Source: an optimization exercise on an open RTL-to-GDS flow (aim: a short achievable clock period and few clock cycles). Production flows keep margins and buffers that such runs may drop. The RTL was checked by simulation tests, not by an equivalence proof against the original design. Not every run is shown, and edits may drop behaviour that the tests do not exercise.

Run 1, clock network drawn from the DEF:
Scale: 2 px per um.
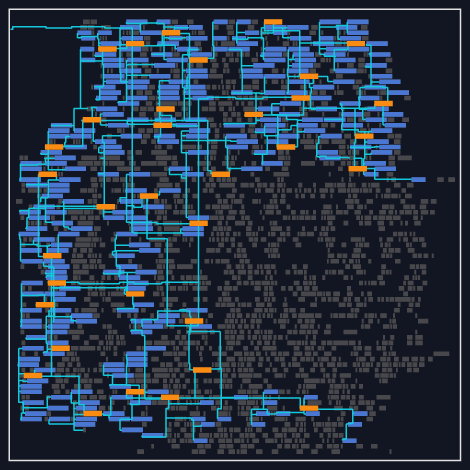
Run 1, the clock network:
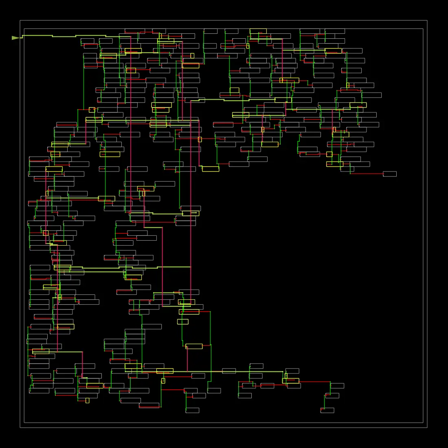
Run 1, met3 routing:
Scale: 1.5 px per um.
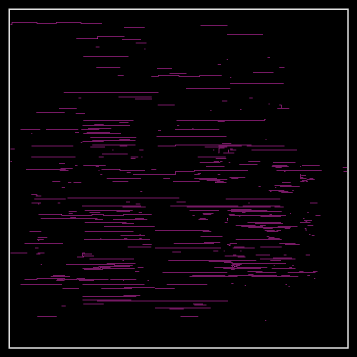
$ cat flow/config.mk
export PLATFORM = sky130hd
export DESIGN_NAME = Risc_16_bit
export DESIGN_NICKNAME = Risc_16_bit
export VERILOG_FILES = /design/flow/design.v
export SDC_FILE = /design/flow/constraint.sdc
export NUM_CORES = 4
export LEC_CHECK = 0
export CAP_MARGIN = 20
export CORE_MARGIN = 2
export CORE_UTILIZATION = 40
export SLEW_MARGIN = 20
$ cat flow/constraint.sdc
create_clock -name core_clock -period 6.4 [get_ports {clk}]
set_input_delay 1.2800 -clock core_clock [delete_from_list [all_inputs] [get_ports {clk}]]
set_output_delay 1.2800 -clock core_clock [all_outputs]
set_load 0.01 [all_outputs]
$ cat flow/design.v
`timescale 1ns / 1ps
module Risc_16_bit(
 input clk,
 input rst,
 output [15:0] imem_addr,
 input  [15:0] imem_data,
 output        dmem_we,
 output [2:0]  dmem_addr,
 output [15:0] dmem_wdata
);
 wire jump,bne,beq,mem_read,mem_write,alu_src,reg_dst,mem_to_reg,reg_write;
 wire[1:0] alu_op;
 wire [3:0] opcode;
 Datapath_Unit DU
 (
  .clk(clk),
  .rst(rst),
  .imem_addr(imem_addr),
  .imem_data(imem_data),
  .trace_we(dmem_we),
  .trace_addr(dmem_addr),
  .trace_wdata(dmem_wdata),
  .jump(jump),
  .beq(beq),
  .mem_read(mem_read),
  .mem_write(mem_write),
  .alu_src(alu_src),
  .reg_dst(reg_dst),
  .mem_to_reg(mem_to_reg),
  .reg_write(reg_write),
  .bne(bne),
  .alu_op(alu_op),
  .opcode(opcode)
 );
 Control_Unit control
 (
  .opcode(opcode),
  .reg_dst(reg_dst),
  .mem_to_reg(mem_to_reg),
  .alu_op(alu_op),
  .jump(jump),
  .bne(bne),
  .beq(beq),
  .mem_read(mem_read),
  .mem_write(mem_write),
  .alu_src(alu_src),
  .reg_write(reg_write)
 );
endmodule
`timescale 1ns / 1ps
module Datapath_Unit(
 input clk,
 input rst,
 output [15:0] imem_addr,
 input  [15:0] imem_data,
 output trace_we,
 output [2:0] trace_addr,
 output [15:0] trace_wdata,
 input jump,beq,mem_read,mem_write,alu_src,reg_dst,mem_to_reg,reg_write,bne,
 input[1:0] alu_op,
 output[3:0] opcode
);
 reg  [15:0] pc_current;
 wire [15:0] pc_next,pc2;
 wire [15:0] instr;
 wire [2:0] reg_write_dest;
 wire [15:0] reg_write_data;
 wire [2:0] reg_read_addr_1;
 wire [15:0] reg_read_data_1;
 wire [2:0] reg_read_addr_2;
 wire [15:0] reg_read_data_2;
 wire [15:0] ext_im,read_data2;
 wire [2:0] ALU_Control;
 wire [15:0] ALU_out;
 wire zero_flag;
 wire [15:0] PC_j, PC_beq, PC_2beq,PC_2bne,PC_bne;
 wire beq_control;
 wire bne_control;
 wire [12:0] jump_shift;
 wire [15:0] mem_read_data;
 always @(posedge clk)
 begin 
   if (rst)
     pc_current <= 16'd0;
   else
     pc_current <= pc_next;
 end
 assign pc2 = pc_current + 16'd2;
 assign imem_addr = pc_current;
 assign instr = imem_data;
 assign jump_shift = {instr[11:0],1'b0};
 assign reg_write_dest = (reg_dst==1'b1) ? instr[5:3] :instr[8:6];
 assign reg_read_addr_1 = instr[11:9];
 assign reg_read_addr_2 = instr[8:6];
 GPRs reg_file
 (
  .clk(clk),
  .rst(rst),
  .reg_write_en(reg_write),
  .reg_write_dest(reg_write_dest),
  .reg_write_data(reg_write_data),
  .reg_read_addr_1(reg_read_addr_1),
  .reg_read_data_1(reg_read_data_1),
  .reg_read_addr_2(reg_read_addr_2),
  .reg_read_data_2(reg_read_data_2)
 );
 assign ext_im = {{10{instr[5]}},instr[5:0]};  
 alu_control ALU_Control_unit(.ALUOp(alu_op),.Opcode(instr[15:12]),.ALU_Cnt(ALU_Control));
 assign read_data2 = (alu_src==1'b1) ? ext_im : reg_read_data_2;
 ALU alu_unit(.a(reg_read_data_1),.b(read_data2),.alu_control(ALU_Control),.result(ALU_out),.zero(zero_flag));
 assign PC_beq = pc2 + {ext_im[14:0],1'b0};
 assign PC_bne = pc2 + {ext_im[14:0],1'b0};
 assign beq_control = beq & zero_flag;
 assign bne_control = bne & (~zero_flag);
 assign PC_2beq = (beq_control==1'b1) ? PC_beq : pc2;
 assign PC_2bne = (bne_control==1'b1) ? PC_bne : PC_2beq;
 assign PC_j = {pc2[15:13],jump_shift};
 assign pc_next = (jump == 1'b1) ? PC_j :  PC_2bne;
  Data_Memory dm
   (
    .clk(clk),
    .rst(rst),
    .trace_we(trace_we),
    .trace_addr(trace_addr),
    .trace_wdata(trace_wdata),
    .mem_access_addr(ALU_out),
    .mem_write_data(reg_read_data_2),
    .mem_write_en(mem_write),
    .mem_read(mem_read),
    .mem_read_data(mem_read_data)
   );
 assign reg_write_data = (mem_to_reg == 1'b1)?  mem_read_data: ALU_out;
 assign opcode = instr[15:12];
endmodule
`timescale 1ns / 1ps
module Control_Unit(
      input[3:0] opcode,
      output reg[1:0] alu_op,
      output reg jump,beq,bne,mem_read,mem_write,alu_src,reg_dst,mem_to_reg,reg_write    
    );
always @(*)
begin
 case(opcode) 
 4'b0000:  
   begin
    reg_dst = 1'b0;
    alu_src = 1'b1;
    mem_to_reg = 1'b1;
    reg_write = 1'b1;
    mem_read = 1'b1;
    mem_write = 1'b0;
    beq = 1'b0;
    bne = 1'b0;
    alu_op = 2'b00;
    jump = 1'b0;   
   end
 4'b0001: 
   begin
    reg_dst = 1'b0;
    alu_src = 1'b1;
    mem_to_reg = 1'b0;
    reg_write = 1'b0;
    mem_read = 1'b0;
    mem_write = 1'b1;
    beq = 1'b0;
    bne = 1'b0;
    alu_op = 2'b00;
    jump = 1'b0;   
   end
 4'b0010:  
   begin
    reg_dst = 1'b1;
    alu_src = 1'b0;
    mem_to_reg = 1'b0;
    reg_write = 1'b1;
    mem_read = 1'b0;
    mem_write = 1'b0;
    beq = 1'b0;
    bne = 1'b0;
    alu_op = 2'b10;
    jump = 1'b0;   
   end
 4'b0011:  
   begin
    reg_dst = 1'b1;
    alu_src = 1'b0;
    mem_to_reg = 1'b0;
    reg_write = 1'b1;
    mem_read = 1'b0;
    mem_write = 1'b0;
    beq = 1'b0;
    bne = 1'b0;
    alu_op = 2'b10;
    jump = 1'b0;   
   end
 4'b0100:  
   begin
    reg_dst = 1'b1;
    alu_src = 1'b0;
    mem_to_reg = 1'b0;
    reg_write = 1'b1;
    mem_read = 1'b0;
    mem_write = 1'b0;
    beq = 1'b0;
    bne = 1'b0;
    alu_op = 2'b10;
    jump = 1'b0;   
   end
 4'b0101:  
   begin
    reg_dst = 1'b1;
    alu_src = 1'b0;
    mem_to_reg = 1'b0;
    reg_write = 1'b1;
    mem_read = 1'b0;
    mem_write = 1'b0;
    beq = 1'b0;
    bne = 1'b0;
    alu_op = 2'b10;
    jump = 1'b0;   
   end
 4'b0110:  
   begin
    reg_dst = 1'b1;
    alu_src = 1'b0;
    mem_to_reg = 1'b0;
    reg_write = 1'b1;
    mem_read = 1'b0;
    mem_write = 1'b0;
    beq = 1'b0;
    bne = 1'b0;
    alu_op = 2'b10;
    jump = 1'b0;   
   end
 4'b0111:  
   begin
    reg_dst = 1'b1;
    alu_src = 1'b0;
    mem_to_reg = 1'b0;
    reg_write = 1'b1;
    mem_read = 1'b0;
    mem_write = 1'b0;
    beq = 1'b0;
    bne = 1'b0;
    alu_op = 2'b10;
    jump = 1'b0;   
   end
 4'b1000:  
   begin
    reg_dst = 1'b1;
    alu_src = 1'b0;
    mem_to_reg = 1'b0;
    reg_write = 1'b1;
    mem_read = 1'b0;
    mem_write = 1'b0;
    beq = 1'b0;
    bne = 1'b0;
    alu_op = 2'b10;
    jump = 1'b0;   
   end
 4'b1001:  
   begin
    reg_dst = 1'b1;
    alu_src = 1'b0;
    mem_to_reg = 1'b0;
    reg_write = 1'b1;
    mem_read = 1'b0;
    mem_write = 1'b0;
    beq = 1'b0;
    bne = 1'b0;
    alu_op = 2'b10;
    jump = 1'b0;   
   end
 4'b1011: 
   begin
    reg_dst = 1'b0;
    alu_src = 1'b0;
    mem_to_reg = 1'b0;
    reg_write = 1'b0;
    mem_read = 1'b0;
    mem_write = 1'b0;
    beq = 1'b1;
    bne = 1'b0;
    alu_op = 2'b01;
    jump = 1'b0;   
   end
 4'b1100:
   begin
    reg_dst = 1'b0;
    alu_src = 1'b0;
    mem_to_reg = 1'b0;
    reg_write = 1'b0;
    mem_read = 1'b0;
    mem_write = 1'b0;
    beq = 1'b0;
    bne = 1'b1;
    alu_op = 2'b01;
    jump = 1'b0;   
   end
 4'b1101: 
   begin
    reg_dst = 1'b0;
    alu_src = 1'b0;
    mem_to_reg = 1'b0;
    reg_write = 1'b0;
    mem_read = 1'b0;
    mem_write = 1'b0;
    beq = 1'b0;
    bne = 1'b0;
    alu_op = 2'b00;
    jump = 1'b1;   
   end   
 default: begin
    reg_dst = 1'b1;
    alu_src = 1'b0;
    mem_to_reg = 1'b0;
    reg_write = 1'b1;
    mem_read = 1'b0;
    mem_write = 1'b0;
    beq = 1'b0;
    bne = 1'b0;
    alu_op = 2'b00;
    jump = 1'b0; 
   end
 endcase
 end
endmodule
`timescale 1ns / 1ps
module alu_control(
    input [1:0] ALUOp,
    input [3:0] Opcode,
    output reg [2:0] ALU_Cnt
);
always @(*) begin
    case(ALUOp)
        2'b00: ALU_Cnt = 3'b000;  
        2'b01: ALU_Cnt = 3'b001;  
        2'b10: begin  
            case(Opcode)
                4'b0010: ALU_Cnt = 3'b000;  
                4'b0011: ALU_Cnt = 3'b001;  
                4'b0100: ALU_Cnt = 3'b010;  
                4'b0101: ALU_Cnt = 3'b011;  
                4'b0110: ALU_Cnt = 3'b100;  
                4'b0111: ALU_Cnt = 3'b101;  
                4'b1000: ALU_Cnt = 3'b110;  
                4'b1001: ALU_Cnt = 3'b111;  
                default: ALU_Cnt = 3'b000;
            endcase
        end
        default: ALU_Cnt = 3'b000;
    endcase
end
endmodule
module ALU(
 input  [15:0] a,  
 input  [15:0] b,  
 input  [2:0] alu_control, 
 output reg [15:0] result,  
 output zero
    );
always @(*)
begin 
 case(alu_control)
 3'b000: result = a + b; 
 3'b001: result = a - b; 
 3'b010: result = ~a;
 3'b011: result = a<<b;
 3'b100: result = a>>b;
 3'b101: result = a & b;
 3'b110: result = a | b; 
 3'b111: begin if (a<b) result = 16'd1;
    else result = 16'd0;
    end
 default:result = a + b; 
 endcase
end
assign zero = (result==16'd0) ? 1'b1: 1'b0;
endmodule
`timescale 1ns / 1ps
module GPRs(
 input    clk,
 input    rst,
 input    reg_write_en,
 input  [2:0] reg_write_dest,
 input  [15:0] reg_write_data,
 input  [2:0] reg_read_addr_1,
 output  [15:0] reg_read_data_1,
 input  [2:0] reg_read_addr_2,
 output  [15:0] reg_read_data_2
);
 reg [15:0] reg_array [7:0];
 integer i;
 always @ (posedge clk ) begin
   if (rst) begin
    for(i=0;i<8;i=i+1)
     reg_array[i] <= 16'd0;
   end
   else if(reg_write_en) begin
    reg_array[reg_write_dest] <= reg_write_data;
   end
 end
 assign reg_read_data_1 = reg_array[reg_read_addr_1];
 assign reg_read_data_2 = reg_array[reg_read_addr_2];
endmodule
`timescale 1ns / 1ps
module Data_Memory(
 input clk,
 input rst,
 output reg        trace_we,
 output reg [2:0]  trace_addr,
 output reg [15:0] trace_wdata,
 input [15:0]   mem_access_addr,
 input [15:0]   mem_write_data,
 input     mem_write_en,
 input mem_read,
 output [15:0]   mem_read_data
);
reg [16 - 1:0] memory [8 - 1:0];
wire [2:0] ram_addr=mem_access_addr[2:0];
integer i;
 always @(posedge clk) begin
  if (rst) begin
   for (i = 0; i < 8; i = i + 1)
    memory[i] <= 16'd0;
  end
  else if (mem_write_en)
   memory[ram_addr] <= mem_write_data;
 end
 always @(posedge clk) begin
  if (rst) begin
   trace_we    <= 1'b0;
   trace_addr  <= 3'd0;
   trace_wdata <= 16'd0;
  end
  else begin
   trace_we    <= mem_write_en;
   trace_addr  <= ram_addr;
   trace_wdata <= mem_write_data;
  end
 end
 assign mem_read_data = (mem_read==1'b1) ? memory[ram_addr]: 16'd0; 
endmodule
$ cat flow/run.sh
#!/bin/bash
# synth_recipe.tcl (not shown) runs the flow's synth.tcl, then flattens the netlist and writes it again
# the make line also repeats each setting of config.mk as NAME=value (left out here)
make -C /OpenROAD-flow-scripts/flow DESIGN_CONFIG=/design/flow/config.mk WORK_HOME=/design/flow/orfs CLKGATE_MAP_FILE= SYNTH_SCRIPT=/design/flow/synth_recipe.tcl finish
==> results.json, run 1 <==
{
  "dpl.hpwl_mm": 51.84,
  "post_cts_buffers": 0,
  "crit_path_end_kind": "register",
  "path_buf_inv": 5,
  "syn_area_sq_um": 19520,
  "cts_tree": "built",
  "grt_pass1_vias": 15932,
  "rsz0062_at_grt": "false",
  "start_util_pct": 40.71,
  "worst_pin_slew_ns": 1.113,
  "grt_max_degree": 55,
  "crit_chain": "clkdlybuf4s50_1 -> buf_12 -> mux4_2 -> mux2i_4 -> ha_1 -> inv_1 -> fa_1 -> a211oi_1 -> o21ai_0 -> buf_4 -> a31oi_1 -> xnor2_1 -> a21oi_1 -> nor2_1 -> o2111a_1 -> o22ai_1 -> nor4_1 -> and4_4 -> mux2i_4 -> buf_12 -> nand3_1 -> a311oi_2",
  "dp_slack_ns": -0.3076,
  "cp_slowest_cell": "mux4_2",
  "ant_nets": 0,
  "max_freq_mhz": 161.1,
  "port_buffers": 52,
  "synth.most_common_cell": "nor2_1",
  "ctsResizeCount": 0,
  "hold_class": "register to register",
  "crit_family": "compound AO/OA/AOI/OAI gates",
  "slew_viol_final": 0,
  "layout-drive-gt1-share_pct": 22.50,
  "ys_seq_area_share_pct": 42.97,
  "ys.flop_type": "edfxtp_1",
  "ys_top_cells_by_count": "nor2_1 (285), edfxtp_1 (256), mux2i_1 (206)",
  "arrival_ns": 6.66,
  "yosysTopAreaCell": "edfxtp_1",
  "syn_to_final_growth_pct": 21.68,
  "final_nets": 2211,
  "path_max_fanout": 14,
  "netlist_instances": 1856,
  "synthTopCellsByArea": "edfxtp_1 (39%), mux2i_1 (11%), nor2_1 (5.5%)",
  "cap_violations": 0,
  "post-route-util_pct": 49.54,
  "crit_required_ns": 6.85,
  "firstDrtPassIters": 7,
  "worstSetupPathType": "input pin to register",
  "die_y_um": 224.9,
  "fin_ws_ns": 0.1910,
  "overflow": 0,
  "gr-usage-all-layers_pct": 27.03,
  "drc": 0,
  "antenna_found_initial": 0,
  "holdBufCountCts": 0,
  "synth.distinct_cells": 100,
  "clockBufferDepth": 3,
  "hold_viol": 0,
  "die_w_um": 224.9,
  "synth_top_area_share_pct": 39.38,
  "relSlewSlack_pct": 25.80,
  "viasPerCell": 5.900,
  "clkTransAtPathRegs_ns": 0.06,
  "core_region_area_sq_um": 47950,
  "ys_seq_elements": 291,
  "rows": 80,
  "ios": 54,
  "root_buffer": "clkbuf_16",
  "synth-edff-count": 256,
  "grt_pass1_wl_mm": 102.0,
  "place.gp.congestion": 0.9886,
  "fin_crit_sh_pct": 97.02,
  "vias": 16296,
  "htree_levels": 2,
  "syn_area_per_cell_sq_um": 10.52,
  "dieArea_sq_um": 50580,
  "num_antenna_cells": 0,
  "drtIter0Drc": 1552,
  "avgRoutedWirePerCell_um": 24.64,
  "setup_viol": 0,
  "status": "no timing/DRC/antenna violations",
  "async_flop_share_pct": 0
}
Testbench counts for the RTL of run 1, summed over its fixed seeds: cycles 24,079.
Notes on 'clock network drawn from the DEF' above:
- blue: flip-flops (count 291)
- orange: clock-net drivers (count 34)
- cyan: clock wires (length 3990 um)
- flops lie: all over the die
- routed clock nets: 35
skew final: 0.01684 ns
Clock Latency Late Sink: 0.54 ns

Notes on 'the clock network' above:
CLK BUF: 45
Clock Sinks: 291
CTS Buf Count: 34
num sequential: 291

Notes on 'met3 routing' above:
- longest straight run: 86.9 um
- share of all routed wire: 6.6%
- nets with wire on the layer: 232
- wire length on this layer: 4460 um

run 1: cell usage in the layout, fill, tap and decap left out, types with 16 or more instances in the layout:
| master | Yosys | layout |
|---|---|---|
| nor3_1 | 33 | 33 |
| xnor2_1 | 31 | 31 |
| o21ai_1 | 16 | 16 |
| inv_1 | 49 | 49 |
| a21oi_1 | 48 | 48 |
| buf_12 | 0 | 19 |
| a21o_1 | 16 | 16 |
| mux2_2 | 29 | 29 |
| mux2i_1 | 206 | 204 |
| o22ai_1 | 22 | 22 |
| clkdlybuf4s50_1 | 0 | 49 |
| clkbuf_16 | 0 | 34 |
| edfxtp_1 | 256 | 256 |
| nand2b_1 | 24 | 22 |
| nor2b_1 | 76 | 76 |
| mux4_2 | 35 | 35 |
| o21ai_0 | 31 | 31 |
| buf_4 | 17 | 272 |
| nand2_1 | 119 | 119 |
| nand3_1 | 32 | 32 |
| nor2_1 | 285 | 283 |
| and2_1 | 25 | 25 |
| ha_1 | 65 | 65 |
| dfxtp_1 | 35 | 35 |
| a22oi_1 | 19 | 19 |
run 1: logic make-up (layout without fill, tap and decap cells):
family | count (synthesis) | count (layout) | synth area share, %
buffers and inverters | 169 | 460 | 4.256
xor gates and xnor gates | 44 | 44 | 1.974
other | 1 | 1 | 0.01921
DFF | 291 | 291 | 42.97
muxes | 282 | 282 | 17.31
and+or+nand+nor | 698 | 698 | 17.41
AOI/OAI and AO/OA | 303 | 303 | 11.58
adders and majority gates | 68 | 68 | 4.474
run 1: sequential cells by signal (all words and copies together), names as in the netlist:
| name | cells |
|---|---|
| DU.reg_file.reg_array | 128 |
| DU.dm.memory | 128 |
| DU.dm.trace_we | 1 |
| DU.dm.trace_addr | 3 |
| DU.pc_current | 15 |
| DU.dm.trace_wdata | 16 |
run 1: through the flow:
step	instance area, sq um	setup TNS, ns	std cells	hold slack, ns
global placement	22650	-2.379	2704	0.6301
finish	23750	0	2762	0.6514
floorplan	19530	0	1856	0.6345
detailed placement	22650	-7.423	2704	0.6526
global route	23750	0	2762	0.6905
CTS	23730	0	2762	0.6634
run 1: area by class of cell:
cell class | count | area [sq um]
Multi-Input combinational cell | 1396 | 10340
Fill cell | 4341 | 24200
Inverter | 58 | 225.2
Timing Repair Buffer | 344 | 2943
Sequential cell | 291 | 8388
Clock buffer | 45 | 922.1
Tap cell | 615 | 769.5
Clock inverter | 13 | 160.2
run 1: layer usage:
layer  part of all wire [%]  track usage [%]  up-vias  wire [um]
met5                      0                0        -          0
met4                    3.8            10.02        0       2587
met3                    6.5            3.690      139       4455
met2                     45            42.12      631      30780
met1                     44            38.38     8120      30250
li1                       -                -     7406          -
run 1: worst paths after layout:
| check | startpoint | end | slack, ns | cells after the start |
|---|---|---|---|---|
| setup / recovery | imem_data[10] | DU.pc_current[12] | 0.19 | 22 |
| hold reg to reg | DU.pc_current[14] | DU.pc_current[14] | 0.65 | 3 |
| setup reg to reg | DU.reg_file.reg_array[4][0] | DU.pc_current[12] | 1.26 | 20 |
| hold / removal | DU.pc_current[14] | DU.pc_current[14] | 0.65 | 3 |
run 1: worst register-to-register path, stage by stage, from the launching register on:
cell      delay [ns]
edfxtp_1        0.40
mux4_2          0.50
mux2i_4         0.20
ha_1            0.20
inv_1           0.06
fa_1            0.46
a211oi_1        0.34
o21ai_0         0.25
buf_4           0.20
a31oi_1         0.26
xnor2_1         0.15
a21oi_1         0.08
nor2_1          0.20
o2111a_1        0.27
o22ai_1         0.12
nor4_1          0.25
and4_4          0.35
mux2i_4         0.27
buf_12          0.16
nand3_1         0.09
a311oi_2        0.25
==> run 2: changes to the inputs <==
==> flow/design.v (replaced) <==
`timescale 1ns / 1ps
module Risc_16_bit(
 input clk,
 input rst,
 output [15:0] imem_addr,
 input  [15:0] imem_data,
 output reg        dmem_we,
 output reg [2:0]  dmem_addr,
 output reg [15:0] dmem_wdata
);
 reg [7:0]  pc;
 reg [15:0] rf  [0:7];
 reg [15:0] mem [0:7];
 reg [7:0] e_ra, e_rb;         
 reg [7:0] e_wen;              
 reg       e_add, e_sub, e_not, e_sll, e_srl, e_and, e_or, e_slt, e_lw;
 reg       e_sw, e_beq, e_bne, e_pred;
 reg [5:0] e_imm;
 reg [7:0] e_alt;              
 assign imem_addr = {7'd0, pc, 1'b0};
 wire [15:0] ins = imem_data;
 wire [3:0]  op  = ins[15:12];
 wire f_j   = (op == 4'b1101);
 wire f_beq = (op == 4'b1011);
 wire f_bne = (op == 4'b1100);
 wire f_lw  = (op == 4'b0000);
 wire f_sw  = (op == 4'b0001);
 wire f_rtype = !(f_j | f_beq | f_bne | f_lw | f_sw);
 wire f_pred = f_bne | (f_beq & ins[5]);
 wire [7:0] pc1   = pc + 8'd1;
 wire [7:0] f_tgt = pc1 + {{2{ins[5]}}, ins[5:0]};
 wire [15:0] a, b;
 wire eq = (a == b);
 wire e_taken = (e_beq & eq) | (e_bne & ~eq);
 wire e_mis = (e_beq | e_bne) & (e_taken != e_pred);
 wire [7:0] pc_next = e_mis ? e_alt :
                      f_j   ? ins[7:0] :
                      f_pred ? f_tgt : pc1;
 function [7:0] onehot(input [2:0] x);
  onehot = 8'd1 << x;
 endfunction
 always @(posedge clk) begin
  if (rst) begin
   pc <= 8'd0;
   e_ra <= 8'd0; e_rb <= 8'd0; e_wen <= 8'd0;
   {e_add, e_sub, e_not, e_sll, e_srl, e_and, e_or, e_slt, e_lw} <= 9'd0;
   {e_sw, e_beq, e_bne, e_pred} <= 4'd0;
   e_imm <= 6'd0; e_alt <= 8'd0;
  end else begin
   pc <= pc_next;
   e_ra <= onehot(ins[11:9]);
   e_rb <= onehot(ins[8:6]);
   e_imm <= ins[5:0];
   e_alt <= f_pred ? pc1 : f_tgt;
   e_pred <= f_pred;
   if (e_mis) begin
    e_wen <= 8'd0;
    {e_add, e_sub, e_not, e_sll, e_srl, e_and, e_or, e_slt, e_lw} <= 9'd0;
    {e_sw, e_beq, e_bne} <= 3'd0;
   end else begin
    e_wen <= f_lw ? onehot(ins[8:6]) : f_rtype ? onehot(ins[5:3]) : 8'd0;
    e_add <= (op == 4'b0010) | (op == 4'b1010) | (op == 4'b1110) | (op == 4'b1111);
    e_sub <= (op == 4'b0011);
    e_not <= (op == 4'b0100);
    e_sll <= (op == 4'b0101);
    e_srl <= (op == 4'b0110);
    e_and <= (op == 4'b0111);
    e_or  <= (op == 4'b1000);
    e_slt <= (op == 4'b1001);
    e_lw  <= f_lw;
    e_sw  <= f_sw;
    e_beq <= f_beq;
    e_bne <= f_bne;
   end
  end
 end
 reg [15:0] ra, rb;
 integer i;
 always @(*) begin
  ra = 16'd0; rb = 16'd0;
  for (i = 0; i < 8; i = i + 1) begin
   ra = ra | ({16{e_ra[i]}} & rf[i]);
   rb = rb | ({16{e_rb[i]}} & rf[i]);
  end
 end
 assign a = ra;
 assign b = rb;
 wire [15:0] sum  = a + b;
 wire [16:0] dif  = {1'b0, a} - {1'b0, b};
 wire        big  = |b[15:4];
 wire [15:0] shl  = big ? 16'd0 : (a << b[3:0]);
 wire [15:0] shr  = big ? 16'd0 : (a >> b[3:0]);
 wire [2:0]  ma   = a[2:0] + e_imm[2:0];
 wire [15:0] ld   = mem[ma];
 wire [15:0] res =
   ({16{e_add}} & sum) |
   ({16{e_sub}} & dif[15:0]) |
   ({16{e_not}} & ~a) |
   ({16{e_sll}} & shl) |
   ({16{e_srl}} & shr) |
   ({16{e_and}} & (a & b)) |
   ({16{e_or}}  & (a | b)) |
   ({16{e_slt}} & {15'd0, dif[16]}) |
   ({16{e_lw}}  & ld);
 always @(posedge clk) begin
  if (rst) begin
   for (i = 0; i < 8; i = i + 1) begin
    rf[i]  <= 16'd0;
    mem[i] <= 16'd0;
   end
   dmem_we <= 1'b0;
   dmem_addr <= 3'd0;
   dmem_wdata <= 16'd0;
  end else begin
   for (i = 0; i < 8; i = i + 1)
    if (e_wen[i]) rf[i] <= res;
   if (e_sw) mem[ma] <= b;
   dmem_we <= e_sw;
   dmem_addr <= ma;
   dmem_wdata <= b;
  end
 end
endmodule
--- a/flow/config.mk
+++ b/flow/config.mk
@@ -5,7 +5,9 @@
 export SDC_FILE = /design/flow/constraint.sdc
 export NUM_CORES = 4
 export LEC_CHECK = 0
+export ABC_CLOCK_PERIOD_IN_PS = 2000
 export CAP_MARGIN = 20
 export CORE_MARGIN = 2
 export CORE_UTILIZATION = 40
+export SETUP_SLACK_MARGIN = 4.0
 export SLEW_MARGIN = 20
==> results.json, run 2 <==
{
  "finalSetupTns_ns": 0,
  "relSlewSlack_pct": 29.86,
  "avgRoutedWirePerCell_um": 26.48,
  "syn_area_sq_um": 18250,
  "synth.most_common_cell": "nor2_1",
  "drtIter0Drc": 2157,
  "root_buffer": "clkbuf_16",
  "crit_path_end_kind": "register",
  "overflow": 0,
  "syn_area_per_cell_sq_um": 9.737,
  "ios": 54,
  "cts_tree": "built",
  "num_antenna_cells": 0,
  "placed_area_sq_um": 19550,
  "final_nets": 2141,
  "antenna_found_initial": 0,
  "netlist_instances": 1874,
  "grt_max_degree": 111,
  "grt_pass1_wl_mm": 103.6,
  "synthTopCellsByArea": "dfxtp_1 (22%), edfxtp_1 (21%), nor2_1 (7.1%)",
  "dp_slack_ns": 1.431,
  "path_max_fanout": 9,
  "fin_crit_ns": 3.639,
  "crit_required_ns": 6.77,
  "start_util_pct": 40.38,
  "final_area_sq_um": 25310,
  "fin_ws_ns": 2.761,
  "vias": 17141,
  "status": "no timing/DRC/antenna violations",
  "slew_viol_final": 0,
  "rows": 78,
  "htree_levels": 2,
  "synth_warnings": 2,
  "ys_top_cells_by_count": "nor2_1 (346), dfxtp_1 (204), a22oi_1 (129)",
  "firstDrtPassIters": 8,
  "grt_pass1_vias": 16416,
  "worstSetupPathType": "register to register",
  "layout_commonest_cell": "nor2_1",
  "clkTransAtPathRegs_ns": 0.06,
  "ant_nets": 0,
  "layout-drive-gt1-share_pct": 37.34,
  "holdBufCountCts": 0,
  "synthSimpleGateAreaFrac_pct": 16.11,
  "yosysTopAreaCell": "dfxtp_1",
  "drc": 0,
  "dpl.hpwl_mm": 41.22,
  "gr-usage-all-layers_pct": 28.87,
  "fin_crit_sh_pct": 56.86,
  "setup_viol": 0,
  "nFillCells": 3707,
  "ys_seq_area_share_pct": 43.45,
  "die_w_um": 217.6,
  "synth-edff-count": 128,
  "arrival_ns": 4.01,
  "ys.flop_type": "dfxtp_1",
  "synth.distinct_cells": 94,
  "cts_buffers": 39,
  "synthXorXnorAreaFrac_pct": 1.735,
  "ys_seq_elements": 332,
  "async_flop_share_pct": 0,
  "startpoint_type": "register",
  "clockBufferDepth": 3,
  "drt-total-wl_mm": 71.43,
  "multi_input_area_sq_um": 11830,
  "syn_to_final_growth_pct": 38.73,
  "synth_top_area_share_pct": 22.38,
  "whs_ns": 0.4656,
  "worst_pin_slew_ns": 1.052,
  "synth_top_family_by_area": "compound AO/OA/AOI/OAI gates",
  "core_region_area_sq_um": 45190,
  "synthMuxAreaShare_pct": 8.544,
  "port_buffers": 45,
  "dieArea_sq_um": 47340,
  "cap_violations": 0,
  "final_cell_mix": "nor2_1 (249), dfxtp_1 (180), buf_4 (138)",
  "hold_viol": 0,
  "reg_top3": "mem (128), rf (128), dmem_wdata (16)",
  "synth-compound-area-share_pct": 20.63,
  "viasPerCell": 6.356,
  "rsz0062_at_grt": "true",
  "place.gp.congestion": 0.9627,
  "synth_fa_ha_area_share_pct": 4.073,
  "seq_area_sq_um": 7995,
  "max_freq_mhz": 274.8,
  "hold_class": "register to register",
  "die_y_um": 217.6
}
Testbench counts for the RTL of run 2, summed over its fixed seeds: cycles 25,148.
run 2: cell types whose count changed after synthesis, moves of 59 or more:
cell / delta
mux2i_1: -117
nor2b_1: -63
a22oi_1: +110
dfxtp_1: +169
edfxtp_1: -128
clkbuf_1: +59
a211oi_1: +102
nor2_1: +61
run 2: worst max-delay path, cell delays in order, from the launching register on:
cell	delay (ns)
dfxtp_4	0.36
buf_6	0.15
a22oi_2	0.11
and4_4	0.27
buf_4	0.17
fa_2	0.44
o21bai_4	0.19
o2111ai_4	0.17
a211o_4	0.39
a21oi_4	0.21
mux2i_1	0.09
a311o_1	0.32
a2111oi_4	0.30
buf_6	0.20
a211oi_1	0.09
run 2: metal layers:
metal  share of wire (%)  GRT usage (%)  vias to the layer above
li1                    -              -                     7379
met1                  40          39.69                     8387
met2                  45          44.08                     1164
met3                  11          5.132                      211
met4                 4.7          13.49                        0
met5                   0              0                        -
run 2: cell type report:
type	count	area share, %
Clock inverter	13	0.5487
Timing Repair Buffer	299	12.64
Inverter	60	0.9886
Tap cell	600	2.966
Sequential cell	332	31.59
Multi-Input combinational cell	1334	46.72
Clock buffer	59	4.552
run 2: path summary, 6_finish.rpt:
path | from | endpoint | slack [ns] | cells after the start
max | e_rb[2] | rf[7][12] | 2.76 | 14
min | e_alt[3] | pc[3] | 0.47 | 2
max reg2reg | e_rb[2] | rf[7][12] | 2.76 | 14
min reg2reg | e_alt[3] | pc[3] | 0.47 | 2
run 2: cells by family after synthesis:
logic type | count (synthesis)
simple gates | 620
compound gates | 486
flops | 332
buf+inv | 224
mux | 123
fa+ha+maj | 57
xor+xnor | 31
other cells | 1
run 2: stage by stage:
step	instances	util, %
global route	2697	56.02
global placement	2398	43.27
finish	2697	56.02
floorplan	1881	-
CTS	2661	53.22
detailed placement	2398	43.27
run 2: timing repair:
action	4_1_cts	5_1_grt
setup buffers	174	35
gates cloned	17	1
hold endpoints to repair	0	0
gates resized for setup	418	251
endpoints found under the setup margin	455	435
pin swaps	75	55
Run 2, placement by cell class:
Scale: 1.5 px per um. Fill, decap, tap and diode cells in gray.
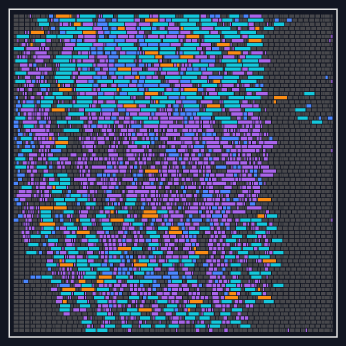
- purple: remaining logic cells (cells 1394; share of their area 49%)
- blue: remaining buffers and delay cells (cells 299; share of their area 13%)
- orange: clock drivers and dummy loads (cells 72; share of their area 5.3%)
- cyan: registers (cells 332; share of their area 33%)

Run 2, the clock network:
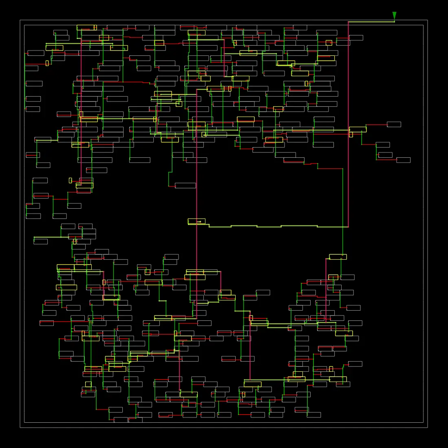
Clock Sinks: 332
num sequential: 332
Clock Latency Late Sink: 0.55 ns
skew final: 0.01927 ns
CLK BUF: 59

==> run 3: changes to the inputs <==
==> flow/design.v (replaced) <==
`timescale 1ns / 1ps
module Risc_16_bit(
 input clk,
 input rst,
 output [15:0] imem_addr,
 input  [15:0] imem_data,
 output        dmem_we,
 output [2:0]  dmem_addr,
 output [15:0] dmem_wdata
);
 reg [7:0]  pc;
 reg [15:0] rf  [0:7];
 reg [15:0] mem [0:7];
 reg [15:0] e_a, e_b;          
 reg [2:0]  e_dst;             
 reg        e_we;              
 reg        e_add, e_sub, e_not, e_sll, e_srl, e_and, e_or, e_slt, e_lw;
 reg        e_sw, e_beq, e_bne, e_pred;
 reg [2:0]  e_imm;             
 reg [7:0]  e_alt;             
 assign imem_addr = {7'd0, pc, 1'b0};
 wire [15:0] ins = imem_data;
 wire [3:0]  op  = ins[15:12];
 wire f_j   = (op == 4'b1101);
 wire f_beq = (op == 4'b1011);
 wire f_bne = (op == 4'b1100);
 wire f_lw  = (op == 4'b0000);
 wire f_sw  = (op == 4'b0001);
 wire f_rtype = !(f_j | f_beq | f_bne | f_lw | f_sw);
 wire f_pred = f_bne | (f_beq & ins[5]);
 wire [7:0] pc1   = pc + 8'd1;
 wire [7:0] f_tgt = pc1 + {{2{ins[5]}}, ins[5:0]};
 wire eq = (e_a == e_b);
 wire e_taken = (e_beq & eq) | (e_bne & ~eq);
 wire e_mis = (e_beq | e_bne) & (e_taken != e_pred);
 wire [7:0] pc_next = e_mis ? e_alt :
                      f_j   ? ins[7:0] :
                      f_pred ? f_tgt : pc1;
 wire [15:0] res;
 wire fwd_a = e_we & (e_dst == ins[11:9]);
 wire fwd_b = e_we & (e_dst == ins[8:6]);
 wire [15:0] f_a = fwd_a ? res : rf[ins[11:9]];
 wire [15:0] f_b = fwd_b ? res : rf[ins[8:6]];
 always @(posedge clk) begin
  if (rst) begin
   pc <= 8'd0;
   e_a <= 16'd0; e_b <= 16'd0;
   e_dst <= 3'd0; e_we <= 1'b0;
   {e_add, e_sub, e_not, e_sll, e_srl, e_and, e_or, e_slt, e_lw} <= 9'd0;
   {e_sw, e_beq, e_bne, e_pred} <= 4'd0;
   e_imm <= 3'd0; e_alt <= 8'd0;
  end else begin
   pc <= pc_next;
   e_a <= f_a;
   e_b <= f_b;
   e_imm <= ins[2:0];
   e_alt <= f_pred ? pc1 : f_tgt;
   e_pred <= f_pred;
   e_dst <= f_lw ? ins[8:6] : ins[5:3];
   if (e_mis) begin
    e_we <= 1'b0;
    {e_add, e_sub, e_not, e_sll, e_srl, e_and, e_or, e_slt, e_lw} <= 9'd0;
    {e_sw, e_beq, e_bne} <= 3'd0;
   end else begin
    e_we  <= f_lw | f_rtype;
    e_add <= (op == 4'b0010) | (op == 4'b1010) | (op == 4'b1110) | (op == 4'b1111);
    e_sub <= (op == 4'b0011);
    e_not <= (op == 4'b0100);
    e_sll <= (op == 4'b0101);
    e_srl <= (op == 4'b0110);
    e_and <= (op == 4'b0111);
    e_or  <= (op == 4'b1000);
    e_slt <= (op == 4'b1001);
    e_lw  <= f_lw;
    e_sw  <= f_sw;
    e_beq <= f_beq;
    e_bne <= f_bne;
   end
  end
 end
 wire [15:0] a = e_a;
 wire [15:0] b = e_b;
 wire [15:0] sum  = a + b;
 wire [16:0] dif  = {1'b0, a} - {1'b0, b};
 wire        big  = |b[15:4];
 wire [15:0] shl  = big ? 16'd0 : (a << b[3:0]);
 wire [15:0] shr  = big ? 16'd0 : (a >> b[3:0]);
 wire [2:0]  ma   = a[2:0] + e_imm;
 wire [15:0] ld   = mem[ma];
 assign res =
   ({16{e_add}} & sum) |
   ({16{e_sub}} & dif[15:0]) |
   ({16{e_not}} & ~a) |
   ({16{e_sll}} & shl) |
   ({16{e_srl}} & shr) |
   ({16{e_and}} & (a & b)) |
   ({16{e_or}}  & (a | b)) |
   ({16{e_slt}} & {15'd0, dif[16]}) |
   ({16{e_lw}}  & ld);
 assign dmem_we    = e_sw;
 assign dmem_addr  = ma;
 assign dmem_wdata = b;
 integer i;
 always @(posedge clk) begin
  if (rst) begin
   for (i = 0; i < 8; i = i + 1) begin
    rf[i]  <= 16'd0;
    mem[i] <= 16'd0;
   end
  end else begin
   if (e_we) rf[e_dst] <= res;
   if (e_sw) mem[ma] <= b;
  end
 end
endmodule
==> results.json, run 3 <==
{
  "status": "no timing/DRC/antenna violations",
  "rows": 80,
  "dp_slack_ns": 2.086,
  "ys_seq_elements": 324,
  "firstDrtPassIters": 5,
  "syn_to_final_growth_pct": 36.37,
  "path_buf_inv": 3,
  "crit_chain": "ha_4 -> fa_2 -> inv_4 -> xnor2_4 -> bufinv_16 -> buf_6",
  "ant_nets": 0,
  "core_region_area_sq_um": 47450,
  "reg2reg_depth": 15,
  "root_buffer": "clkbuf_16",
  "r2r_start": "e_a[0]",
  "cts_tree": "built",
  "relSlewSlack_pct": 36.55,
  "placed_area_sq_um": 20460,
  "layout-drive-gt1-share_pct": 40.54,
  "arrival_ns": 2.00,
  "nFillCells": 3881,
  "fin_ws_ns": 3.123,
  "fin_crit_ns": 3.277,
  "ios": 54,
  "setup_viol": 0,
  "crit_path_end_kind": "primary output",
  "viasPerCell": 6.318,
  "dieArea_sq_um": 49530,
  "layout_commonest_cell": "edfxtp_1",
  "worst_pin_slew_ns": 0.9436,
  "cpPeakStageDelay_ns": 0.38,
  "final_nets": 1998,
  "antenna_found_initial": 0,
  "dpl.hpwl_mm": 37.77,
  "finalSetupTns_ns": 0,
  "synth.most_common_cell": "edfxtp_1",
  "ys_top_cells_by_count": "edfxtp_1 (256), nor2_1 (200), nand2_1 (122)",
  "fin_crit_sh_pct": 51.21,
  "port_buffers": 45,
  "rsz0062_at_grt": "true",
  "drt-total-wl_mm": 69.58,
  "vias": 16181,
  "cts_buffers": 38,
  "die_y_um": 222.6,
  "hold_class": "register to register",
  "slew_viol_final": 0,
  "syn_area_sq_um": 19110,
  "grt_pass1_vias": 15806,
  "drc": 0,
  "htree_levels": 2,
  "avgRoutedWirePerCell_um": 27.17,
  "overflow": 0,
  "grt_pass1_wl_mm": 100.9,
  "synth_top_area_share_pct": 40.24,
  "syn_area_per_cell_sq_um": 11.21,
  "fin_skew_ns": 0.02343,
  "whs_ns": 0.4309,
  "drtIter0Drc": 1810,
  "yosysTopAreaCell": "edfxtp_1",
  "crit_required_ns": 5.12,
  "cp_slowest_cell": "fa_2",
  "hp-start": "e_alt[5]",
  "clockBufferDepth": 3,
  "holdBufCountCts": 0,
  "worstSetupPathType": "register to primary output",
  "reg2reg_slack_ns": 3.15,
  "startpoint_type": "register",
  "grt_max_degree": 57,
  "synthTopCellsByArea": "edfxtp_1 (40%), mux4_2 (13%), dfxtp_1 (7.1%)",
  "ys.flop_type": "edfxtp_1",
  "path_max_fanout": 2,
  "synth_warnings": 1,
  "die_w_um": 222.6,
  "async_flop_share_pct": 0,
  "synth.distinct_cells": 85,
  "start_util_pct": 40.27,
  "clk_latency_ns": 0.58,
  "place.gp.congestion": 0.9263,
  "reg_top3": "mem (128), rf (128)",
  "hold_viol": 0,
  "cap_violations": 0,
  "critPathLaunch": "e_a[0]",
  "clkTransAtPathRegs_ns": 0.06,
  "max_freq_mhz": 305.1,
  "netlist_instances": 1705,
  "num_antenna_cells": 0,
  "worstHoldPathCells": 2,
  "crit_family": "adder cells"
}
Testbench counts for the RTL of run 3, summed over its fixed seeds: cycles 24,956.
==> run 3: cell types whose count changed in the layout (fill, tap and decap cells not counted), moves of 35 or more <==
| cell | before | now |
|---|---|---|
| dfxtp_1 | 180 | 28 |
| edfxtp_1 | 128 | 256 |
| a22oi_1 | 106 | 4 |
| mux4_2 | 25 | 108 |
| nor2_1 | 249 | 179 |
| nor3_1 | 24 | 86 |
| nor2_4 | 68 | 11 |
| mux2i_1 | 80 | 27 |
| a211oi_2 | 50 | 15 |
==> run 3: worst min-delay path, delay by kind of cell (launching register included) <==
family | cells | cell delay [ns]
flops | 1 | 0.29
simple gates | 1 | 0.05
compound gates | 1 | 0.05
==> run 3: logic make-up (layout without fill, tap and decap cells) <==
logic type | after synthesis | count (layout) | synth area share [%]
DFF | 324 | 324 | 47.36
other | 1 | 8 | 0.01963
xor gates and xnor gates | 27 | 27 | 1.316
AOI/OAI and AO/OA | 336 | 338 | 12.98
and+or+nand+nor | 588 | 600 | 14.48
buffers and inverters | 219 | 439 | 4.735
adders and majority gates | 62 | 62 | 4.217
muxes | 148 | 148 | 14.89
==> run 3: metal layers <==
| layer | GRT usage (%) | vias to the layer above | wire length, um |
|---|---|---|---|
| met5 | 0 | - | 0 |
| met4 | 12.71 | 0 | 3391 |
| met1 | 33.78 | 8094 | 26290 |
| met3 | 4.509 | 211 | 5926 |
| li1 | - | 6920 | - |
| met2 | 45.65 | 956 | 33970 |
==> run 3: timing repair <==
action	CTS	global route
setup buffers	168	59
gates resized for setup	416	171
pin swaps	63	49
endpoints found under the setup margin	589	471
gates cloned	18	12
==> run 3: how the worst max path moves through the flow <==
stage | cells after the start | end | slack [ns]
after floorplan | 13 | rf[0][15] | 3.32
after global routing | 6 | dmem_addr[2] | 3.08
final | 6 | dmem_addr[2] | 3.12
after global placement | 7 | e_b[4] | 2.06
after detailed placement | 7 | e_b[4] | 2.09
after CTS | 6 | dmem_addr[2] | 3.11
==> run 3: layout make-up <==
| class | instances | area (sq um) | area share, % |
|---|---|---|---|
| tap | 615 | 769.5 | 2.953 |
| clock buffer | 47 | 1005 | 3.856 |
| timing repair buffer | 301 | 3223 | 12.37 |
| timing repair inverter | 4 | 37.54 | 0.1441 |
| sequential | 324 | 9179 | 35.23 |
| clock inverter | 21 | 239.0 | 0.9173 |
| multi-input combinational | 1183 | 11160 | 42.84 |
| inverter | 66 | 440.4 | 1.690 |
==> run 3: metrics by stage <==
step / instances / util, %
3_3_place_gp: 2236 / 43.10
5_1_grt: 2561 / 54.91
6_report: 2561 / 54.91
2_1_floorplan: 1712 / -
3_5_place_dp: 2236 / 43.11
4_1_cts: 2490 / 52.03
Run 3, placement by cell class:
Scale: 1.5 px per um. Fill, decap, tap and diode cells in gray.
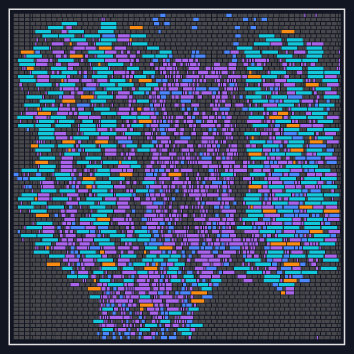
- orange: clock drivers and dummy loads (cells 68; share of their area 4.9%)
- cyan: registers (cells 324; share of their area 36%)
- blue: remaining buffers and delay cells (cells 301; share of their area 13%)
- purple: remaining logic cells (cells 1253; share of their area 46%)

Run 3, congestion heat map:
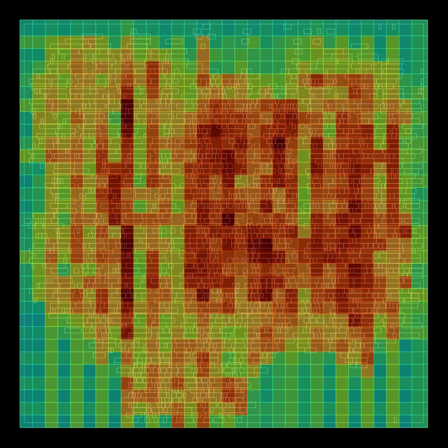
grt met3 use: 4.509%
GRT Util Overall: 26.99%
met1 GRT Util: 33.78%

--- run 4 (changed files replaced; the others as in run 3) ---
==> flow/design.v <==
`timescale 1ns / 1ps
module Risc_16_bit(
 input clk,
 input rst,
 output [15:0] imem_addr,
 input  [15:0] imem_data,
 output        dmem_we,
 output [2:0]  dmem_addr,
 output [15:0] dmem_wdata
);
 integer i;
 reg [7:0]  pc;
 reg [15:0] rf  [0:7];
 reg [15:0] mem [0:7];
 reg [15:0] e_a, e_b;          
 reg [15:0] e_m [0:7];         
 reg [2:0]  e_dst;             
 reg        e_we;              
 reg        e_add, e_sub, e_not, e_sll, e_srl, e_and, e_or, e_slt, e_lw;
 reg        e_sw, e_beq, e_bne, e_pred;
 reg [2:0]  e_imm;             
 reg [7:0]  e_alt;             
 reg [15:0] w_res;
 reg [2:0]  w_dst;
 reg        w_we;
 assign imem_addr = {7'd0, pc, 1'b0};
 wire [15:0] ins = imem_data;
 wire [3:0]  op  = ins[15:12];
 wire [2:0]  rs  = ins[11:9];
 wire [2:0]  rt  = ins[8:6];
 wire f_j   = (op == 4'b1101);
 wire f_beq = (op == 4'b1011);
 wire f_bne = (op == 4'b1100);
 wire f_lw  = (op == 4'b0000);
 wire f_sw  = (op == 4'b0001);
 wire f_rtype = !(f_j | f_beq | f_bne | f_lw | f_sw);
 wire f_pred = f_bne | (f_beq & ins[5]);
 wire [7:0] pc1   = pc + 8'd1;
 wire [5:0] t_lo;
 wire       t_c;
 ks_add #(6) tadd (.x(pc1[5:0]), .y(ins[5:0]), .ci(1'b0), .s(t_lo), .co(t_c));
 wire [1:0] h0 = pc1[7:6];
 wire [1:0] hp = pc1[7:6] + 2'd1;
 wire [1:0] hm = pc1[7:6] - 2'd1;
 wire [1:0] t_hi = ins[5] ? (t_c ? h0 : hm) : (t_c ? hp : h0);
 wire [7:0] f_tgt = {t_hi, t_lo};
 wire eq = (e_a == e_b);
 wire e_taken = (e_beq & eq) | (e_bne & ~eq);
 wire e_mis = (e_beq | e_bne) & (e_taken != e_pred);
 wire s_j   = ~e_mis & f_j;
 wire s_tgt = ~e_mis & ~f_j & f_pred;
 wire s_seq = ~e_mis & ~f_j & ~f_pred;
 wire [7:0] pc_next = ({8{e_mis}} & e_alt) | ({8{s_j}} & ins[7:0]) |
                      ({8{s_tgt}} & f_tgt) | ({8{s_seq}} & pc1);
 wire [15:0] res;
 wire fe_a = e_we & (e_dst == rs);
 wire fe_b = e_we & (e_dst == rt);
 wire fw_a = w_we & (w_dst == rs);
 wire fw_b = w_we & (w_dst == rt);
 wire [15:0] f_a = fe_a ? res : fw_a ? w_res : rf[rs];
 wire [15:0] f_b = fe_b ? res : fw_b ? w_res : rf[rt];
 wire [2:0]  ma = e_a[2:0] + e_imm;
 reg  [15:0] mem_nx [0:7];
 always @(*)
  for (i = 0; i < 8; i = i + 1)
   mem_nx[i] = (e_sw && ma == i) ? e_b : mem[i];
 always @(posedge clk) begin
  if (rst) begin
   pc <= 8'd0;
   e_we <= 1'b0;
   {e_add, e_sub, e_not, e_sll, e_srl, e_and, e_or, e_slt, e_lw} <= 9'd0;
   {e_sw, e_beq, e_bne} <= 3'd0;
   w_we <= 1'b0;
  end else begin
   pc <= pc_next;
   w_we <= e_we;
   if (e_mis) begin
    e_we <= 1'b0;
    {e_add, e_sub, e_not, e_sll, e_srl, e_and, e_or, e_slt, e_lw} <= 9'd0;
    {e_sw, e_beq, e_bne} <= 3'd0;
   end else begin
    e_we  <= f_lw | f_rtype;
    e_add <= (op == 4'b0010) | (op == 4'b1010) | (op == 4'b1110) | (op == 4'b1111);
    e_sub <= (op == 4'b0011);
    e_not <= (op == 4'b0100);
    e_sll <= (op == 4'b0101);
    e_srl <= (op == 4'b0110);
    e_and <= (op == 4'b0111);
    e_or  <= (op == 4'b1000);
    e_slt <= (op == 4'b1001);
    e_lw  <= f_lw;
    e_sw  <= f_sw;
    e_beq <= f_beq;
    e_bne <= f_bne;
   end
  end
 end
 always @(posedge clk) begin
  e_a <= f_a;
  e_b <= f_b;
  for (i = 0; i < 8; i = i + 1)
   e_m[i] <= mem_nx[(i + ins[2:0]) & 7];
  e_imm <= ins[2:0];
  e_alt <= f_pred ? pc1 : f_tgt;
  e_pred <= f_pred;
  e_dst <= f_lw ? rt : ins[5:3];
  w_res <= res;
  w_dst <= e_dst;
 end
 wire [15:0] a = e_a;
 wire [15:0] b = e_b;
 wire [15:0] sum, dif;
 wire        sco, dco;
 ks_add #(16) add_u (.x(a), .y(b),  .ci(1'b0), .s(sum), .co(sco));
 ks_add #(16) sub_u (.x(a), .y(~b), .ci(1'b1), .s(dif), .co(dco));
 wire        lt   = ~dco;             
 wire        big  = |b[15:4];
 wire [15:0] sh1  = {16{~big}} & (16'd1 << b[3:0]);
 reg  [15:0] shl, shr;
 integer k, j;
 always @(*) begin
  for (j = 0; j < 16; j = j + 1) begin
   shl[j] = 1'b0;
   shr[j] = 1'b0;
   for (k = 0; k < 16; k = k + 1) begin
    if (k <= j)     shl[j] = shl[j] | (sh1[k] & a[j-k]);
    if (j + k < 16) shr[j] = shr[j] | (sh1[k] & a[j+k]);
   end
  end
 end
 wire [15:0] ld = e_m[a[2:0]];
 assign res =
   ({16{e_add}} & sum) |
   ({16{e_sub}} & dif) |
   ({16{e_not}} & ~a) |
   ({16{e_sll}} & shl) |
   ({16{e_srl}} & shr) |
   ({16{e_and}} & (a & b)) |
   ({16{e_or}}  & (a | b)) |
   ({16{e_slt}} & {15'd0, lt}) |
   ({16{e_lw}}  & ld);
 assign dmem_we    = e_sw;
 assign dmem_addr  = ma;
 assign dmem_wdata = b;
 always @(posedge clk) begin
  if (rst) begin
   for (i = 0; i < 8; i = i + 1) begin
    rf[i]  <= 16'd0;
    mem[i] <= 16'd0;
   end
  end else begin
   if (w_we) rf[w_dst] <= w_res;
   for (i = 0; i < 8; i = i + 1)
    mem[i] <= mem_nx[i];
  end
 end
endmodule
`timescale 1ns / 1ps
module ks_add #(parameter W = 16) (
 input  [W-1:0] x,
 input  [W-1:0] y,
 input          ci,
 output [W-1:0] s,
 output         co
);
 localparam N = W + 1;
 localparam L = (N <= 2) ? 1 : (N <= 4) ? 2 : (N <= 8) ? 3 : (N <= 16) ? 4 : (N <= 32) ? 5 : 6;
 wire [N-1:0] g [0:L];
 wire [N-1:0] p [0:L];
 assign g[0] = {x & y, ci};
 assign p[0] = {x ^ y, 1'b0};
 genvar l, i;
 generate
  for (l = 0; l < L; l = l + 1) begin : lv
   for (i = 0; i < N; i = i + 1) begin : bt
    if (i >= (1 << l)) begin : m
     assign g[l+1][i] = g[l][i] | (p[l][i] & g[l][i-(1<<l)]);
     assign p[l+1][i] = p[l][i] & p[l][i-(1<<l)];
    end else begin : c
     assign g[l+1][i] = g[l][i];
     assign p[l+1][i] = p[l][i];
    end
   end
  end
 endgenerate
 assign s  = p[0][N-1:1] ^ g[L][N-2:0];
 assign co = g[L][N-1];
endmodule
==> results.json, run 4 <==
{
  "startpoint_type": "register",
  "gr-usage-all-layers_pct": 38.75,
  "final_nets": 4149,
  "arrival_ns": 3.89,
  "dp_slack_ns": 1.621,
  "synth-edff-count": 128,
  "fin_crit_ns": 3.424,
  "synth.distinct_cells": 98,
  "worstSetupPathType": "register to register",
  "start_util_pct": 40.49,
  "ys_seq_area_share_pct": 34.16,
  "root_buffer": "clkbuf_16",
  "layout-drive-gt1-share_pct": 44.38,
  "setup_viol": 0,
  "die_w_um": 284.3,
  "ys_top_cells_by_count": "nor2_1 (394), dfxtp_1 (344), clkbuf_1 (249)",
  "ios": 54,
  "fin_crit_sh_pct": 53.50,
  "drtIter0Drc": 6583,
  "clockBufferDepth": 3,
  "cts_buffers": 54,
  "relSlewSlack_pct": 13.30,
  "syn_to_final_growth_pct": 51.42,
  "layout_commonest_cell": "buf_4",
  "avgRoutedWirePerCell_um": 33.02,
  "port_buffers": 45,
  "path_max_fanout": 3,
  "drc": 0,
  "hold_viol": 0,
  "worst_pin_slew_ns": 1.296,
  "async_flop_share_pct": 0,
  "final_area_sq_um": 47570,
  "reg_top3": "e_m (128), mem (128), rf (128)",
  "ys_seq_elements": 472,
  "syn_area_sq_um": 31420,
  "slew_viol_final": 0,
  "grt_pass1_vias": 32974,
  "synth_warnings": 6,
  "netlist_instances": 3518,
  "grt_pass1_wl_mm": 232.4,
  "cap_violations": 0,
  "fin_ws_ns": 2.976,
  "firstDrtPassIters": 22,
  "viasPerCell": 6.951,
  "dpl.hpwl_mm": 91.01,
  "numClockSinks": 472,
  "htree_levels": 2,
  "ys.flop_type": "dfxtp_1",
  "fin_skew_ns": 0.04240,
  "ant_nets": 0,
  "rsz0062_at_grt": "true",
  "nFillCells": 6068,
  "cts_tree": "built",
  "holdBufCountCts": 0,
  "crit_required_ns": 6.87,
  "clk_latency_ns": 0.66,
  "overflow": 0,
  "syn_area_per_cell_sq_um": 8.930,
  "instances_no_fill": 5149,
  "status": "no timing/DRC/antenna violations",
  "dieArea_sq_um": 80800,
  "finalSetupTns_ns": 0,
  "die_y_um": 284.3,
  "max_freq_mhz": 292.0,
  "placed_area_sq_um": 33650,
  "clkTransAtPathRegs_ns": 0.06,
  "crit_path_end_kind": "register",
  "synthTopCellsByArea": "dfxtp_1 (22%), edfxtp_1 (12%), mux4_2 (6.8%)",
  "antenna_found_initial": 7,
  "synth_top_area_share_pct": 21.92,
  "grt_max_degree": 81,
  "dp_cells": 4370,
  "final_cell_mix": "buf_4 (405), dfxtp_1 (311), nor2_1 (308)",
  "place.gp.congestion": 1.048,
  "synth.most_common_cell": "nor2_1",
  "yosysTopAreaCell": "dfxtp_1",
  "hold_class": "register to register"
}
Testbench counts for the RTL of run 4, summed over its fixed seeds: cycles 24,956.
==> run 4: cells by family (layout without fill, tap and decap cells) <==
family,count (synthesis),count (layout),synth area share [%]
AO/OA/AOI/OAI,1049,1052,23.04
XOR/XNOR,43,43,1.247
adder cells (fa/ha/maj),68,68,2.780
buffers and inverters,421,988,5.556
flip-flops,472,472,34.16
multiplexers,377,384,16.21
other,1,9,0.01194
AND/OR/NAND/NOR,1087,1093,17.00
==> run 4: cell type report <==
cell class              count  area, sq um  share of cell area [%]
multi-input cells        2648        24140                   50.74
flip-flops and latches    472        10840                   22.79
repair buffers            806         8971                   18.86
clock buffers              72         1560                   3.280
well taps                1040         1301                   2.735
inverters                  81        470.5                  0.9890
clock inverters            29        289.0                  0.6076
diodes                      1        2.502                0.005260
==> run 4: through the flow <==
| stage | hold slack (ns) |
|---|---|
| after detailed placement | 0.4011 |
| after floorplan | 0.3755 |
| after CTS | 0.3830 |
| after global routing | 0.3924 |
| after global placement | 0.4029 |
| final | 0.4002 |
==> run 4: what timing repair did <==
item	4_1_cts	5_1_grt
setup buffers	417	218
endpoints found under the setup margin	522	370
cloned	34	8
pin swaps	159	254
gates resized for setup	872	519
==> run 4: path summary, 6_finish.rpt <==
check	from	end	slack, ns	depth (start not counted)
setup / recovery	e_a[0]	e_b[14]	2.98	15
hold / removal	e_dst[2]	w_dst[2]	0.40	0
setup reg to reg	e_a[0]	e_b[14]	2.98	15
hold reg to reg	e_dst[2]	w_dst[2]	0.40	0
==> run 4: routing by layer <==
metal  global-route usage (%)  vias to the layer above  share of wire, %
li1                         -                    14461                 -
met1                    47.82                    17059                35
met2                    57.22                     3175                41
met3                    14.22                     1090                15
met4                    24.14                        8               9.0
met5                        0                        -             0.055
==> run 4: worst max-delay path, stage by stage, from the launching register on <==
cell and delay (ns):
dfxtp_4 0.40, buf_6 0.15, buf_6 0.13, buf_12 0.14
buf_16 0.13, ha_4 0.17, fa_2 0.40, a211oi_2 0.28
o211ai_1 0.23, buf_4 0.21, buf_6 0.11, a21oi_4 0.11
a21oi_2 0.08, and2_4 0.17, o32ai_4 0.34, a41oi_2 0.17
Run 4, met3 routing:
Scale: 1.5 px per um.
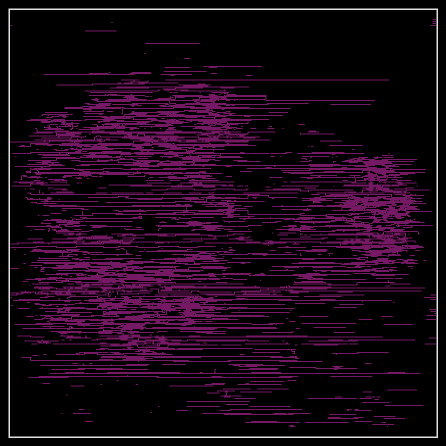
- wire length on this layer: 26.0 mm
- share of all routed wire: 15%
- longest straight run: 247 um
- main direction: horizontal
- nets with wire on the layer: 805
grt met3 use: 14.22%
Total Wirelength: 170.0 mm
detailed-route via count: 35793

Run 4, placement by cell class:
Scale: 1.5 px per um. Fill, decap, tap and diode cells in gray.
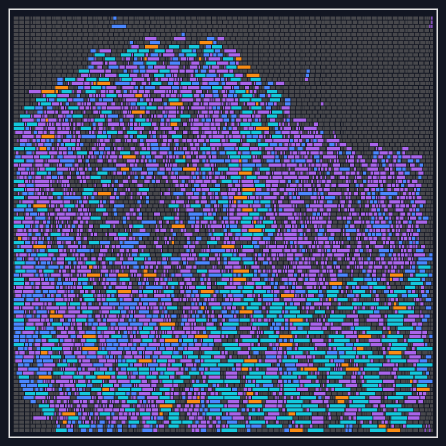
- orange: clock drivers and dummy loads (cells 101; share of their area 4.0%)
- cyan: registers (cells 472; share of their area 23%)
- purple: remaining logic cells (cells 2729; share of their area 53%)
- blue: remaining buffers and delay cells (cells 806; share of their area 19%)
Seq/total area: 22.79%
Core Box Area: 77590 sq um
Final Util: 61.31%
# rows: 102

==> run 5: changes to the inputs <==
--- a/flow/design.v
+++ b/flow/design.v
@@ -13,6 +13,12 @@
  reg [15:0] rf  [0:7];
  reg [15:0] mem [0:7];
  reg [15:0] e_a, e_b;          
+ reg [15:0] e_as;              
+ reg [15:0] e_bs;              
+ reg [15:0] e_nb;              
+ reg        e_ci;              
+ reg [2:0]  e_al;              
+ reg [15:0] e_bw;              
  reg [15:0] e_m [0:7];         
  reg [2:0]  e_dst;             
  reg        e_we;              
@@ -35,6 +41,10 @@
  wire f_sw  = (op == 4'b0001);
  wire f_rtype = !(f_j | f_beq | f_bne | f_lw | f_sw);
  wire f_pred = f_bne | (f_beq & ins[5]);
+ wire f_sll = (op == 4'b0101);
+ wire f_srl = (op == 4'b0110);
+ wire f_sub = (op == 4'b0011);
+ wire f_slt = (op == 4'b1001);
  wire [7:0] pc1   = pc + 8'd1;
  wire [5:0] t_lo;
  wire       t_c;
@@ -59,11 +69,19 @@
  wire fw_b = w_we & (w_dst == rt);
  wire [15:0] f_a = fe_a ? res : fw_a ? w_res : rf[rs];
  wire [15:0] f_b = fe_b ? res : fw_b ? w_res : rf[rt];
- wire [2:0]  ma = e_a[2:0] + e_imm;
+ wire [2:0]  ma = e_al + e_imm;
  reg  [15:0] mem_nx [0:7];
  always @(*)
   for (i = 0; i < 8; i = i + 1)
-   mem_nx[i] = (e_sw && ma == i) ? e_b : mem[i];
+   mem_nx[i] = (e_sw && ma == i) ? e_bw : mem[i];
+ reg  [15:0] m_rot [0:7];
+ integer v, u;
+ always @(*)
+  for (v = 0; v < 8; v = v + 1) begin
+   m_rot[v] = 16'd0;
+   for (u = 0; u < 8; u = u + 1)
+    m_rot[v] = m_rot[v] | ({16{ins[2:0] == u}} & mem_nx[(v + u) % 8]);
+  end
  always @(posedge clk) begin
   if (rst) begin
    pc <= 8'd0;
@@ -81,13 +99,13 @@
    end else begin
     e_we  <= f_lw | f_rtype;
     e_add <= (op == 4'b0010) | (op == 4'b1010) | (op == 4'b1110) | (op == 4'b1111);
-    e_sub <= (op == 4'b0011);
+    e_sub <= f_sub;
     e_not <= (op == 4'b0100);
-    e_sll <= (op == 4'b0101);
-    e_srl <= (op == 4'b0110);
+    e_sll <= f_sll;
+    e_srl <= f_srl;
     e_and <= (op == 4'b0111);
     e_or  <= (op == 4'b1000);
-    e_slt <= (op == 4'b1001);
+    e_slt <= f_slt;
     e_lw  <= f_lw;
     e_sw  <= f_sw;
     e_beq <= f_beq;
@@ -98,8 +116,14 @@
  always @(posedge clk) begin
   e_a <= f_a;
   e_b <= f_b;
+  e_as <= (f_sll | f_srl) ? f_a : 16'd0;
+  e_bs <= (f_sll | f_srl) ? f_b : 16'd0;
+  e_nb <= (f_sub | f_slt) ? ~f_b : 16'd0;
+  e_ci <= f_sub | f_slt;
+  e_al <= (f_lw | f_sw) ? f_a[2:0] : 3'd0;
+  e_bw <= f_sw ? f_b : 16'd0;
   for (i = 0; i < 8; i = i + 1)
-   e_m[i] <= mem_nx[(i + ins[2:0]) & 7];
+   e_m[i] <= m_rot[i];
   e_imm <= ins[2:0];
   e_alt <= f_pred ? pc1 : f_tgt;
   e_pred <= f_pred;
@@ -112,10 +136,10 @@
  wire [15:0] sum, dif;
  wire        sco, dco;
  ks_add #(16) add_u (.x(a), .y(b),  .ci(1'b0), .s(sum), .co(sco));
- ks_add #(16) sub_u (.x(a), .y(~b), .ci(1'b1), .s(dif), .co(dco));
+ ks_add #(16) sub_u (.x(a), .y(e_nb), .ci(e_ci), .s(dif), .co(dco));
  wire        lt   = ~dco;             
- wire        big  = |b[15:4];
- wire [15:0] sh1  = {16{~big}} & (16'd1 << b[3:0]);
+ wire        big  = |e_bs[15:4];
+ wire [15:0] sh1  = {16{~big}} & (16'd1 << e_bs[3:0]);
  reg  [15:0] shl, shr;
  integer k, j;
  always @(*) begin
@@ -123,12 +147,12 @@
    shl[j] = 1'b0;
    shr[j] = 1'b0;
    for (k = 0; k < 16; k = k + 1) begin
-    if (k <= j)     shl[j] = shl[j] | (sh1[k] & a[j-k]);
-    if (j + k < 16) shr[j] = shr[j] | (sh1[k] & a[j+k]);
-   end
-  end
- end
- wire [15:0] ld = e_m[a[2:0]];
+    if (k <= j)     shl[j] = shl[j] | (sh1[k] & e_as[j-k]);
+    if (j + k < 16) shr[j] = shr[j] | (sh1[k] & e_as[j+k]);
+   end
+  end
+ end
+ wire [15:0] ld = e_m[e_al];
  assign res =
    ({16{e_add}} & sum) |
    ({16{e_sub}} & dif) |
@@ -141,7 +165,7 @@
    ({16{e_lw}}  & ld);
  assign dmem_we    = e_sw;
  assign dmem_addr  = ma;
- assign dmem_wdata = b;
+ assign dmem_wdata = e_bw;
  always @(posedge clk) begin
   if (rst) begin
    for (i = 0; i < 8; i = i + 1) begin
==> results.json, run 5 <==
{
  "status": "no timing/DRC/antenna violations",
  "dieArea_sq_um": 78560,
  "cap_violations": 0,
  "port_buffers": 45,
  "cp_slowest_cell": "dfxtp_4",
  "r2r_start": "e_al[0]",
  "vias": 32508,
  "fin_skew_ns": 0.03058,
  "rows": 101,
  "cpPeakStageDelay_ns": 0.37,
  "drt-total-wl_mm": 130.3,
  "worstHoldPathCells": 0,
  "reg2reg_depth": 16,
  "max_freq_mhz": 312.8,
  "clockBufferDepth": 3,
  "crit_required_ns": 5.12,
  "synth_warnings": 7,
  "ant_nets": 0,
  "grt_pass1_vias": 28679,
  "worst_pin_slew_ns": 1.260,
  "nFillCells": 5957,
  "critPathLaunch": "e_al[0]",
  "layout_commonest_cell": "nor2_1",
  "drtIter0Drc": 4592,
  "ios": 54,
  "reg_top3": "e_m (128), mem (128), rf (128)",
  "syn_to_final_growth_pct": 44.43,
  "relSlewSlack_pct": 15.90,
  "cts_tree": "built",
  "synthTopCellsByArea": "dfxtp_1 (27%), edfxtp_1 (13%), o22ai_1 (11%)",
  "worstSetupPathType": "register to primary output",
  "finalSetupTns_ns": 0,
  "overflow": 0,
  "syn_area_sq_um": 30530,
  "final_nets": 3865,
  "htree_levels": 2,
  "avgRoutedWirePerCell_um": 27.08,
  "numClockSinks": 540,
  "async_flop_share_pct": 0,
  "synth.most_common_cell": "o22ai_1",
  "layout-drive-gt1-share_pct": 34.86,
  "final_cell_mix": "nor2_1 (480), o22ai_1 (455), dfxtp_1 (351)",
  "hp-start": "e_dst[2]",
  "seq_area_sq_um": 12260,
  "yosysTopAreaCell": "dfxtp_1",
  "ys_seq_elements": 540,
  "ys_seq_area_share_pct": 39.60,
  "syn_area_per_cell_sq_um": 8.894,
  "root_buffer": "clkbuf_16",
  "synth-edff-count": 128,
  "viasPerCell": 6.757,
  "setup_viol": 0,
  "multi_input_area_sq_um": 22870,
  "clk_latency_ns": 0.65,
  "crit_cells": 5,
  "fin_crit_ns": 3.197,
  "place.gp.congestion": 0.9215,
  "clkTransAtPathRegs_ns": 0.06,
  "antenna_found_initial": 1,
  "firstDrtPassIters": 13,
  "die_y_um": 280.3,
  "path_buf_inv": 2,
  "dpl.hpwl_mm": 66.37,
  "die_w_um": 280.3,
  "drc": 0,
  "start_util_pct": 40.34,
  "rsz0062_at_grt": "true",
  "netlist_instances": 3433,
  "grt_max_degree": 129,
  "slew_viol_final": 0,
  "crit_family": "adder cells"
}
Testbench counts for the RTL of run 5, summed over its fixed seeds: cycles 24,956.
-- run 5: timing repair --
action / in CTS / in global routing
resized for setup: 777 / 341
buffers inserted: 255 / 124
hold endpoints to repair: 0 / 0
endpoints found under the setup margin: 511 / 423
pin swaps: 141 / 306
cloned: 55 / 48
-- run 5: logic make-up (layout without fill, tap and decap cells) --
group | after synthesis | in the layout | share of synthesized area, %
xor gates and xnor gates | 51 | 51 | 1.463
and+or+nand+nor | 1184 | 1194 | 18.36
muxes | 271 | 356 | 12.43
buffers and inverters | 381 | 678 | 5.130
adders and majority gates | 60 | 60 | 2.557
other | 1 | 9 | 0.01228
AOI/OAI and AO/OA | 945 | 945 | 20.45
DFF | 540 | 540 | 39.60
-- run 5: final cells by class --
class / instances / share of cell area [%]
repair buffers: 495 / 12.46
inverters: 80 / 0.7377
clock inverters: 17 / 0.5079
well taps: 978 / 2.775
flip-flops and latches: 540 / 27.81
multi-input cells: 2614 / 51.86
clock buffers: 86 / 3.850
diodes: 1 / 0.005674
-- run 5: final timing paths --
check	to	slack [ns]
worst min register to register	w_dst[2]	0.40
worst min-delay path	w_dst[2]	0.40
worst max register to register	e_m[4][13]	3.29
worst max-delay path	dmem_addr[2]	3.20
-- run 5: layer usage --
| metal | track usage, % | share of wire (%) | wire length (um) |
|---|---|---|---|
| met4 | 9.530 | 5.5 | 7161 |
| met2 | 47.66 | 45 | 58400 |
| met5 | 0 | 0.013 | 17 |
| met3 | 6.062 | 12 | 15180 |
| met1 | 40.92 | 38 | 49520 |
-- run 5: stage by stage --
| stage | instances | setup slack, ns | cell area (sq um) | hold WS (ns) |
|---|---|---|---|---|
| floorplan | 3440 | 3.243 | 32310 | 0.3748 |
| global placement | 4225 | 2.148 | 32790 | 0.3949 |
| detailed placement | 4225 | 2.133 | 32790 | 0.3950 |
| CTS | 4638 | 3.189 | 40430 | 0.4031 |
| global route | 4810 | 3.178 | 44100 | 0.4072 |
| finish | 4811 | 3.203 | 44100 | 0.4004 |
Run 5, placement by cell class:
Scale: 1.5 px per um. Fill, decap, tap and diode cells in gray.
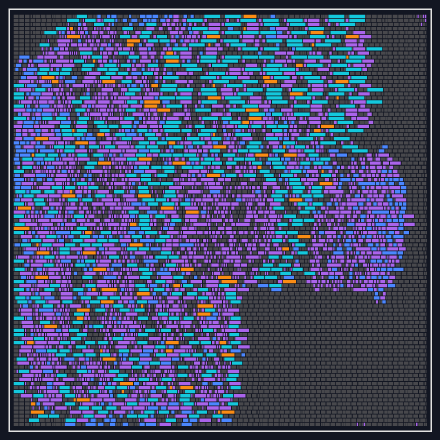
- purple: remaining logic cells (cells 2694; share of their area 54%)
- blue: remaining buffers and delay cells (cells 495; share of their area 13%)
- orange: clock drivers and dummy loads (cells 103; share of their area 4.5%)
- cyan: registers (cells 540; share of their area 29%)
Final Util: 58.26%
post-route cell area: 44100 sq um
Core Box Area: 75700 sq um

Run 5, met3 routing:
Scale: 1.5 px per um.
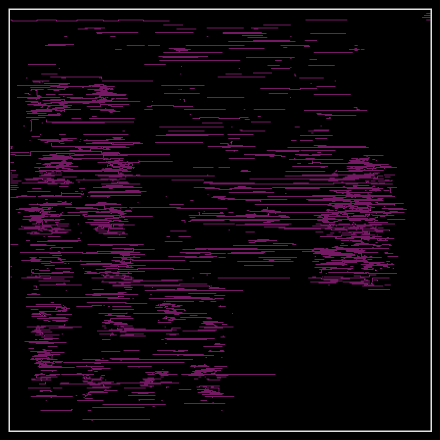
- share of all routed wire: 12%
- main direction: horizontal
- longest straight run: 122 um
- nets with wire on the layer: 706
- wire length on this layer: 15200 um

==> run 6: changes to the inputs <==
--- a/flow/design.v
+++ b/flow/design.v
@@ -4,9 +4,9 @@
  input rst,
  output [15:0] imem_addr,
  input  [15:0] imem_data,
- output        dmem_we,
- output [2:0]  dmem_addr,
- output [15:0] dmem_wdata
+ output reg        dmem_we,
+ output reg [2:0]  dmem_addr,
+ output reg [15:0] dmem_wdata
 );
  integer i;
  reg [7:0]  pc;
@@ -19,7 +19,7 @@
  reg        e_ci;              
  reg [2:0]  e_al;              
  reg [15:0] e_bw;              
- reg [15:0] e_m [0:7];         
+ reg [2:0]  e_tw [0:7];        
  reg [2:0]  e_dst;             
  reg        e_we;              
  reg        e_add, e_sub, e_not, e_sll, e_srl, e_and, e_or, e_slt, e_lw;
@@ -70,18 +70,10 @@
  wire [15:0] f_a = fe_a ? res : fw_a ? w_res : rf[rs];
  wire [15:0] f_b = fe_b ? res : fw_b ? w_res : rf[rt];
  wire [2:0]  ma = e_al + e_imm;
- reg  [15:0] mem_nx [0:7];
+ reg  [7:0]  msel;
  always @(*)
   for (i = 0; i < 8; i = i + 1)
-   mem_nx[i] = (e_sw && ma == i) ? e_bw : mem[i];
- reg  [15:0] m_rot [0:7];
- integer v, u;
- always @(*)
-  for (v = 0; v < 8; v = v + 1) begin
-   m_rot[v] = 16'd0;
-   for (u = 0; u < 8; u = u + 1)
-    m_rot[v] = m_rot[v] | ({16{ins[2:0] == u}} & mem_nx[(v + u) % 8]);
-  end
+   msel[i] = (e_al == e_tw[i]);
  always @(posedge clk) begin
   if (rst) begin
    pc <= 8'd0;
@@ -114,6 +106,8 @@
   end
  end
  always @(posedge clk) begin
+  dmem_addr  <= ma;
+  dmem_wdata <= e_bw;
   e_a <= f_a;
   e_b <= f_b;
   e_as <= (f_sll | f_srl) ? f_a : 16'd0;
@@ -123,7 +117,7 @@
   e_al <= (f_lw | f_sw) ? f_a[2:0] : 3'd0;
   e_bw <= f_sw ? f_b : 16'd0;
   for (i = 0; i < 8; i = i + 1)
-   e_m[i] <= m_rot[i];
+   e_tw[i] <= i[2:0] - ins[2:0];
   e_imm <= ins[2:0];
   e_alt <= f_pred ? pc1 : f_tgt;
   e_pred <= f_pred;
@@ -152,7 +146,12 @@
    end
   end
  end
- wire [15:0] ld = e_m[e_al];
+ reg  [15:0] ld;
+ always @(*) begin
+  ld = 16'd0;
+  for (i = 0; i < 8; i = i + 1)
+   ld = ld | ({16{msel[i]}} & mem[i]);
+ end
  assign res =
    ({16{e_add}} & sum) |
    ({16{e_sub}} & dif) |
@@ -163,19 +162,18 @@
    ({16{e_or}}  & (a | b)) |
    ({16{e_slt}} & {15'd0, lt}) |
    ({16{e_lw}}  & ld);
- assign dmem_we    = e_sw;
- assign dmem_addr  = ma;
- assign dmem_wdata = e_bw;
  always @(posedge clk) begin
   if (rst) begin
    for (i = 0; i < 8; i = i + 1) begin
     rf[i]  <= 16'd0;
     mem[i] <= 16'd0;
    end
+   dmem_we <= 1'b0;
   end else begin
+   dmem_we <= e_sw;
    if (w_we) rf[w_dst] <= w_res;
    for (i = 0; i < 8; i = i + 1)
-    mem[i] <= mem_nx[i];
+    if (e_sw & msel[i]) mem[i] <= e_bw;
   end
  end
 endmodule
==> flow/flow/run.sh (new file) <==
#!/bin/bash
# The standard layout, with one synthesis change: no full/half adder cells
# (ADDER_MAP_FILE empty), so that ABC maps the adders as plain logic.
set -euo pipefail
bash standard.sh ADDER_MAP_FILE= finish > standard.log 2>&1
==> flow/standard.sh (new file) <==
#!/bin/bash
# synth_recipe.tcl (not shown) runs the flow's synth.tcl, then flattens the netlist and writes it again
# the make line also repeats each setting of config.mk as NAME=value (left out here)
make -C /OpenROAD-flow-scripts/flow DESIGN_CONFIG=/design/flow/config.mk WORK_HOME=/design/flow/orfs CLKGATE_MAP_FILE= SYNTH_SCRIPT=/design/flow/synth_recipe.tcl "${@:-finish}"
removed: flow/run.sh
==> results.json, run 6 <==
{
  "synth-edff-count": 128,
  "num_antenna_cells": 0,
  "path_common_cell": "a221o_1",
  "setup_viol": 0,
  "syn_area_sq_um": 23100,
  "htree_levels": 2,
  "cts_tree": "built",
  "rsz0062_at_grt": "true",
  "gr-usage-all-layers_pct": 26.63,
  "cpPeakStageDelay_ns": 0.41,
  "syn_area_per_cell_sq_um": 9.233,
  "grt_max_degree": 94,
  "clkTransAtPathRegs_ns": 0.07,
  "avgRoutedWirePerCell_um": 24.23,
  "grt_pass1_vias": 20016,
  "startpoint_type": "register",
  "synthTopCellsByArea": "dfxtp_1 (27%), edfxtp_1 (17%), mux4_2 (6.2%)",
  "ios": 54,
  "ys_seq_area_share_pct": 43.93,
  "root_buffer": "clkbuf_16",
  "final_cell_mix": "dfxtp_1 (256), nand2_1 (241), buf_4 (185)",
  "layout-drive-gt1-share_pct": 31.04,
  "synth.most_common_cell": "dfxtp_1",
  "whs_ns": 0.4047,
  "relSlewSlack_pct": 29.14,
  "dieArea_sq_um": 59690,
  "clk_latency_ns": 0.58,
  "dp_cells": 3115,
  "reg2reg_to": "e_bw[5]",
  "rows": 88,
  "r2r_start": "e_al[1]",
  "layout_commonest_cell": "dfxtp_1",
  "worst_pin_slew_ns": 1.061,
  "crit_path_end_kind": "register",
  "reg_top3": "mem (128), rf (128)",
  "ys_top_cells_by_count": "dfxtp_1 (315), nand2_1 (250), a21oi_1 (198)",
  "ant_nets": 0,
  "arrival_ns": 3.34,
  "port_buffers": 45,
  "reg2reg_depth": 10,
  "hold_viol": 0,
  "worstSetupPathType": "register to register",
  "start_util_pct": 40.27,
  "synth_top_area_share_pct": 27.30,
  "hold_class": "register to register",
  "path_max_fanout": 11,
  "cts_buffers": 45,
  "hp-start": "e_dst[0]",
  "dpl.hpwl_mm": 50.22,
  "drtIter0Drc": 1945,
  "die_y_um": 244.3,
  "syn_to_final_growth_pct": 29.02,
  "slew_viol_final": 0,
  "drc": 0,
  "max_freq_mhz": 344.0,
  "overflow": 0,
  "crit_required_ns": 6.83,
  "instances_no_fill": 3426,
  "vias": 20906,
  "fin_crit_ns": 2.907,
  "min_to": "w_dst[0]",
  "reg2reg_slack_ns": 3.49,
  "fin_crit_sh_pct": 45.43,
  "status": "no timing/DRC/antenna violations"
}
Testbench counts for the RTL of run 6, summed over its fixed seeds: cycles 25,148.
run 6: cell types whose count changed in the layout (fill, tap and decap cells not counted), moves of 22 or more:
cell and delta:
a21oi_1 +125, a22oi_1 +44, buf_12 -43, buf_4 -46, buf_6 -115, dfxtp_1 -95
ha_1 -34, mux2i_4 -209, nand2_1 +22, nand3_1 +92, nor2_1 -341, o22ai_1 -446
o22ai_2 -72, xnor2_1 +22
run 6: how the worst max path moves through the flow:
stage / endpoint / from / slack [ns] / cells after the start
3_3_place_gp: e_bw[3] / imem_data[8] / 2.23 / 7
2_1_floorplan: pc[6] / imem_data[0] / 3.24 / 10
6_report: e_bw[5] / e_al[1] / 3.49 / 10
3_5_place_dp: pc[6] / imem_data[1] / 2.22 / 10
4_1_cts: e_as[10] / e_al[0] / 3.55 / 10
5_1_grt: e_bw[5] / e_al[2] / 3.45 / 10
run 6: through the flow:
stage | setup WS (ns) | area (sq um) | util (%)
3_3_place_gp | 2.225 | 24030 | 41.89
2_1_floorplan | 3.241 | 23600 | -
3_5_place_dp | 2.215 | 24050 | 41.92
6_report | 3.493 | 29810 | 51.96
5_1_grt | 3.445 | 29810 | 51.96
4_1_cts | 3.546 | 28670 | 49.97
run 6: what timing repair did:
item / 4_1_cts / 5_1_grt
pin swaps: 133 / 112
hold buffers: 0 / 0
setup endpoints to repair: 465 / 219
resized for setup: 545 / 152
gates cloned: 8 / 6
hold endpoints to repair: 0 / 0
setup buffers: 158 / 55
run 6: final cells by class:
type,instances,area [sq um]
clock buffers,62,1345
repair buffers,312,3068
inverters,53,201.4
clock inverters,22,192.7
flip-flops and latches,443,10290
multi-input cells,1769,13750
fillers,5048,27560
well taps,765,957.2
run 6: per-layer routing:
layer	up-vias	wire length, um	GRT usage [%]
met4	0	3755	11.55
met3	239	6960	4.467
met5	-	0	0
met2	1109	38910	43.10
met1	10246	33380	35.15
li1	9312	-	-
run 6: worst max-delay path, delay by kind of cell (launching register included):
kind            cells  cell delay (ns)
compound gates      5             1.45
xor+xnor            1             0.16
buf+inv             1             0.17
flops               1             0.40
simple gates        3             0.56
run 6: cells by family after synthesis:
| kind of cell | synth area share, % |
|---|---|
| AOI/OAI and AO/OA | 16.58 |
| DFF | 43.93 |
| muxes | 9.245 |
| other | 0.01623 |
| buffers and inverters | 5.226 |
| and+or+nand+nor | 20.37 |
| adders and majority gates | 0.6120 |
| xor gates and xnor gates | 4.019 |
Run 6, clock network drawn from the DEF:
Scale: 2 px per um.
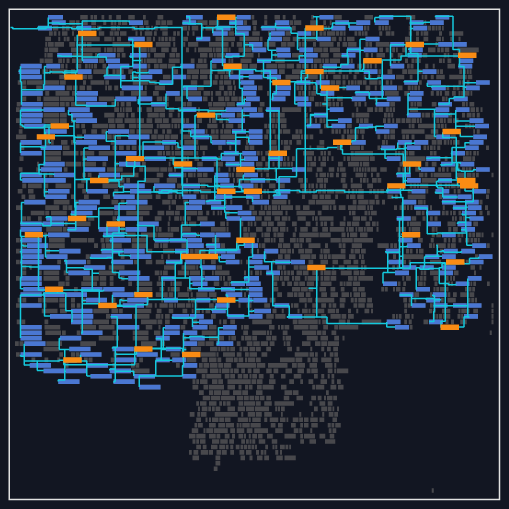
- cyan: clock wires (length 5550 um)
- blue: flip-flops (count 443)
- orange: clock-net drivers (count 45)
- routed clock nets: 46
skew final: 0.02332 ns

Run 6, the clock network:
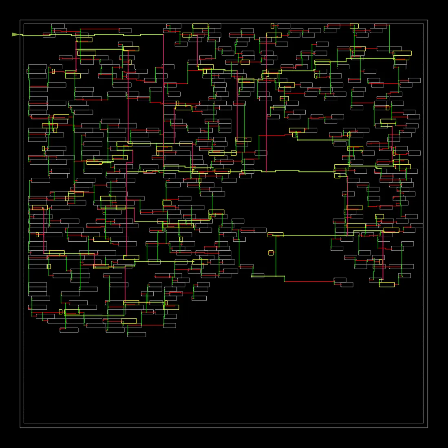
Clock Sinks: 443
num sequential: 443

==> run 7: changes to the inputs <==
--- a/flow/config.mk
+++ b/flow/config.mk
@@ -8,6 +8,7 @@
 export ABC_CLOCK_PERIOD_IN_PS = 2000
 export CAP_MARGIN = 20
 export CORE_MARGIN = 2
-export CORE_UTILIZATION = 40
+export CORE_UTILIZATION = 60
+export PLACE_DENSITY = 0.75
 export SETUP_SLACK_MARGIN = 4.0
 export SLEW_MARGIN = 20
==> results.json, run 7 <==
{
  "fin_crit_sh_pct": 48.06,
  "root_buffer": "clkbuf_16",
  "port_buffers": 45,
  "hold_class": "register to register",
  "crit_path_end_kind": "register",
  "worstSetupPathType": "register to register",
  "clk_latency_ns": 0.59,
  "startpoint_type": "register",
  "place.gp.congestion": 0.9966,
  "reg_top3": "mem (128), rf (128)",
  "synthMuxAreaShare_pct": 9.245,
  "max_freq_mhz": 325.1,
  "die_w_um": 200.2,
  "avgRoutedWirePerCell_um": 29.03,
  "grt_max_degree": 87,
  "synth-compound-area-share_pct": 16.58,
  "finalSetupTns_ns": 0,
  "yosysTopAreaCell": "dfxtp_1",
  "async_flop_share_pct": 0,
  "holdBufCountCts": 0,
  "synth_fa_ha_area_share_pct": 0.6120,
  "htree_levels": 2,
  "path_max_fanout": 17,
  "synth.most_common_cell": "dfxtp_1",
  "synth.distinct_cells": 87,
  "ys_top_cells_by_count": "dfxtp_1 (315), nand2_1 (250), a21oi_1 (198)",
  "grt_pass1_vias": 21949,
  "synth_warnings": 5,
  "synth_top_area_share_pct": 27.30,
  "rsz0062_at_grt": "true",
  "placed_area_sq_um": 23670,
  "die_y_um": 200.2,
  "firstDrtPassIters": 10,
  "drc": 0,
  "syn_area_per_cell_sq_um": 9.233,
  "syn_to_final_growth_pct": 29.86,
  "core_region_area_sq_um": 37760,
  "layout_commonest_cell": "dfxtp_1",
  "gr-usage-all-layers_pct": 42.73,
  "ys_seq_area_share_pct": 43.93,
  "worst_pin_slew_ns": 1.134,
  "drt-total-wl_mm": 92.96,
  "numClockSinks": 443,
  "synth-edff-count": 128,
  "synthXorXnorAreaFrac_pct": 4.019,
  "ios": 54,
  "fin_crit_ns": 3.076,
  "post-route-util_pct": 79.46,
  "layout-drive-gt1-share_pct": 32.75,
  "start_util_pct": 61.19,
  "status": "no timing/DRC/antenna violations",
  "antenna_found_initial": 1,
  "slew_viol_final": 0,
  "final_cell_mix": "dfxtp_1 (261), nand2_1 (241), buf_4 (185)",
  "hold_viol": 0,
  "synthSimpleGateAreaFrac_pct": 20.37,
  "ys.flop_type": "dfxtp_1",
  "overflow": 0,
  "syn_area_sq_um": 23100,
  "crit_required_ns": 6.84,
  "ys_seq_elements": 443,
  "vias": 23174,
  "cts_tree": "built",
  "clkTransAtPathRegs_ns": 0.06,
  "netlist_instances": 2502,
  "drtIter0Drc": 3982,
  "multi_input_area_sq_um": 13820,
  "viasPerCell": 7.237,
  "dieArea_sq_um": 40090,
  "relSlewSlack_pct": 24.32,
  "final_area_sq_um": 30000,
  "cap_violations": 0,
  "arrival_ns": 3.51,
  "seq_area_sq_um": 10290,
  "clockBufferDepth": 3,
  "grt_pass1_wl_mm": 131.8,
  "final_nets": 2672,
  "rows": 71,
  "synth_top_family_by_area": "simple AND/OR/NAND/NOR gates",
  "dpl.hpwl_mm": 48.27,
  "setup_viol": 0,
  "ant_nets": 0,
  "synthTopCellsByArea": "dfxtp_1 (27%), edfxtp_1 (17%), mux4_2 (6.2%)",
  "nFillCells": 2080
}
[run 7: cell counts after synthesis]
No cell type changed its count.
[run 7: repair_timing]
| item | CTS | global route |
|---|---|---|
| pin swaps | 148 | 113 |
| buffers inserted | 180 | 67 |
| setup endpoints to repair | 481 | 252 |
| gates cloned | 13 | 5 |
| resized for setup | 617 | 135 |
[run 7: cell type report]
type | count | area share, %
well taps | 511 | 2.131
clock buffers | 66 | 4.500
diodes | 1 | 0.008341
multi-input cells | 1772 | 46.07
clock inverters | 17 | 0.7423
flip-flops and latches | 443 | 34.29
repair buffers | 339 | 11.59
inverters | 53 | 0.6714
[run 7: cells by family after synthesis]
group                    after synthesis
adder cells (fa/ha/maj)               14
other                                  1
AO/OA/AOI/OAI                        569
buffers and inverters                300
XOR/XNOR                             106
multiplexers                         131
AND/OR/NAND/NOR                      938
flip-flops                           443
[run 7: worst paths after layout]
check	start	to	slack, ns	depth (start not counted)
worst max register to register	e_al[2]	e_bs[5]	3.32	10
worst min register to register	e_dst[0]	w_dst[0]	0.44	0
worst min-delay path	e_dst[0]	w_dst[0]	0.44	0
worst max-delay path	e_al[2]	e_bs[5]	3.32	10
[run 7: per-layer routing]
metal,part of all wire (%),up-vias,GRT usage (%)
met4,7.6,0,25.53
met1,34,11011,53.54
met2,44,2146,66.06
met3,14,621,11.99
li1,-,9396,-
met5,0,-,0
[run 7: critical path: stages, from the launching register on]
cell and delay [ns]:
dfxtp_4 0.48, xnor2_1 0.12, and3_4 0.19, buf_12 0.16, a22oi_2 0.20, nand4_1 0.17
a221o_1 0.43, a221o_1 0.31, a221o_1 0.37, a21o_1 0.30, nor2b_1 0.17
[run 7: per-stage QoR]
stage          setup slack (ns)  hold WS, ns  cells
2_1_floorplan             3.241       0.3290   2509
6_report                  3.324       0.4395   3202
5_1_grt                   3.290       0.4337   3201
3_3_place_gp              2.190       0.3850   2853
3_5_place_dp              2.250       0.3943   2853
4_1_cts                   3.463       0.4272   3129
Run 7, cell sizes after repair:
Scale: 3 px per um.
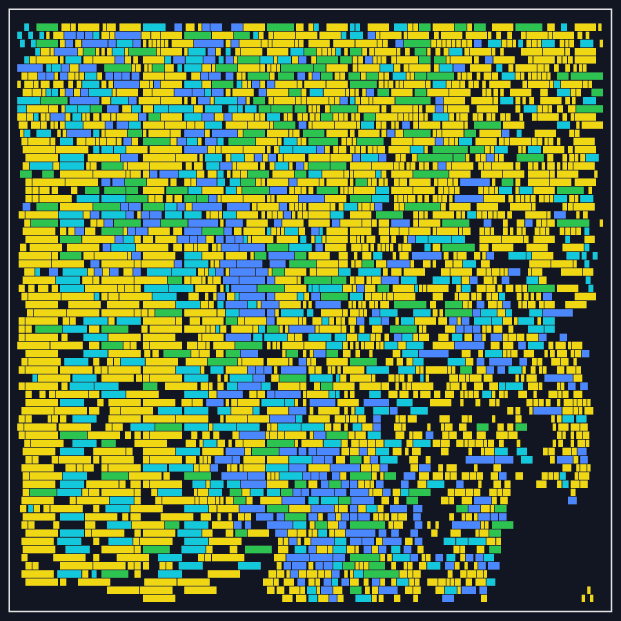
- green: x6 and larger (cells 181; share 6.7%)
- cyan: x2 (cells 357; share 13%)
- yellow: x1 and smaller (cells 1809; share 67%)
- blue: x3 and x4 (cells 343; share 13%)

Run 7, the clock network:
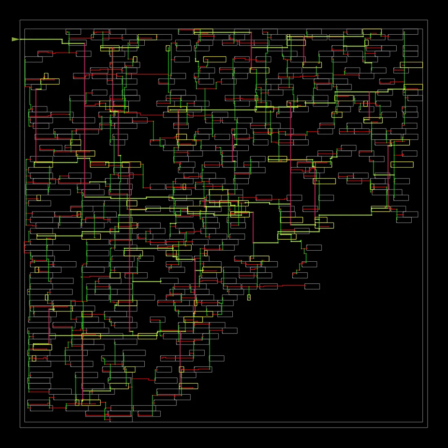
skew final: 0.02690 ns
CTS Buf Count: 45
CLK BUF: 66

==> run 8: changes to the inputs <==
--- a/flow/design.v
+++ b/flow/design.v
@@ -18,7 +18,6 @@
  reg [15:0] e_nb;              
  reg        e_ci;              
  reg [2:0]  e_al;              
- reg [15:0] e_bw;              
  reg [2:0]  e_tw [0:7];        
  reg [2:0]  e_dst;             
  reg        e_we;              
@@ -107,7 +106,7 @@
  end
  always @(posedge clk) begin
   dmem_addr  <= ma;
-  dmem_wdata <= e_bw;
+  dmem_wdata <= e_b;
   e_a <= f_a;
   e_b <= f_b;
   e_as <= (f_sll | f_srl) ? f_a : 16'd0;
@@ -115,7 +114,6 @@
   e_nb <= (f_sub | f_slt) ? ~f_b : 16'd0;
   e_ci <= f_sub | f_slt;
   e_al <= (f_lw | f_sw) ? f_a[2:0] : 3'd0;
-  e_bw <= f_sw ? f_b : 16'd0;
   for (i = 0; i < 8; i = i + 1)
    e_tw[i] <= i[2:0] - ins[2:0];
   e_imm <= ins[2:0];
@@ -134,34 +132,47 @@
  wire        lt   = ~dco;             
  wire        big  = |e_bs[15:4];
  wire [15:0] sh1  = {16{~big}} & (16'd1 << e_bs[3:0]);
- reg  [15:0] shl, shr;
- integer k, j;
- always @(*) begin
-  for (j = 0; j < 16; j = j + 1) begin
-   shl[j] = 1'b0;
-   shr[j] = 1'b0;
-   for (k = 0; k < 16; k = k + 1) begin
-    if (k <= j)     shl[j] = shl[j] | (sh1[k] & e_as[j-k]);
-    if (j + k < 16) shr[j] = shr[j] | (sh1[k] & e_as[j+k]);
-   end
-  end
- end
- reg  [15:0] ld;
- always @(*) begin
-  ld = 16'd0;
-  for (i = 0; i < 8; i = i + 1)
-   ld = ld | ({16{msel[i]}} & mem[i]);
- end
- assign res =
-   ({16{e_add}} & sum) |
-   ({16{e_sub}} & dif) |
-   ({16{e_not}} & ~a) |
-   ({16{e_sll}} & shl) |
-   ({16{e_srl}} & shr) |
-   ({16{e_and}} & (a & b)) |
-   ({16{e_or}}  & (a | b)) |
-   ({16{e_slt}} & {15'd0, lt}) |
-   ({16{e_lw}}  & ld);
+ wire [15:0] shl, shr, ld;
+ genvar gj, gk;
+ generate
+  for (gj = 0; gj < 16; gj = gj + 1) begin : shb
+   wire [15:0] tl, tr;
+   for (gk = 0; gk < 16; gk = gk + 1) begin : t
+    if (gk <= gj) begin : l
+     assign tl[gk] = sh1[gk] & e_as[gj-gk];
+    end else begin : lz
+     assign tl[gk] = 1'b0;
+    end
+    if (gj + gk < 16) begin : r
+     assign tr[gk] = sh1[gk] & e_as[gj+gk];
+    end else begin : rz
+     assign tr[gk] = 1'b0;
+    end
+   end
+   assign shl[gj] = |tl;
+   assign shr[gj] = |tr;
+  end
+  for (gj = 0; gj < 16; gj = gj + 1) begin : ldb
+   wire [7:0] tm;
+   for (gk = 0; gk < 8; gk = gk + 1) begin : t
+    assign tm[gk] = msel[gk] & mem[gk][gj];
+   end
+   assign ld[gj] = |tm;
+  end
+  for (gj = 0; gj < 16; gj = gj + 1) begin : rb
+   wire [8:0] tr;
+   assign tr[0] = e_add & sum[gj];
+   assign tr[1] = e_sub & dif[gj];
+   assign tr[2] = e_not & ~a[gj];
+   assign tr[3] = e_sll & shl[gj];
+   assign tr[4] = e_srl & shr[gj];
+   assign tr[5] = e_and & a[gj] & b[gj];
+   assign tr[6] = e_or & (a[gj] | b[gj]);
+   assign tr[7] = (gj == 0) ? (e_slt & lt) : 1'b0;
+   assign tr[8] = e_lw & ld[gj];
+   assign res[gj] = |tr;
+  end
+ endgenerate
  always @(posedge clk) begin
   if (rst) begin
    for (i = 0; i < 8; i = i + 1) begin
@@ -173,7 +184,7 @@
    dmem_we <= e_sw;
    if (w_we) rf[w_dst] <= w_res;
    for (i = 0; i < 8; i = i + 1)
-    if (e_sw & msel[i]) mem[i] <= e_bw;
+    if (e_sw & msel[i]) mem[i] <= e_b;
   end
  end
 endmodule
--- a/flow/config.mk
+++ b/flow/config.mk
@@ -8,7 +8,6 @@
 export ABC_CLOCK_PERIOD_IN_PS = 2000
 export CAP_MARGIN = 20
 export CORE_MARGIN = 2
-export CORE_UTILIZATION = 60
-export PLACE_DENSITY = 0.75
+export CORE_UTILIZATION = 40
 export SETUP_SLACK_MARGIN = 4.0
 export SLEW_MARGIN = 20
==> results.json, run 8 <==
{
  "status": "no timing/DRC/antenna violations",
  "netlist_instances": 2534,
  "hold_viol": 0,
  "die_y_um": 245.3,
  "num_antenna_cells": 0,
  "instances_no_fill": 3441,
  "place.gp.congestion": 0.9607,
  "dp_slack_ns": 2.352,
  "syn_area_sq_um": 23290,
  "min_to": "w_dst[2]",
  "dp_cells": 3168,
  "synthTopCellsByArea": "dfxtp_1 (26%), edfxtp_1 (17%), mux4_2 (6.3%)",
  "synth_warnings": 5,
  "cts_buffers": 47,
  "slew_viol_final": 0,
  "worstSetupPathType": "register to register",
  "grt_pass1_wl_mm": 126.5,
  "finalSetupTns_ns": 0,
  "synth.distinct_cells": 95,
  "clockBufferDepth": 3,
  "grt_pass1_vias": 20663,
  "overflow": 0,
  "arrival_ns": 3.64,
  "ys_seq_area_share_pct": 42.20,
  "port_buffers": 45,
  "synth.most_common_cell": "dfxtp_1",
  "layout-drive-gt1-share_pct": 28.62,
  "drt-total-wl_mm": 84.68,
  "clk_latency_ns": 0.61,
  "ant_nets": 0,
  "setup_viol": 0,
  "seq_area_sq_um": 10000,
  "drc": 0,
  "r2r_start": "e_bs[0]",
  "startpoint_type": "register",
  "syn_area_per_cell_sq_um": 9.193,
  "dieArea_sq_um": 60180,
  "reg_top3": "mem (128), rf (128)",
  "syn_to_final_growth_pct": 26.73,
  "worstHoldPathCells": 0,
  "viasPerCell": 6.200,
  "drtIter0Drc": 2814,
  "nFillCells": 5086,
  "crit_path_end_kind": "register",
  "rsz0062_at_grt": "true",
  "synth-edff-count": 128,
  "avgRoutedWirePerCell_um": 24.61,
  "ys.flop_type": "dfxtp_1",
  "crit_required_ns": 6.90,
  "hold_class": "register to register",
  "reg2reg_depth": 11,
  "root_buffer": "clkbuf_16",
  "critPathLaunch": "e_bs[0]",
  "dpl.hpwl_mm": 51.67,
  "hp-start": "e_dst[2]",
  "die_w_um": 245.3,
  "gr-usage-all-layers_pct": 27.35,
  "max_freq_mhz": 318.9,
  "ys_top_cells_by_count": "dfxtp_1 (299), nand2_1 (231), a21oi_1 (194)",
  "async_flop_share_pct": 0,
  "final_nets": 2656,
  "cap_violations": 0,
  "fin_ws_ns": 3.265,
  "start_util_pct": 40.45,
  "final_cell_mix": "dfxtp_1 (241), nand2_1 (215), a21oi_1 (177)",
  "ios": 54,
  "ys_seq_elements": 427,
  "synth_top_area_share_pct": 25.70,
  "core_region_area_sq_um": 57590,
  "cts_tree": "built",
  "multi_input_area_sq_um": 14020,
  "path_max_fanout": 27,
  "htree_levels": 2,
  "holdBufCountCts": 0,
  "fin_crit_ns": 3.135,
  "vias": 21334,
  "grt_max_degree": 98,
  "antenna_found_initial": 0,
  "yosysTopAreaCell": "dfxtp_1",
  "layout_commonest_cell": "dfxtp_1",
  "relSlewSlack_pct": 30.94,
  "fin_crit_sh_pct": 48.99,
  "reg2reg_to": "w_res[8]",
  "firstDrtPassIters": 7,
  "worst_pin_slew_ns": 1.036,
  "reg2reg_slack_ns": 3.26,
  "clkTransAtPathRegs_ns": 0.07,
  "rows": 88
}
Testbench counts for the RTL of run 8, summed over its fixed seeds: cycles 25,148.
## run 8: cell type report
| cell class | count | area share, % |
|---|---|---|
| inverters | 61 | 0.7968 |
| well taps | 765 | 3.242 |
| clock buffers | 65 | 4.560 |
| multi-input cells | 1820 | 47.51 |
| repair buffers | 281 | 9.269 |
| flip-flops and latches | 427 | 33.89 |
| clock inverters | 22 | 0.7374 |
## run 8: metrics by stage
stage / hold slack (ns) / cell area (sq um) / util (%)
2_1_floorplan: 0.3290 / 23960 / -
3_3_place_gp: 0.3933 / 24450 / 42.46
3_5_place_dp: 0.3999 / 24450 / 42.46
4_1_cts: 0.4041 / 28600 / 49.66
5_1_grt: 0.4229 / 29520 / 51.27
6_report: 0.4020 / 29520 / 51.27
## run 8: worst max path at each step
stage          endpoint  cells past startpoint
3_5_place_dp   e_alt[7]                      9
5_1_grt          e_a[8]                     12
6_report       w_res[8]                     11
2_1_floorplan     pc[5]                      9
3_3_place_gp    e_as[3]                      8
4_1_cts        e_nb[10]                     10
## run 8: per-layer routing
| layer | up-vias | routed length, um | GRT usage, % |
|---|---|---|---|
| met3 | 315 | 7213 | 5.631 |
| met1 | 10319 | 33200 | 34.11 |
| li1 | 9531 | - | - |
| met4 | 0 | 4066 | 12.86 |
| met2 | 1169 | 40190 | 45.31 |
| met5 | - | 0 | 0 |
## run 8: logic make-up (layout without fill, tap and decap cells)
group	after synthesis	count (layout)	synth area share, %
buf+inv	297	429	5.183
simple gates	928	931	20.30
compound gates	612	612	17.75
flops	427	427	42.20
other cells	1	8	0.01610
mux	151	151	10.07
xor+xnor	109	109	4.098
fa+ha+maj	9	9	0.3921
## run 8: repair_timing
| item | in CTS | in global routing |
|---|---|---|
| gates cloned | 8 | 3 |
| endpoints found under the setup margin | 421 | 145 |
| gates resized for setup | 483 | 128 |
| buffers inserted | 135 | 40 |
| pin swaps | 96 | 86 |
## run 8: worst max-delay path, cell delays in order (launching register included)
cell	delay, ns
dfxtp_4	0.38
buf_4	0.13
or2_2	0.17
nor4_4	0.06
buf_6	0.19
and2_1	0.24
a22oi_2	0.44
nand3_2	0.21
a2111o_1	0.54
a221oi_4	0.42
inv_1	0.11
buf_4	0.15
Run 8, placement by cell class:
Scale: 1.5 px per um. Fill, decap, tap and diode cells in gray.
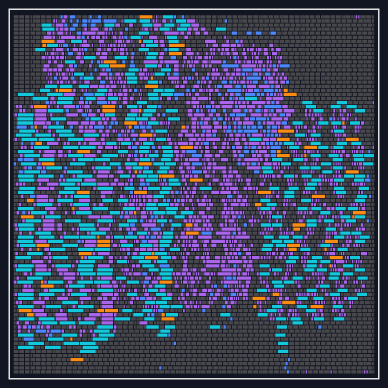
- cyan: registers (cells 427; share of their area 35%)
- purple: remaining logic cells (cells 1881; share of their area 50%)
- orange: clock drivers and dummy loads (cells 87; share of their area 5.5%)
- blue: remaining buffers and delay cells (cells 281; share of their area 9.6%)

Run 8, the clock network:
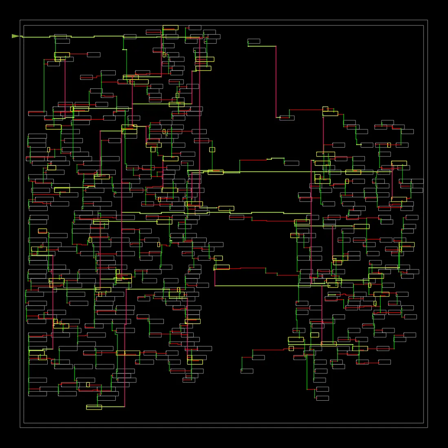
skew final: 0.03879 ns
Clock Sinks: 427
CLK BUF: 65

==> run 9: changes to the inputs <==
--- a/flow/design.v
+++ b/flow/design.v
@@ -45,14 +45,20 @@
  wire f_sub = (op == 4'b0011);
  wire f_slt = (op == 4'b1001);
  wire [7:0] pc1   = pc + 8'd1;
- wire [5:0] t_lo;
- wire       t_c;
- ks_add #(6) tadd (.x(pc1[5:0]), .y(ins[5:0]), .ci(1'b0), .s(t_lo), .co(t_c));
- wire [1:0] h0 = pc1[7:6];
- wire [1:0] hp = pc1[7:6] + 2'd1;
- wire [1:0] hm = pc1[7:6] - 2'd1;
- wire [1:0] t_hi = ins[5] ? (t_c ? h0 : hm) : (t_c ? hp : h0);
- wire [7:0] f_tgt = {t_hi, t_lo};
+ reg [3:0] lo_k [0:7];         
+ reg [4:0] h0_k [0:7];         
+ reg [4:0] h1_k [0:7];         
+ integer q;
+ always @(*)
+  for (q = 0; q < 8; q = q + 1) begin
+   lo_k[q] = {1'b0, pc1[2:0]} + q[3:0];
+   h0_k[q] = pc1[7:3] + {{2{q[2]}}, q[2:0]};
+   h1_k[q] = pc1[7:3] + {{2{q[2]}}, q[2:0]} + 5'd1;
+  end
+ wire [3:0] t_lo = lo_k[ins[2:0]];
+ wire [4:0] t_h0 = h0_k[ins[5:3]];
+ wire [4:0] t_h1 = h1_k[ins[5:3]];
+ wire [7:0] f_tgt = {t_lo[3] ? t_h1 : t_h0, t_lo[2:0]};
  wire eq = (e_a == e_b);
  wire e_taken = (e_beq & eq) | (e_bne & ~eq);
  wire e_mis = (e_beq | e_bne) & (e_taken != e_pred);
@@ -131,7 +137,9 @@
  ks_add #(16) sub_u (.x(a), .y(e_nb), .ci(e_ci), .s(dif), .co(dco));
  wire        lt   = ~dco;             
  wire        big  = |e_bs[15:4];
- wire [15:0] sh1  = {16{~big}} & (16'd1 << e_bs[3:0]);
+ wire [15:0] sh1  = 16'd1 << e_bs[3:0];
+ wire        sll_ok = e_sll & ~big;
+ wire        srl_ok = e_srl & ~big;
  wire [15:0] shl, shr, ld;
  genvar gj, gk;
  generate
@@ -164,8 +172,8 @@
    assign tr[0] = e_add & sum[gj];
    assign tr[1] = e_sub & dif[gj];
    assign tr[2] = e_not & ~a[gj];
-   assign tr[3] = e_sll & shl[gj];
-   assign tr[4] = e_srl & shr[gj];
+   assign tr[3] = sll_ok & shl[gj];
+   assign tr[4] = srl_ok & shr[gj];
    assign tr[5] = e_and & a[gj] & b[gj];
    assign tr[6] = e_or & (a[gj] | b[gj]);
    assign tr[7] = (gj == 0) ? (e_slt & lt) : 1'b0;
--- a/flow/config.mk
+++ b/flow/config.mk
@@ -8,6 +8,7 @@
 export ABC_CLOCK_PERIOD_IN_PS = 2000
 export CAP_MARGIN = 20
 export CORE_MARGIN = 2
-export CORE_UTILIZATION = 40
+export CORE_UTILIZATION = 60
+export PLACE_DENSITY = 0.75
 export SETUP_SLACK_MARGIN = 4.0
 export SLEW_MARGIN = 20
==> results.json, run 9 <==
{
  "max_freq_mhz": 335.3,
  "cap_violations": 0,
  "grt_pass1_wl_mm": 133.0,
  "worstHoldPathCells": 2,
  "drtIter0Drc": 3397,
  "hold_class": "register to register",
  "clockBufferDepth": 3,
  "final_nets": 2757,
  "wl_met2_mm": 41.57,
  "crit_required_ns": 6.90,
  "dieArea_sq_um": 41280,
  "htree_levels": 2,
  "status": "no timing/DRC/antenna violations",
  "root_buffer": "clkbuf_16",
  "place.gp.congestion": 1.021,
  "finalSetupTns_ns": 0,
  "start_util_pct": 61.16,
  "met1Wirelength_mm": 31.67,
  "dp_cells": 2946,
  "ant_nets": 0,
  "ios": 54,
  "ys_seq_area_share_pct": 41.30,
  "clk_latency_ns": 0.62,
  "cts_buffers": 44,
  "multi_input_area_sq_um": 14990,
  "instances_no_fill": 3291,
  "vias": 23415,
  "netlist_instances": 2607,
  "reg2reg_slack_ns": 3.42,
  "synthTopCellsByArea": "dfxtp_1 (25%), edfxtp_1 (16%), mux4_2 (6.3%)",
  "synth_warnings": 7,
  "fin_crit_sh_pct": 46.60,
  "dpl.hpwl_mm": 49.14,
  "slew_viol_final": 0,
  "antenna_found_initial": 2,
  "firstDrtPassIters": 12,
  "overflow": 0,
  "syn_to_final_growth_pct": 30.41,
  "relSlewSlack_pct": 34.88,
  "die_w_um": 203.2,
  "viasPerCell": 7.115,
  "fin_ws_ns": 3.417,
  "port_buffers": 45,
  "nFillCells": 2336,
  "whs_ns": 0.4525,
  "r2r_start": "e_bs[0]",
  "gr-usage-all-layers_pct": 42.25,
  "hold_viol": 0,
  "fin_skew_ns": 0.02321,
  "rows": 72,
  "wl_met3_mm": 12.07,
  "fin_crit_ns": 2.983,
  "grt_pass1_vias": 21890,
  "hp-start": "e_alt[1]",
  "core_region_area_sq_um": 38920,
  "syn_area_per_cell_sq_um": 9.130,
  "synth_top_area_share_pct": 25.15,
  "reg_top3": "mem (128), rf (128)",
  "cts_tree": "built",
  "holdBufCountCts": 0,
  "reg2reg_to": "e_a[10]"
}
Testbench counts for the RTL of run 9, summed over its fixed seeds: cycles 25,148.
[run 9: cells by family after synthesis]
logic type                 after synthesis  synth area share, %
and+or+nand+nor                        910                19.38
other                                    1              0.01576
muxes                                  174                10.99
xor gates and xnor gates               104                3.859
adders and majority gates                9               0.3838
DFF                                    427                41.30
AOI/OAI and AO/OA                      665                18.55
buffers and inverters                  317                5.525
[run 9: stage by stage]
step	area (sq um)	utilization, %
global route	31040	79.75
floorplan	24250	-
detailed placement	24190	62.16
finish	31040	79.76
CTS	29300	75.28
global placement	24190	62.16
[run 9: repair_timing]
| action | 4_1_cts | 5_1_grt |
|---|---|---|
| buffers inserted | 164 | 76 |
| pin swaps | 128 | 97 |
| cloned | 18 | 7 |
| endpoints found under the hold margin | 0 | 0 |
| setup endpoints to repair | 401 | 138 |
| gates resized for setup | 641 | 207 |
[run 9: layer usage]
| layer | global-route usage (%) | up-vias |
|---|---|---|
| li1 | - | 9815 |
| met1 | 50.91 | 11146 |
| met2 | 67.09 | 1871 |
| met3 | 11.76 | 575 |
| met4 | 26.56 | 8 |
| met5 | 0 | - |
[run 9: how the worst max path moves through the flow]
stage	startpoint	cells after the start	endpoint	slack, ns
2_1_floorplan	imem_data[1]	9	pc[6]	3.23
3_3_place_gp	imem_data[5]	9	pc[6]	2.29
3_5_place_dp	imem_data[5]	9	pc[6]	2.20
4_1_cts	e_a[4]	8	e_as[8]	3.61
5_1_grt	e_bs[0]	9	e_a[10]	3.42
6_report	e_bs[0]	9	e_a[10]	3.42
[run 9: cell type report]
type                            instances  area share [%]
Inverter                               54          0.7175
Multi-Input combinational cell       1872           48.30
Antenna cell                            1        0.008062
Sequential cell                       427           32.23
Tap cell                              518           2.088
Timing Repair Buffer                  340           11.75
Clock buffer                           59           4.003
Clock inverter                         20          0.9070
[run 9: critical path, stage by stage (launching register included)]
cell and delay, ns:
dfxtp_4 0.41, buf_12 0.15, buf_4 0.14, mux2i_2 0.59, o32ai_2 0.34, a311oi_2 0.39, o221ai_2 0.17, a21oi_2 0.26
inv_2 0.13, mux2_2 0.30
Run 9, cell sizes after repair:
Scale: 3 px per um.
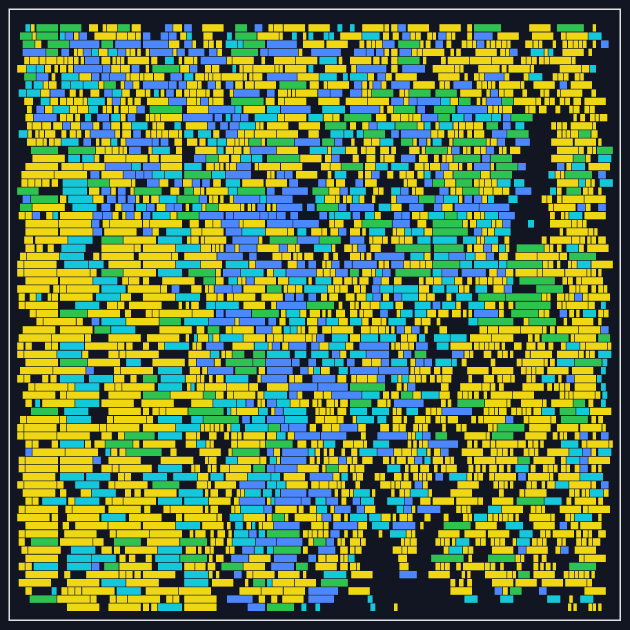
- yellow: x1 and smaller (cells 1839; share 66%)
- blue: x3 and x4 (cells 384; share 14%)
- green: x6 and larger (cells 167; share 6.0%)
- cyan: x2 (cells 382; share 14%)

Run 9, clock network drawn from the DEF:
Scale: 2 px per um.
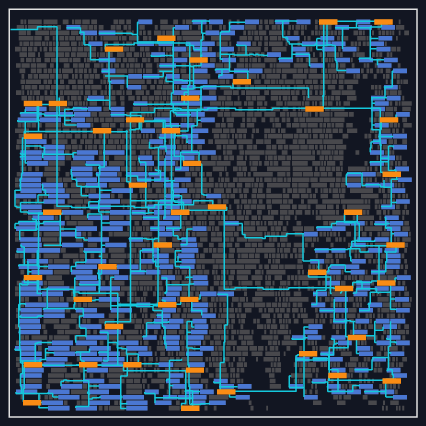
- orange: clock-net drivers (count 44)
- blue: flip-flops (count 427)
- cyan: clock wires (length 5240 um)
- routed clock nets: 45

==> run 10: changes to the inputs <==
--- a/flow/design.v
+++ b/flow/design.v
@@ -4,9 +4,9 @@
  input rst,
  output [15:0] imem_addr,
  input  [15:0] imem_data,
- output reg        dmem_we,
- output reg [2:0]  dmem_addr,
- output reg [15:0] dmem_wdata
+ output        dmem_we,
+ output [2:0]  dmem_addr,
+ output [15:0] dmem_wdata
 );
  integer i;
  reg [7:0]  pc;
@@ -23,6 +23,11 @@
  reg        e_we;              
  reg        e_add, e_sub, e_not, e_sll, e_srl, e_and, e_or, e_slt, e_lw;
  reg        e_sw, e_beq, e_bne, e_pred;
+ reg        e_early;           
+ reg [2:0]  e_pa;
+ reg        r_pend;
+ reg [2:0]  r_addr;
+ reg [15:0] r_data;
  reg [2:0]  e_imm;             
  reg [7:0]  e_alt;             
  reg [15:0] w_res;
@@ -39,7 +44,8 @@
  wire f_lw  = (op == 4'b0000);
  wire f_sw  = (op == 4'b0001);
  wire f_rtype = !(f_j | f_beq | f_bne | f_lw | f_sw);
- wire f_pred = f_bne | (f_beq & ins[5]);
+ wire f_same = (rs == rt);
+ wire f_pred = (f_bne & ~f_same) | (f_beq & (f_same | ins[5]));
  wire f_sll = (op == 4'b0101);
  wire f_srl = (op == 4'b0110);
  wire f_sub = (op == 4'b0011);
@@ -72,7 +78,8 @@
  wire fe_b = e_we & (e_dst == rt);
  wire fw_a = w_we & (w_dst == rs);
  wire fw_b = w_we & (w_dst == rt);
- wire [15:0] f_a = fe_a ? res : fw_a ? w_res : rf[rs];
+ wire [15:0] o_a = fw_a ? w_res : rf[rs];    
+ wire [15:0] f_a = fe_a ? res : o_a;
  wire [15:0] f_b = fe_b ? res : fw_b ? w_res : rf[rt];
  wire [2:0]  ma = e_al + e_imm;
  reg  [7:0]  msel;
@@ -111,8 +118,10 @@
   end
  end
  always @(posedge clk) begin
-  dmem_addr  <= ma;
-  dmem_wdata <= e_b;
+  e_early <= ~fe_a;
+  e_pa <= o_a[2:0] + ins[2:0];
+  r_addr <= ma;
+  r_data <= e_b;
   e_a <= f_a;
   e_b <= f_b;
   e_as <= (f_sll | f_srl) ? f_a : 16'd0;
@@ -129,6 +138,9 @@
   w_res <= res;
   w_dst <= e_dst;
  end
+ assign dmem_we    = r_pend | (e_sw & e_early);
+ assign dmem_addr  = r_pend ? r_addr : e_pa;
+ assign dmem_wdata = r_pend ? r_data : e_b;
  wire [15:0] a = e_a;
  wire [15:0] b = e_b;
  wire [15:0] sum, dif;
@@ -187,9 +199,9 @@
     rf[i]  <= 16'd0;
     mem[i] <= 16'd0;
    end
-   dmem_we <= 1'b0;
+   r_pend <= 1'b0;
   end else begin
-   dmem_we <= e_sw;
+   r_pend <= e_sw & ~(e_early & ~r_pend);
    if (w_we) rf[w_dst] <= w_res;
    for (i = 0; i < 8; i = i + 1)
     if (e_sw & msel[i]) mem[i] <= e_b;
--- a/flow/config.mk
+++ b/flow/config.mk
@@ -8,7 +8,6 @@
 export ABC_CLOCK_PERIOD_IN_PS = 2000
 export CAP_MARGIN = 20
 export CORE_MARGIN = 2
-export CORE_UTILIZATION = 60
-export PLACE_DENSITY = 0.75
+export CORE_UTILIZATION = 40
 export SETUP_SLACK_MARGIN = 4.0
 export SLEW_MARGIN = 20
==> results.json, run 10 <==
{
  "finalSetupTns_ns": 0,
  "ys_seq_area_share_pct": 40.74,
  "worstSetupPathType": "register to primary output",
  "gr-usage-all-layers_pct": 28.61,
  "dp_slack_ns": 1.939,
  "clkTransAtPathRegs_ns": 0.06,
  "status": "no timing/DRC/antenna violations",
  "synth_top_area_share_pct": 24.94,
  "dieArea_sq_um": 62790,
  "synth-compound-area-share_pct": 19.00,
  "viasPerCell": 6.198,
  "fin_crit_ns": 2.929,
  "critPathLaunch": "r_pend",
  "fin_crit_sh_pct": 45.77,
  "syn_to_final_growth_pct": 34.39,
  "grt_max_degree": 89,
  "ys.flop_type": "dfxtp_1",
  "antenna_found_initial": 1,
  "root_buffer": "clkbuf_16",
  "grt_pass1_vias": 22371,
  "cpPeakStageDelay_ns": 0.39,
  "dp_cells": 3293,
  "overflow": 0,
  "arrival_ns": 1.65,
  "synth.distinct_cells": 97,
  "slew_viol_final": 0,
  "startpoint_type": "register",
  "die_y_um": 250.6,
  "synthSimpleGateAreaFrac_pct": 19.05,
  "synthXorXnorAreaFrac_pct": 4.352,
  "ys_top_cells_by_count": "dfxtp_1 (303), nand2_1 (240), nor2_1 (224)",
  "synth.most_common_cell": "dfxtp_1",
  "nFillCells": 5093,
  "reg_top3": "mem (128), rf (128)",
  "final_cell_mix": "dfxtp_1 (251), nand2_1 (212), nor2_1 (209)",
  "drc": 0,
  "crit_path_end_kind": "primary output",
  "instances_no_fill": 3662,
  "synth_top_family_by_area": "simple AND/OR/NAND/NOR gates",
  "drt-total-wl_mm": 92.36,
  "dpl.hpwl_mm": 52.99,
  "synth-edff-count": 128,
  "syn_area_sq_um": 24320,
  "numClockSinks": 431,
  "netlist_instances": 2663,
  "hold_class": "register to register",
  "start_util_pct": 40.37,
  "crit_chain": "buf_12 -> mux2_4 -> buf_6",
  "cap_violations": 0,
  "r2r_start": "e_al[1]",
  "final_nets": 2860,
  "die_w_um": 250.6,
  "core_region_area_sq_um": 60250,
  "async_flop_share_pct": 0,
  "place.gp.congestion": 0.9664,
  "clockBufferDepth": 3,
  "cp_slowest_cell": "dfxtp_4",
  "max_freq_mhz": 341.4,
  "yosysTopAreaCell": "dfxtp_1",
  "cts_buffers": 47,
  "ant_nets": 0,
  "relSlewSlack_pct": 36.31,
  "layout_commonest_cell": "dfxtp_1",
  "rows": 90,
  "ios": 54,
  "synthMuxAreaShare_pct": 11.09,
  "ys_seq_elements": 431,
  "synth_warnings": 7,
  "whs_ns": 0.3905,
  "syn_area_per_cell_sq_um": 9.133,
  "htree_levels": 2,
  "cts_tree": "built",
  "path_max_fanout": 7,
  "vias": 22697,
  "firstDrtPassIters": 6,
  "crit_family": "flip-flops",
  "synth_fa_ha_area_share_pct": 0.4527,
  "grt_pass1_wl_mm": 138.4,
  "rsz0062_at_grt": "true",
  "drtIter0Drc": 2471,
  "layout-drive-gt1-share_pct": 33.34,
  "path_buf_inv": 2,
  "synthTopCellsByArea": "dfxtp_1 (25%), edfxtp_1 (16%), mux4_2 (6.6%)",
  "port_buffers": 45,
  "setup_viol": 0,
  "worst_pin_slew_ns": 0.9554,
  "crit_required_ns": 5.12,
  "hold_viol": 0,
  "hp-start": "e_dst[2]",
  "fin_ws_ns": 3.471,
  "avgRoutedWirePerCell_um": 25.22,
  "holdBufCountCts": 0
}
Testbench counts for the RTL of run 10, summed over its fixed seeds: cycles 24,801.
run 10: cell count changes in the layout (fill, tap and decap cells not counted), moves of 18 or more:
| cell | change |
|---|---|
| buf_4 | -33 |
| xnor2_2 | -18 |
| nand2_1 | -24 |
| buf_6 | +54 |
| nand3_1 | -45 |
| nor2_1 | +97 |
| o21ai_0 | +22 |
run 10: layout make-up:
class / instances / area, sq um / share of cell area (%)
Multi-Input combinational cell: 1932 / 15330 / 46.90
Sequential cell: 431 / 10070 / 30.81
Timing Repair Buffer: 369 / 4352 / 13.31
Clock buffer: 64 / 1416 / 4.333
Tap cell: 782 / 978.4 / 2.993
Inverter: 60 / 301.5 / 0.9225
Clock inverter: 22 / 229.0 / 0.7005
Timing Repair inverter: 1 / 6.256 / 0.01914
Antenna cell: 1 / 2.502 / 0.007656
run 10: through the flow:
step | instance area [sq um] | util [%]
after floorplan | 24900 | -
final | 32690 | 54.26
after global routing | 32690 | 54.25
after detailed placement | 25330 | 42.04
after CTS | 31690 | 52.59
after global placement | 25330 | 42.04
run 10: worst paths after layout:
kind                            slack (ns)  cells past startpoint              to
worst min-delay path                  0.39                      0        w_dst[2]
worst max-delay path                  3.47                      3  dmem_wdata[15]
worst max register to register        3.53                     12         e_as[9]
worst min register to register        0.39                      0        w_dst[2]
run 10: what timing repair did:
| item | 4_1_cts | 5_1_grt |
|---|---|---|
| setup endpoints to repair | 435 | 176 |
| pin swaps | 151 | 85 |
| buffers inserted | 214 | 47 |
| gates resized for setup | 767 | 136 |
| cloned | 20 | 1 |
run 10: routing by layer:
layer | part of all wire (%) | track usage [%] | routed length (um) | vias to the layer above
met4 | 5.5 | 14.17 | 5116 | 2
met2 | 47 | 47.47 | 43770 | 1264
met3 | 9.3 | 5.819 | 8625 | 331
met1 | 38 | 35.43 | 34840 | 11036
li1 | - | - | - | 10064
met5 | 0.011 | 0 | 10 | -
run 10: worst register-to-register path, cell delays in order, from the launching register on:
cell and delay, ns:
dfxtp_4 0.36, buf_6 0.12, buf_12 0.12, xor2_4 0.23, nor3_4 0.09, buf_12 0.17
buf_12 0.16, a22oi_2 0.13, nand4_1 0.19, a2111o_1 0.48, a221oi_4 0.37, mux2i_4 0.18
and2_1 0.17
run 10: logic make-up (layout without fill, tap and decap cells):
| family | after synthesis | count (layout) |
|---|---|---|
| muxes | 177 | 177 |
| other | 1 | 9 |
| and+or+nand+nor | 933 | 933 |
| buffers and inverters | 307 | 516 |
| DFF | 431 | 431 |
| xor gates and xnor gates | 117 | 117 |
| adders and majority gates | 11 | 11 |
| AOI/OAI and AO/OA | 686 | 686 |
Run 10, met3 routing:
Scale: 1.5 px per um.
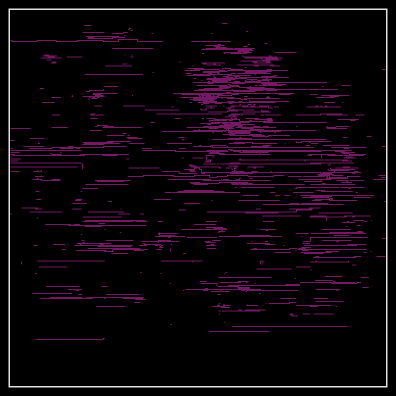
- nets with wire on the layer: 406
- main direction: horizontal
- wire length on this layer: 8630 um
- longest straight run: 89.2 um

Run 10, clock network drawn from the DEF:
Scale: 2 px per um.
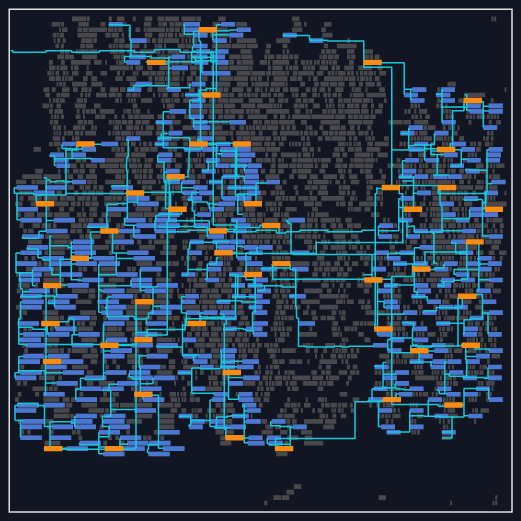
- blue: flip-flops (count 431)
- cyan: clock wires (length 5870 um)
- orange: clock-net drivers (count 47)
- routed clock nets: 48
Clock Latency Late Sink: 0.62 ns
skew final: 0.03227 ns

==> run 11: changes to the inputs <==
--- a/flow/config.mk
+++ b/flow/config.mk
@@ -9,5 +9,5 @@
 export CAP_MARGIN = 20
 export CORE_MARGIN = 2
 export CORE_UTILIZATION = 40
-export SETUP_SLACK_MARGIN = 4.0
+export SETUP_SLACK_MARGIN = 3.7
 export SLEW_MARGIN = 20
==> results.json, run 11 <==
{
  "r2r_start": "e_b[2]",
  "drt-total-wl_mm": 86.55,
  "crit_path_end_kind": "primary output",
  "crit_family": "flip-flops",
  "synth_top_area_share_pct": 24.94,
  "fin_skew_ns": 0.06010,
  "fin_crit_sh_pct": 45.12,
  "cp_slowest_cell": "dfxtp_4",
  "yosysTopAreaCell": "dfxtp_1",
  "startpoint_type": "register",
  "hold_viol": 0,
  "syn_area_sq_um": 24320,
  "setup_viol": 0,
  "overflow": 0,
  "status": "no timing/DRC/antenna violations",
  "grt_pass1_wl_mm": 129.1,
  "layout_commonest_cell": "dfxtp_1",
  "drtIter0Drc": 2444,
  "crit_required_ns": 5.12,
  "dpl.hpwl_mm": 53.06,
  "synth.distinct_cells": 97,
  "synth.most_common_cell": "dfxtp_1",
  "worstHoldPathCells": 0,
  "firstDrtPassIters": 9,
  "cts_buffers": 46,
  "rows": 90,
  "root_buffer": "clkbuf_16",
  "path_max_fanout": 6,
  "numClockSinks": 431,
  "netlist_instances": 2663,
  "ys_top_cells_by_count": "dfxtp_1 (303), nand2_1 (240), nor2_1 (224)",
  "async_flop_share_pct": 0,
  "dieArea_sq_um": 62790,
  "avgRoutedWirePerCell_um": 24.22,
  "htree_levels": 2,
  "rsz0062_at_grt": "true",
  "max_freq_mhz": 346.3,
  "layout-drive-gt1-share_pct": 28.40,
  "worst_pin_slew_ns": 1.148,
  "synth_warnings": 7,
  "dp_cells": 3299,
  "ys_seq_area_share_pct": 40.74,
  "start_util_pct": 40.37,
  "worstSetupPathType": "register to primary output",
  "place.gp.congestion": 0.9712,
  "synth-edff-count": 128,
  "hold_class": "register to register",
  "path_buf_inv": 2,
  "dp_slack_ns": 2.054,
  "cts_tree": "built",
  "synthTopCellsByArea": "dfxtp_1 (25%), edfxtp_1 (16%), mux4_2 (6.6%)",
  "gr-usage-all-layers_pct": 26.59,
  "ant_nets": 0,
  "cap_violations": 0,
  "port_buffers": 45,
  "finalSetupTns_ns": 0,
  "cpPeakStageDelay_ns": 0.38,
  "final_nets": 2775,
  "die_y_um": 250.6,
  "fin_crit_ns": 2.888,
  "viasPerCell": 6.179,
  "clkTransAtPathRegs_ns": 0.07,
  "fin_ws_ns": 3.512,
  "crit_chain": "buf_12 -> mux2_4 -> buf_6",
  "core_region_area_sq_um": 60250,
  "arrival_ns": 1.61,
  "reg2reg_depth": 9,
  "ys_seq_elements": 431,
  "hp-start": "e_dst[0]",
  "clk_latency_ns": 0.62,
  "grt_max_degree": 99,
  "ios": 54,
  "syn_to_final_growth_pct": 27.27,
  "final_cell_mix": "dfxtp_1 (244), nand2_1 (222), nor2_1 (216)",
  "slew_viol_final": 0,
  "clockBufferDepth": 3,
  "drc": 0,
  "grt_pass1_vias": 20994,
  "antenna_found_initial": 1,
  "min_to": "w_dst[0]",
  "die_w_um": 250.6,
  "reg2reg_to": "e_a[15]",
  "relSlewSlack_pct": 23.29,
  "reg_top3": "mem (128), rf (128)",
  "instances_no_fill": 3574,
  "ys.flop_type": "dfxtp_1",
  "syn_area_per_cell_sq_um": 9.133,
  "vias": 22083,
  "num_antenna_cells": 0,
  "reg2reg_slack_ns": 3.58
}
==> run 11: cells by family (layout without fill, tap and decap cells) <==
group	Yosys count	after routing	share of synthesized area [%]
flip-flops	431	431	40.74
buffers and inverters	307	428	5.293
other	1	8	0.01542
adder cells (fa/ha/maj)	11	11	0.4527
AND/OR/NAND/NOR	933	934	19.05
XOR/XNOR	117	117	4.352
multiplexers	177	177	11.09
AO/OA/AOI/OAI	686	686	19.00
==> run 11: cell type report <==
cell class	count	area [sq um]
Sequential cell	431	10090
Clock inverter	22	305.3
Multi-Input combinational cell	1933	14810
Timing Repair inverter	1	8.758
Fill cell	5269	29290
Tap cell	782	978.4
Timing Repair Buffer	284	3144
Inverter	60	296.5
Clock buffer	61	1323
==> run 11: per-stage QoR <==
| step | hold WS (ns) | util [%] | area, sq um |
|---|---|---|---|
| floorplan | 0.3258 | - | 24760 |
| global placement | 0.4008 | 41.97 | 25290 |
| detailed placement | 0.4010 | 41.97 | 25290 |
| CTS | 0.4123 | 49.20 | 29640 |
| global route | 0.4306 | 51.38 | 30950 |
| finish | 0.4178 | 51.38 | 30950 |
==> run 11: worst max path at each step <==
stage,from,end,slack (ns),depth (start not counted)
final,r_pend,dmem_wdata[15],3.51,3
after global routing,r_pend,dmem_wdata[4],3.48,4
after CTS,r_pend,dmem_wdata[4],3.48,4
after detailed placement,imem_data[4],pc[7],2.05,9
after global placement,imem_data[4],pc[7],2.10,9
after floorplan,imem_data[4],pc[7],3.21,9
==> run 11: worst register-to-register path, cell delays in order, from the launching register on <==
cell and delay (ns):
dfxtp_4 0.36, buf_8 0.14, a222oi_1 0.42, o31a_1 0.31
o31ai_4 0.12, o2bb2ai_2 0.16, or3_4 0.35, a211o_1 0.32
or2_1 0.26, mux2_2 0.28
==> run 11: per-layer routing <==
metal | routed length, um | track usage, % | vias to the layer above
met2 | 40430 | 43.29 | 1122
met1 | 34430 | 34.55 | 10800
met3 | 7319 | 4.146 | 267
met5 | 7 | 0 | -
li1 | - | - | 9892
met4 | 4366 | 12.90 | 2
==> run 11: what timing repair did <==
action / CTS / global route
hold buffers: 0 / 0
gates cloned: 10 / 4
setup buffers: 113 / 65
pin swaps: 78 / 70
gates resized for setup: 514 / 172
endpoints found under the setup margin: 253 / 182
Run 11, met3 routing:
Scale: 1.5 px per um.
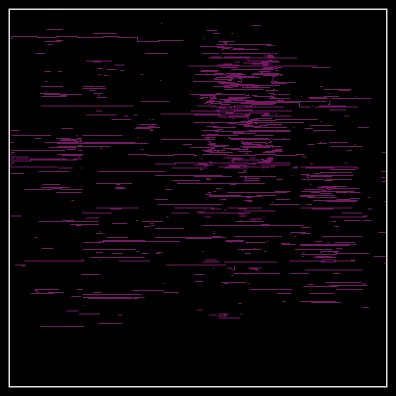
- wire length on this layer: 7320 um
- longest straight run: 85.6 um
- nets with wire on the layer: 348
- share of all routed wire: 8.5%

Run 11, cell sizes after repair:
Scale: 2 px per um.
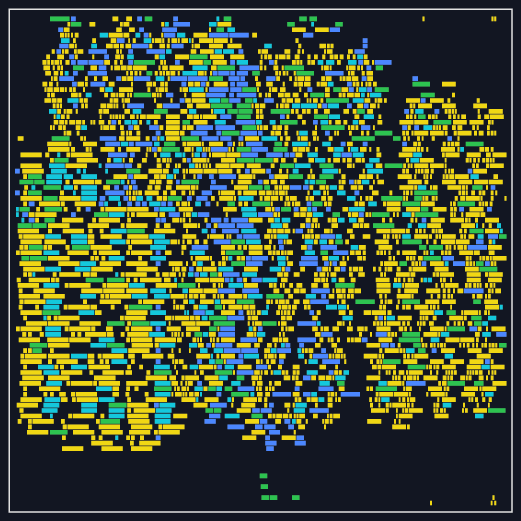
- yellow: x1 and smaller (cells 1999; share 72%)
- blue: x3 and x4 (cells 310; share 11%)
- green: x6 and larger (cells 176; share 6.3%)
- cyan: x2 (cells 307; share 11%)

separate check: timing with driven ports:
How much do the figures lean on ideal ports? The routed layouts below were timed once more, with nothing changed but the port constraints. Step 1 (the two cells are an assumption about what drives the block):
set clk [get_ports {clk}]
set_driving_cell -lib_cell sky130_fd_sc_hd__clkbuf_16 $clk
set_driving_cell -lib_cell sky130_fd_sc_hd__buf_2 [delete_from_list [all_inputs] $clk]
Step 2 moves the port delays by t, midway between the first and last clock arrival at a register: inputs arrive t later, outputs are due t later. That takes back most of the time a late clock gives input paths. Slacks: ideal / step 1 / step 2; pairs: ideal / step 1.
run | t (ns) | slack for setup (ns) | worst setup path at the end | slew at the worst register clock pin (ns)
run 1 | 0.583 | 0.191 / 0.223 / -0.360 | input to register | 0.06 / 0.06
run 2 | 0.596 | 2.761 / 2.762 / 2.761 | input to register | 0.07 / 0.07
run 3 | 0.628 | 3.123 / 3.063 / 2.962 | input to register | 0.07 / 0.07
run 4 | 0.713 | 2.976 / 2.949 / 2.441 | input to register | 0.07 / 0.07
run 5 | 0.698 | 3.203 / 3.139 / 2.902 | input to register | 0.07 / 0.07
run 6 | 0.631 | 3.493 / 3.493 / 2.984 | input to register | 0.07 / 0.07
run 7 | 0.637 | 3.324 / 3.324 / 2.828 | input to register | 0.07 / 0.07
run 8 | 0.655 | 3.265 / 3.265 / 3.006 | input to register | 0.07 / 0.07
run 9 | 0.668 | 3.417 / 3.417 / 2.987 | input to register | 0.07 / 0.07
run 10 | 0.667 | 3.471 / 3.407 / 3.008 | input to register | 0.07 / 0.07
run 11 | 0.653 | 3.512 / 3.453 / 3.074 | input to register | 0.07 / 0.07
Met with ideal ports but missed after step 2: setup timing in run 1. The setup slack of run 1, which loses most, moves by +0.032 ns with the drivers and by -0.551 ns with both steps.
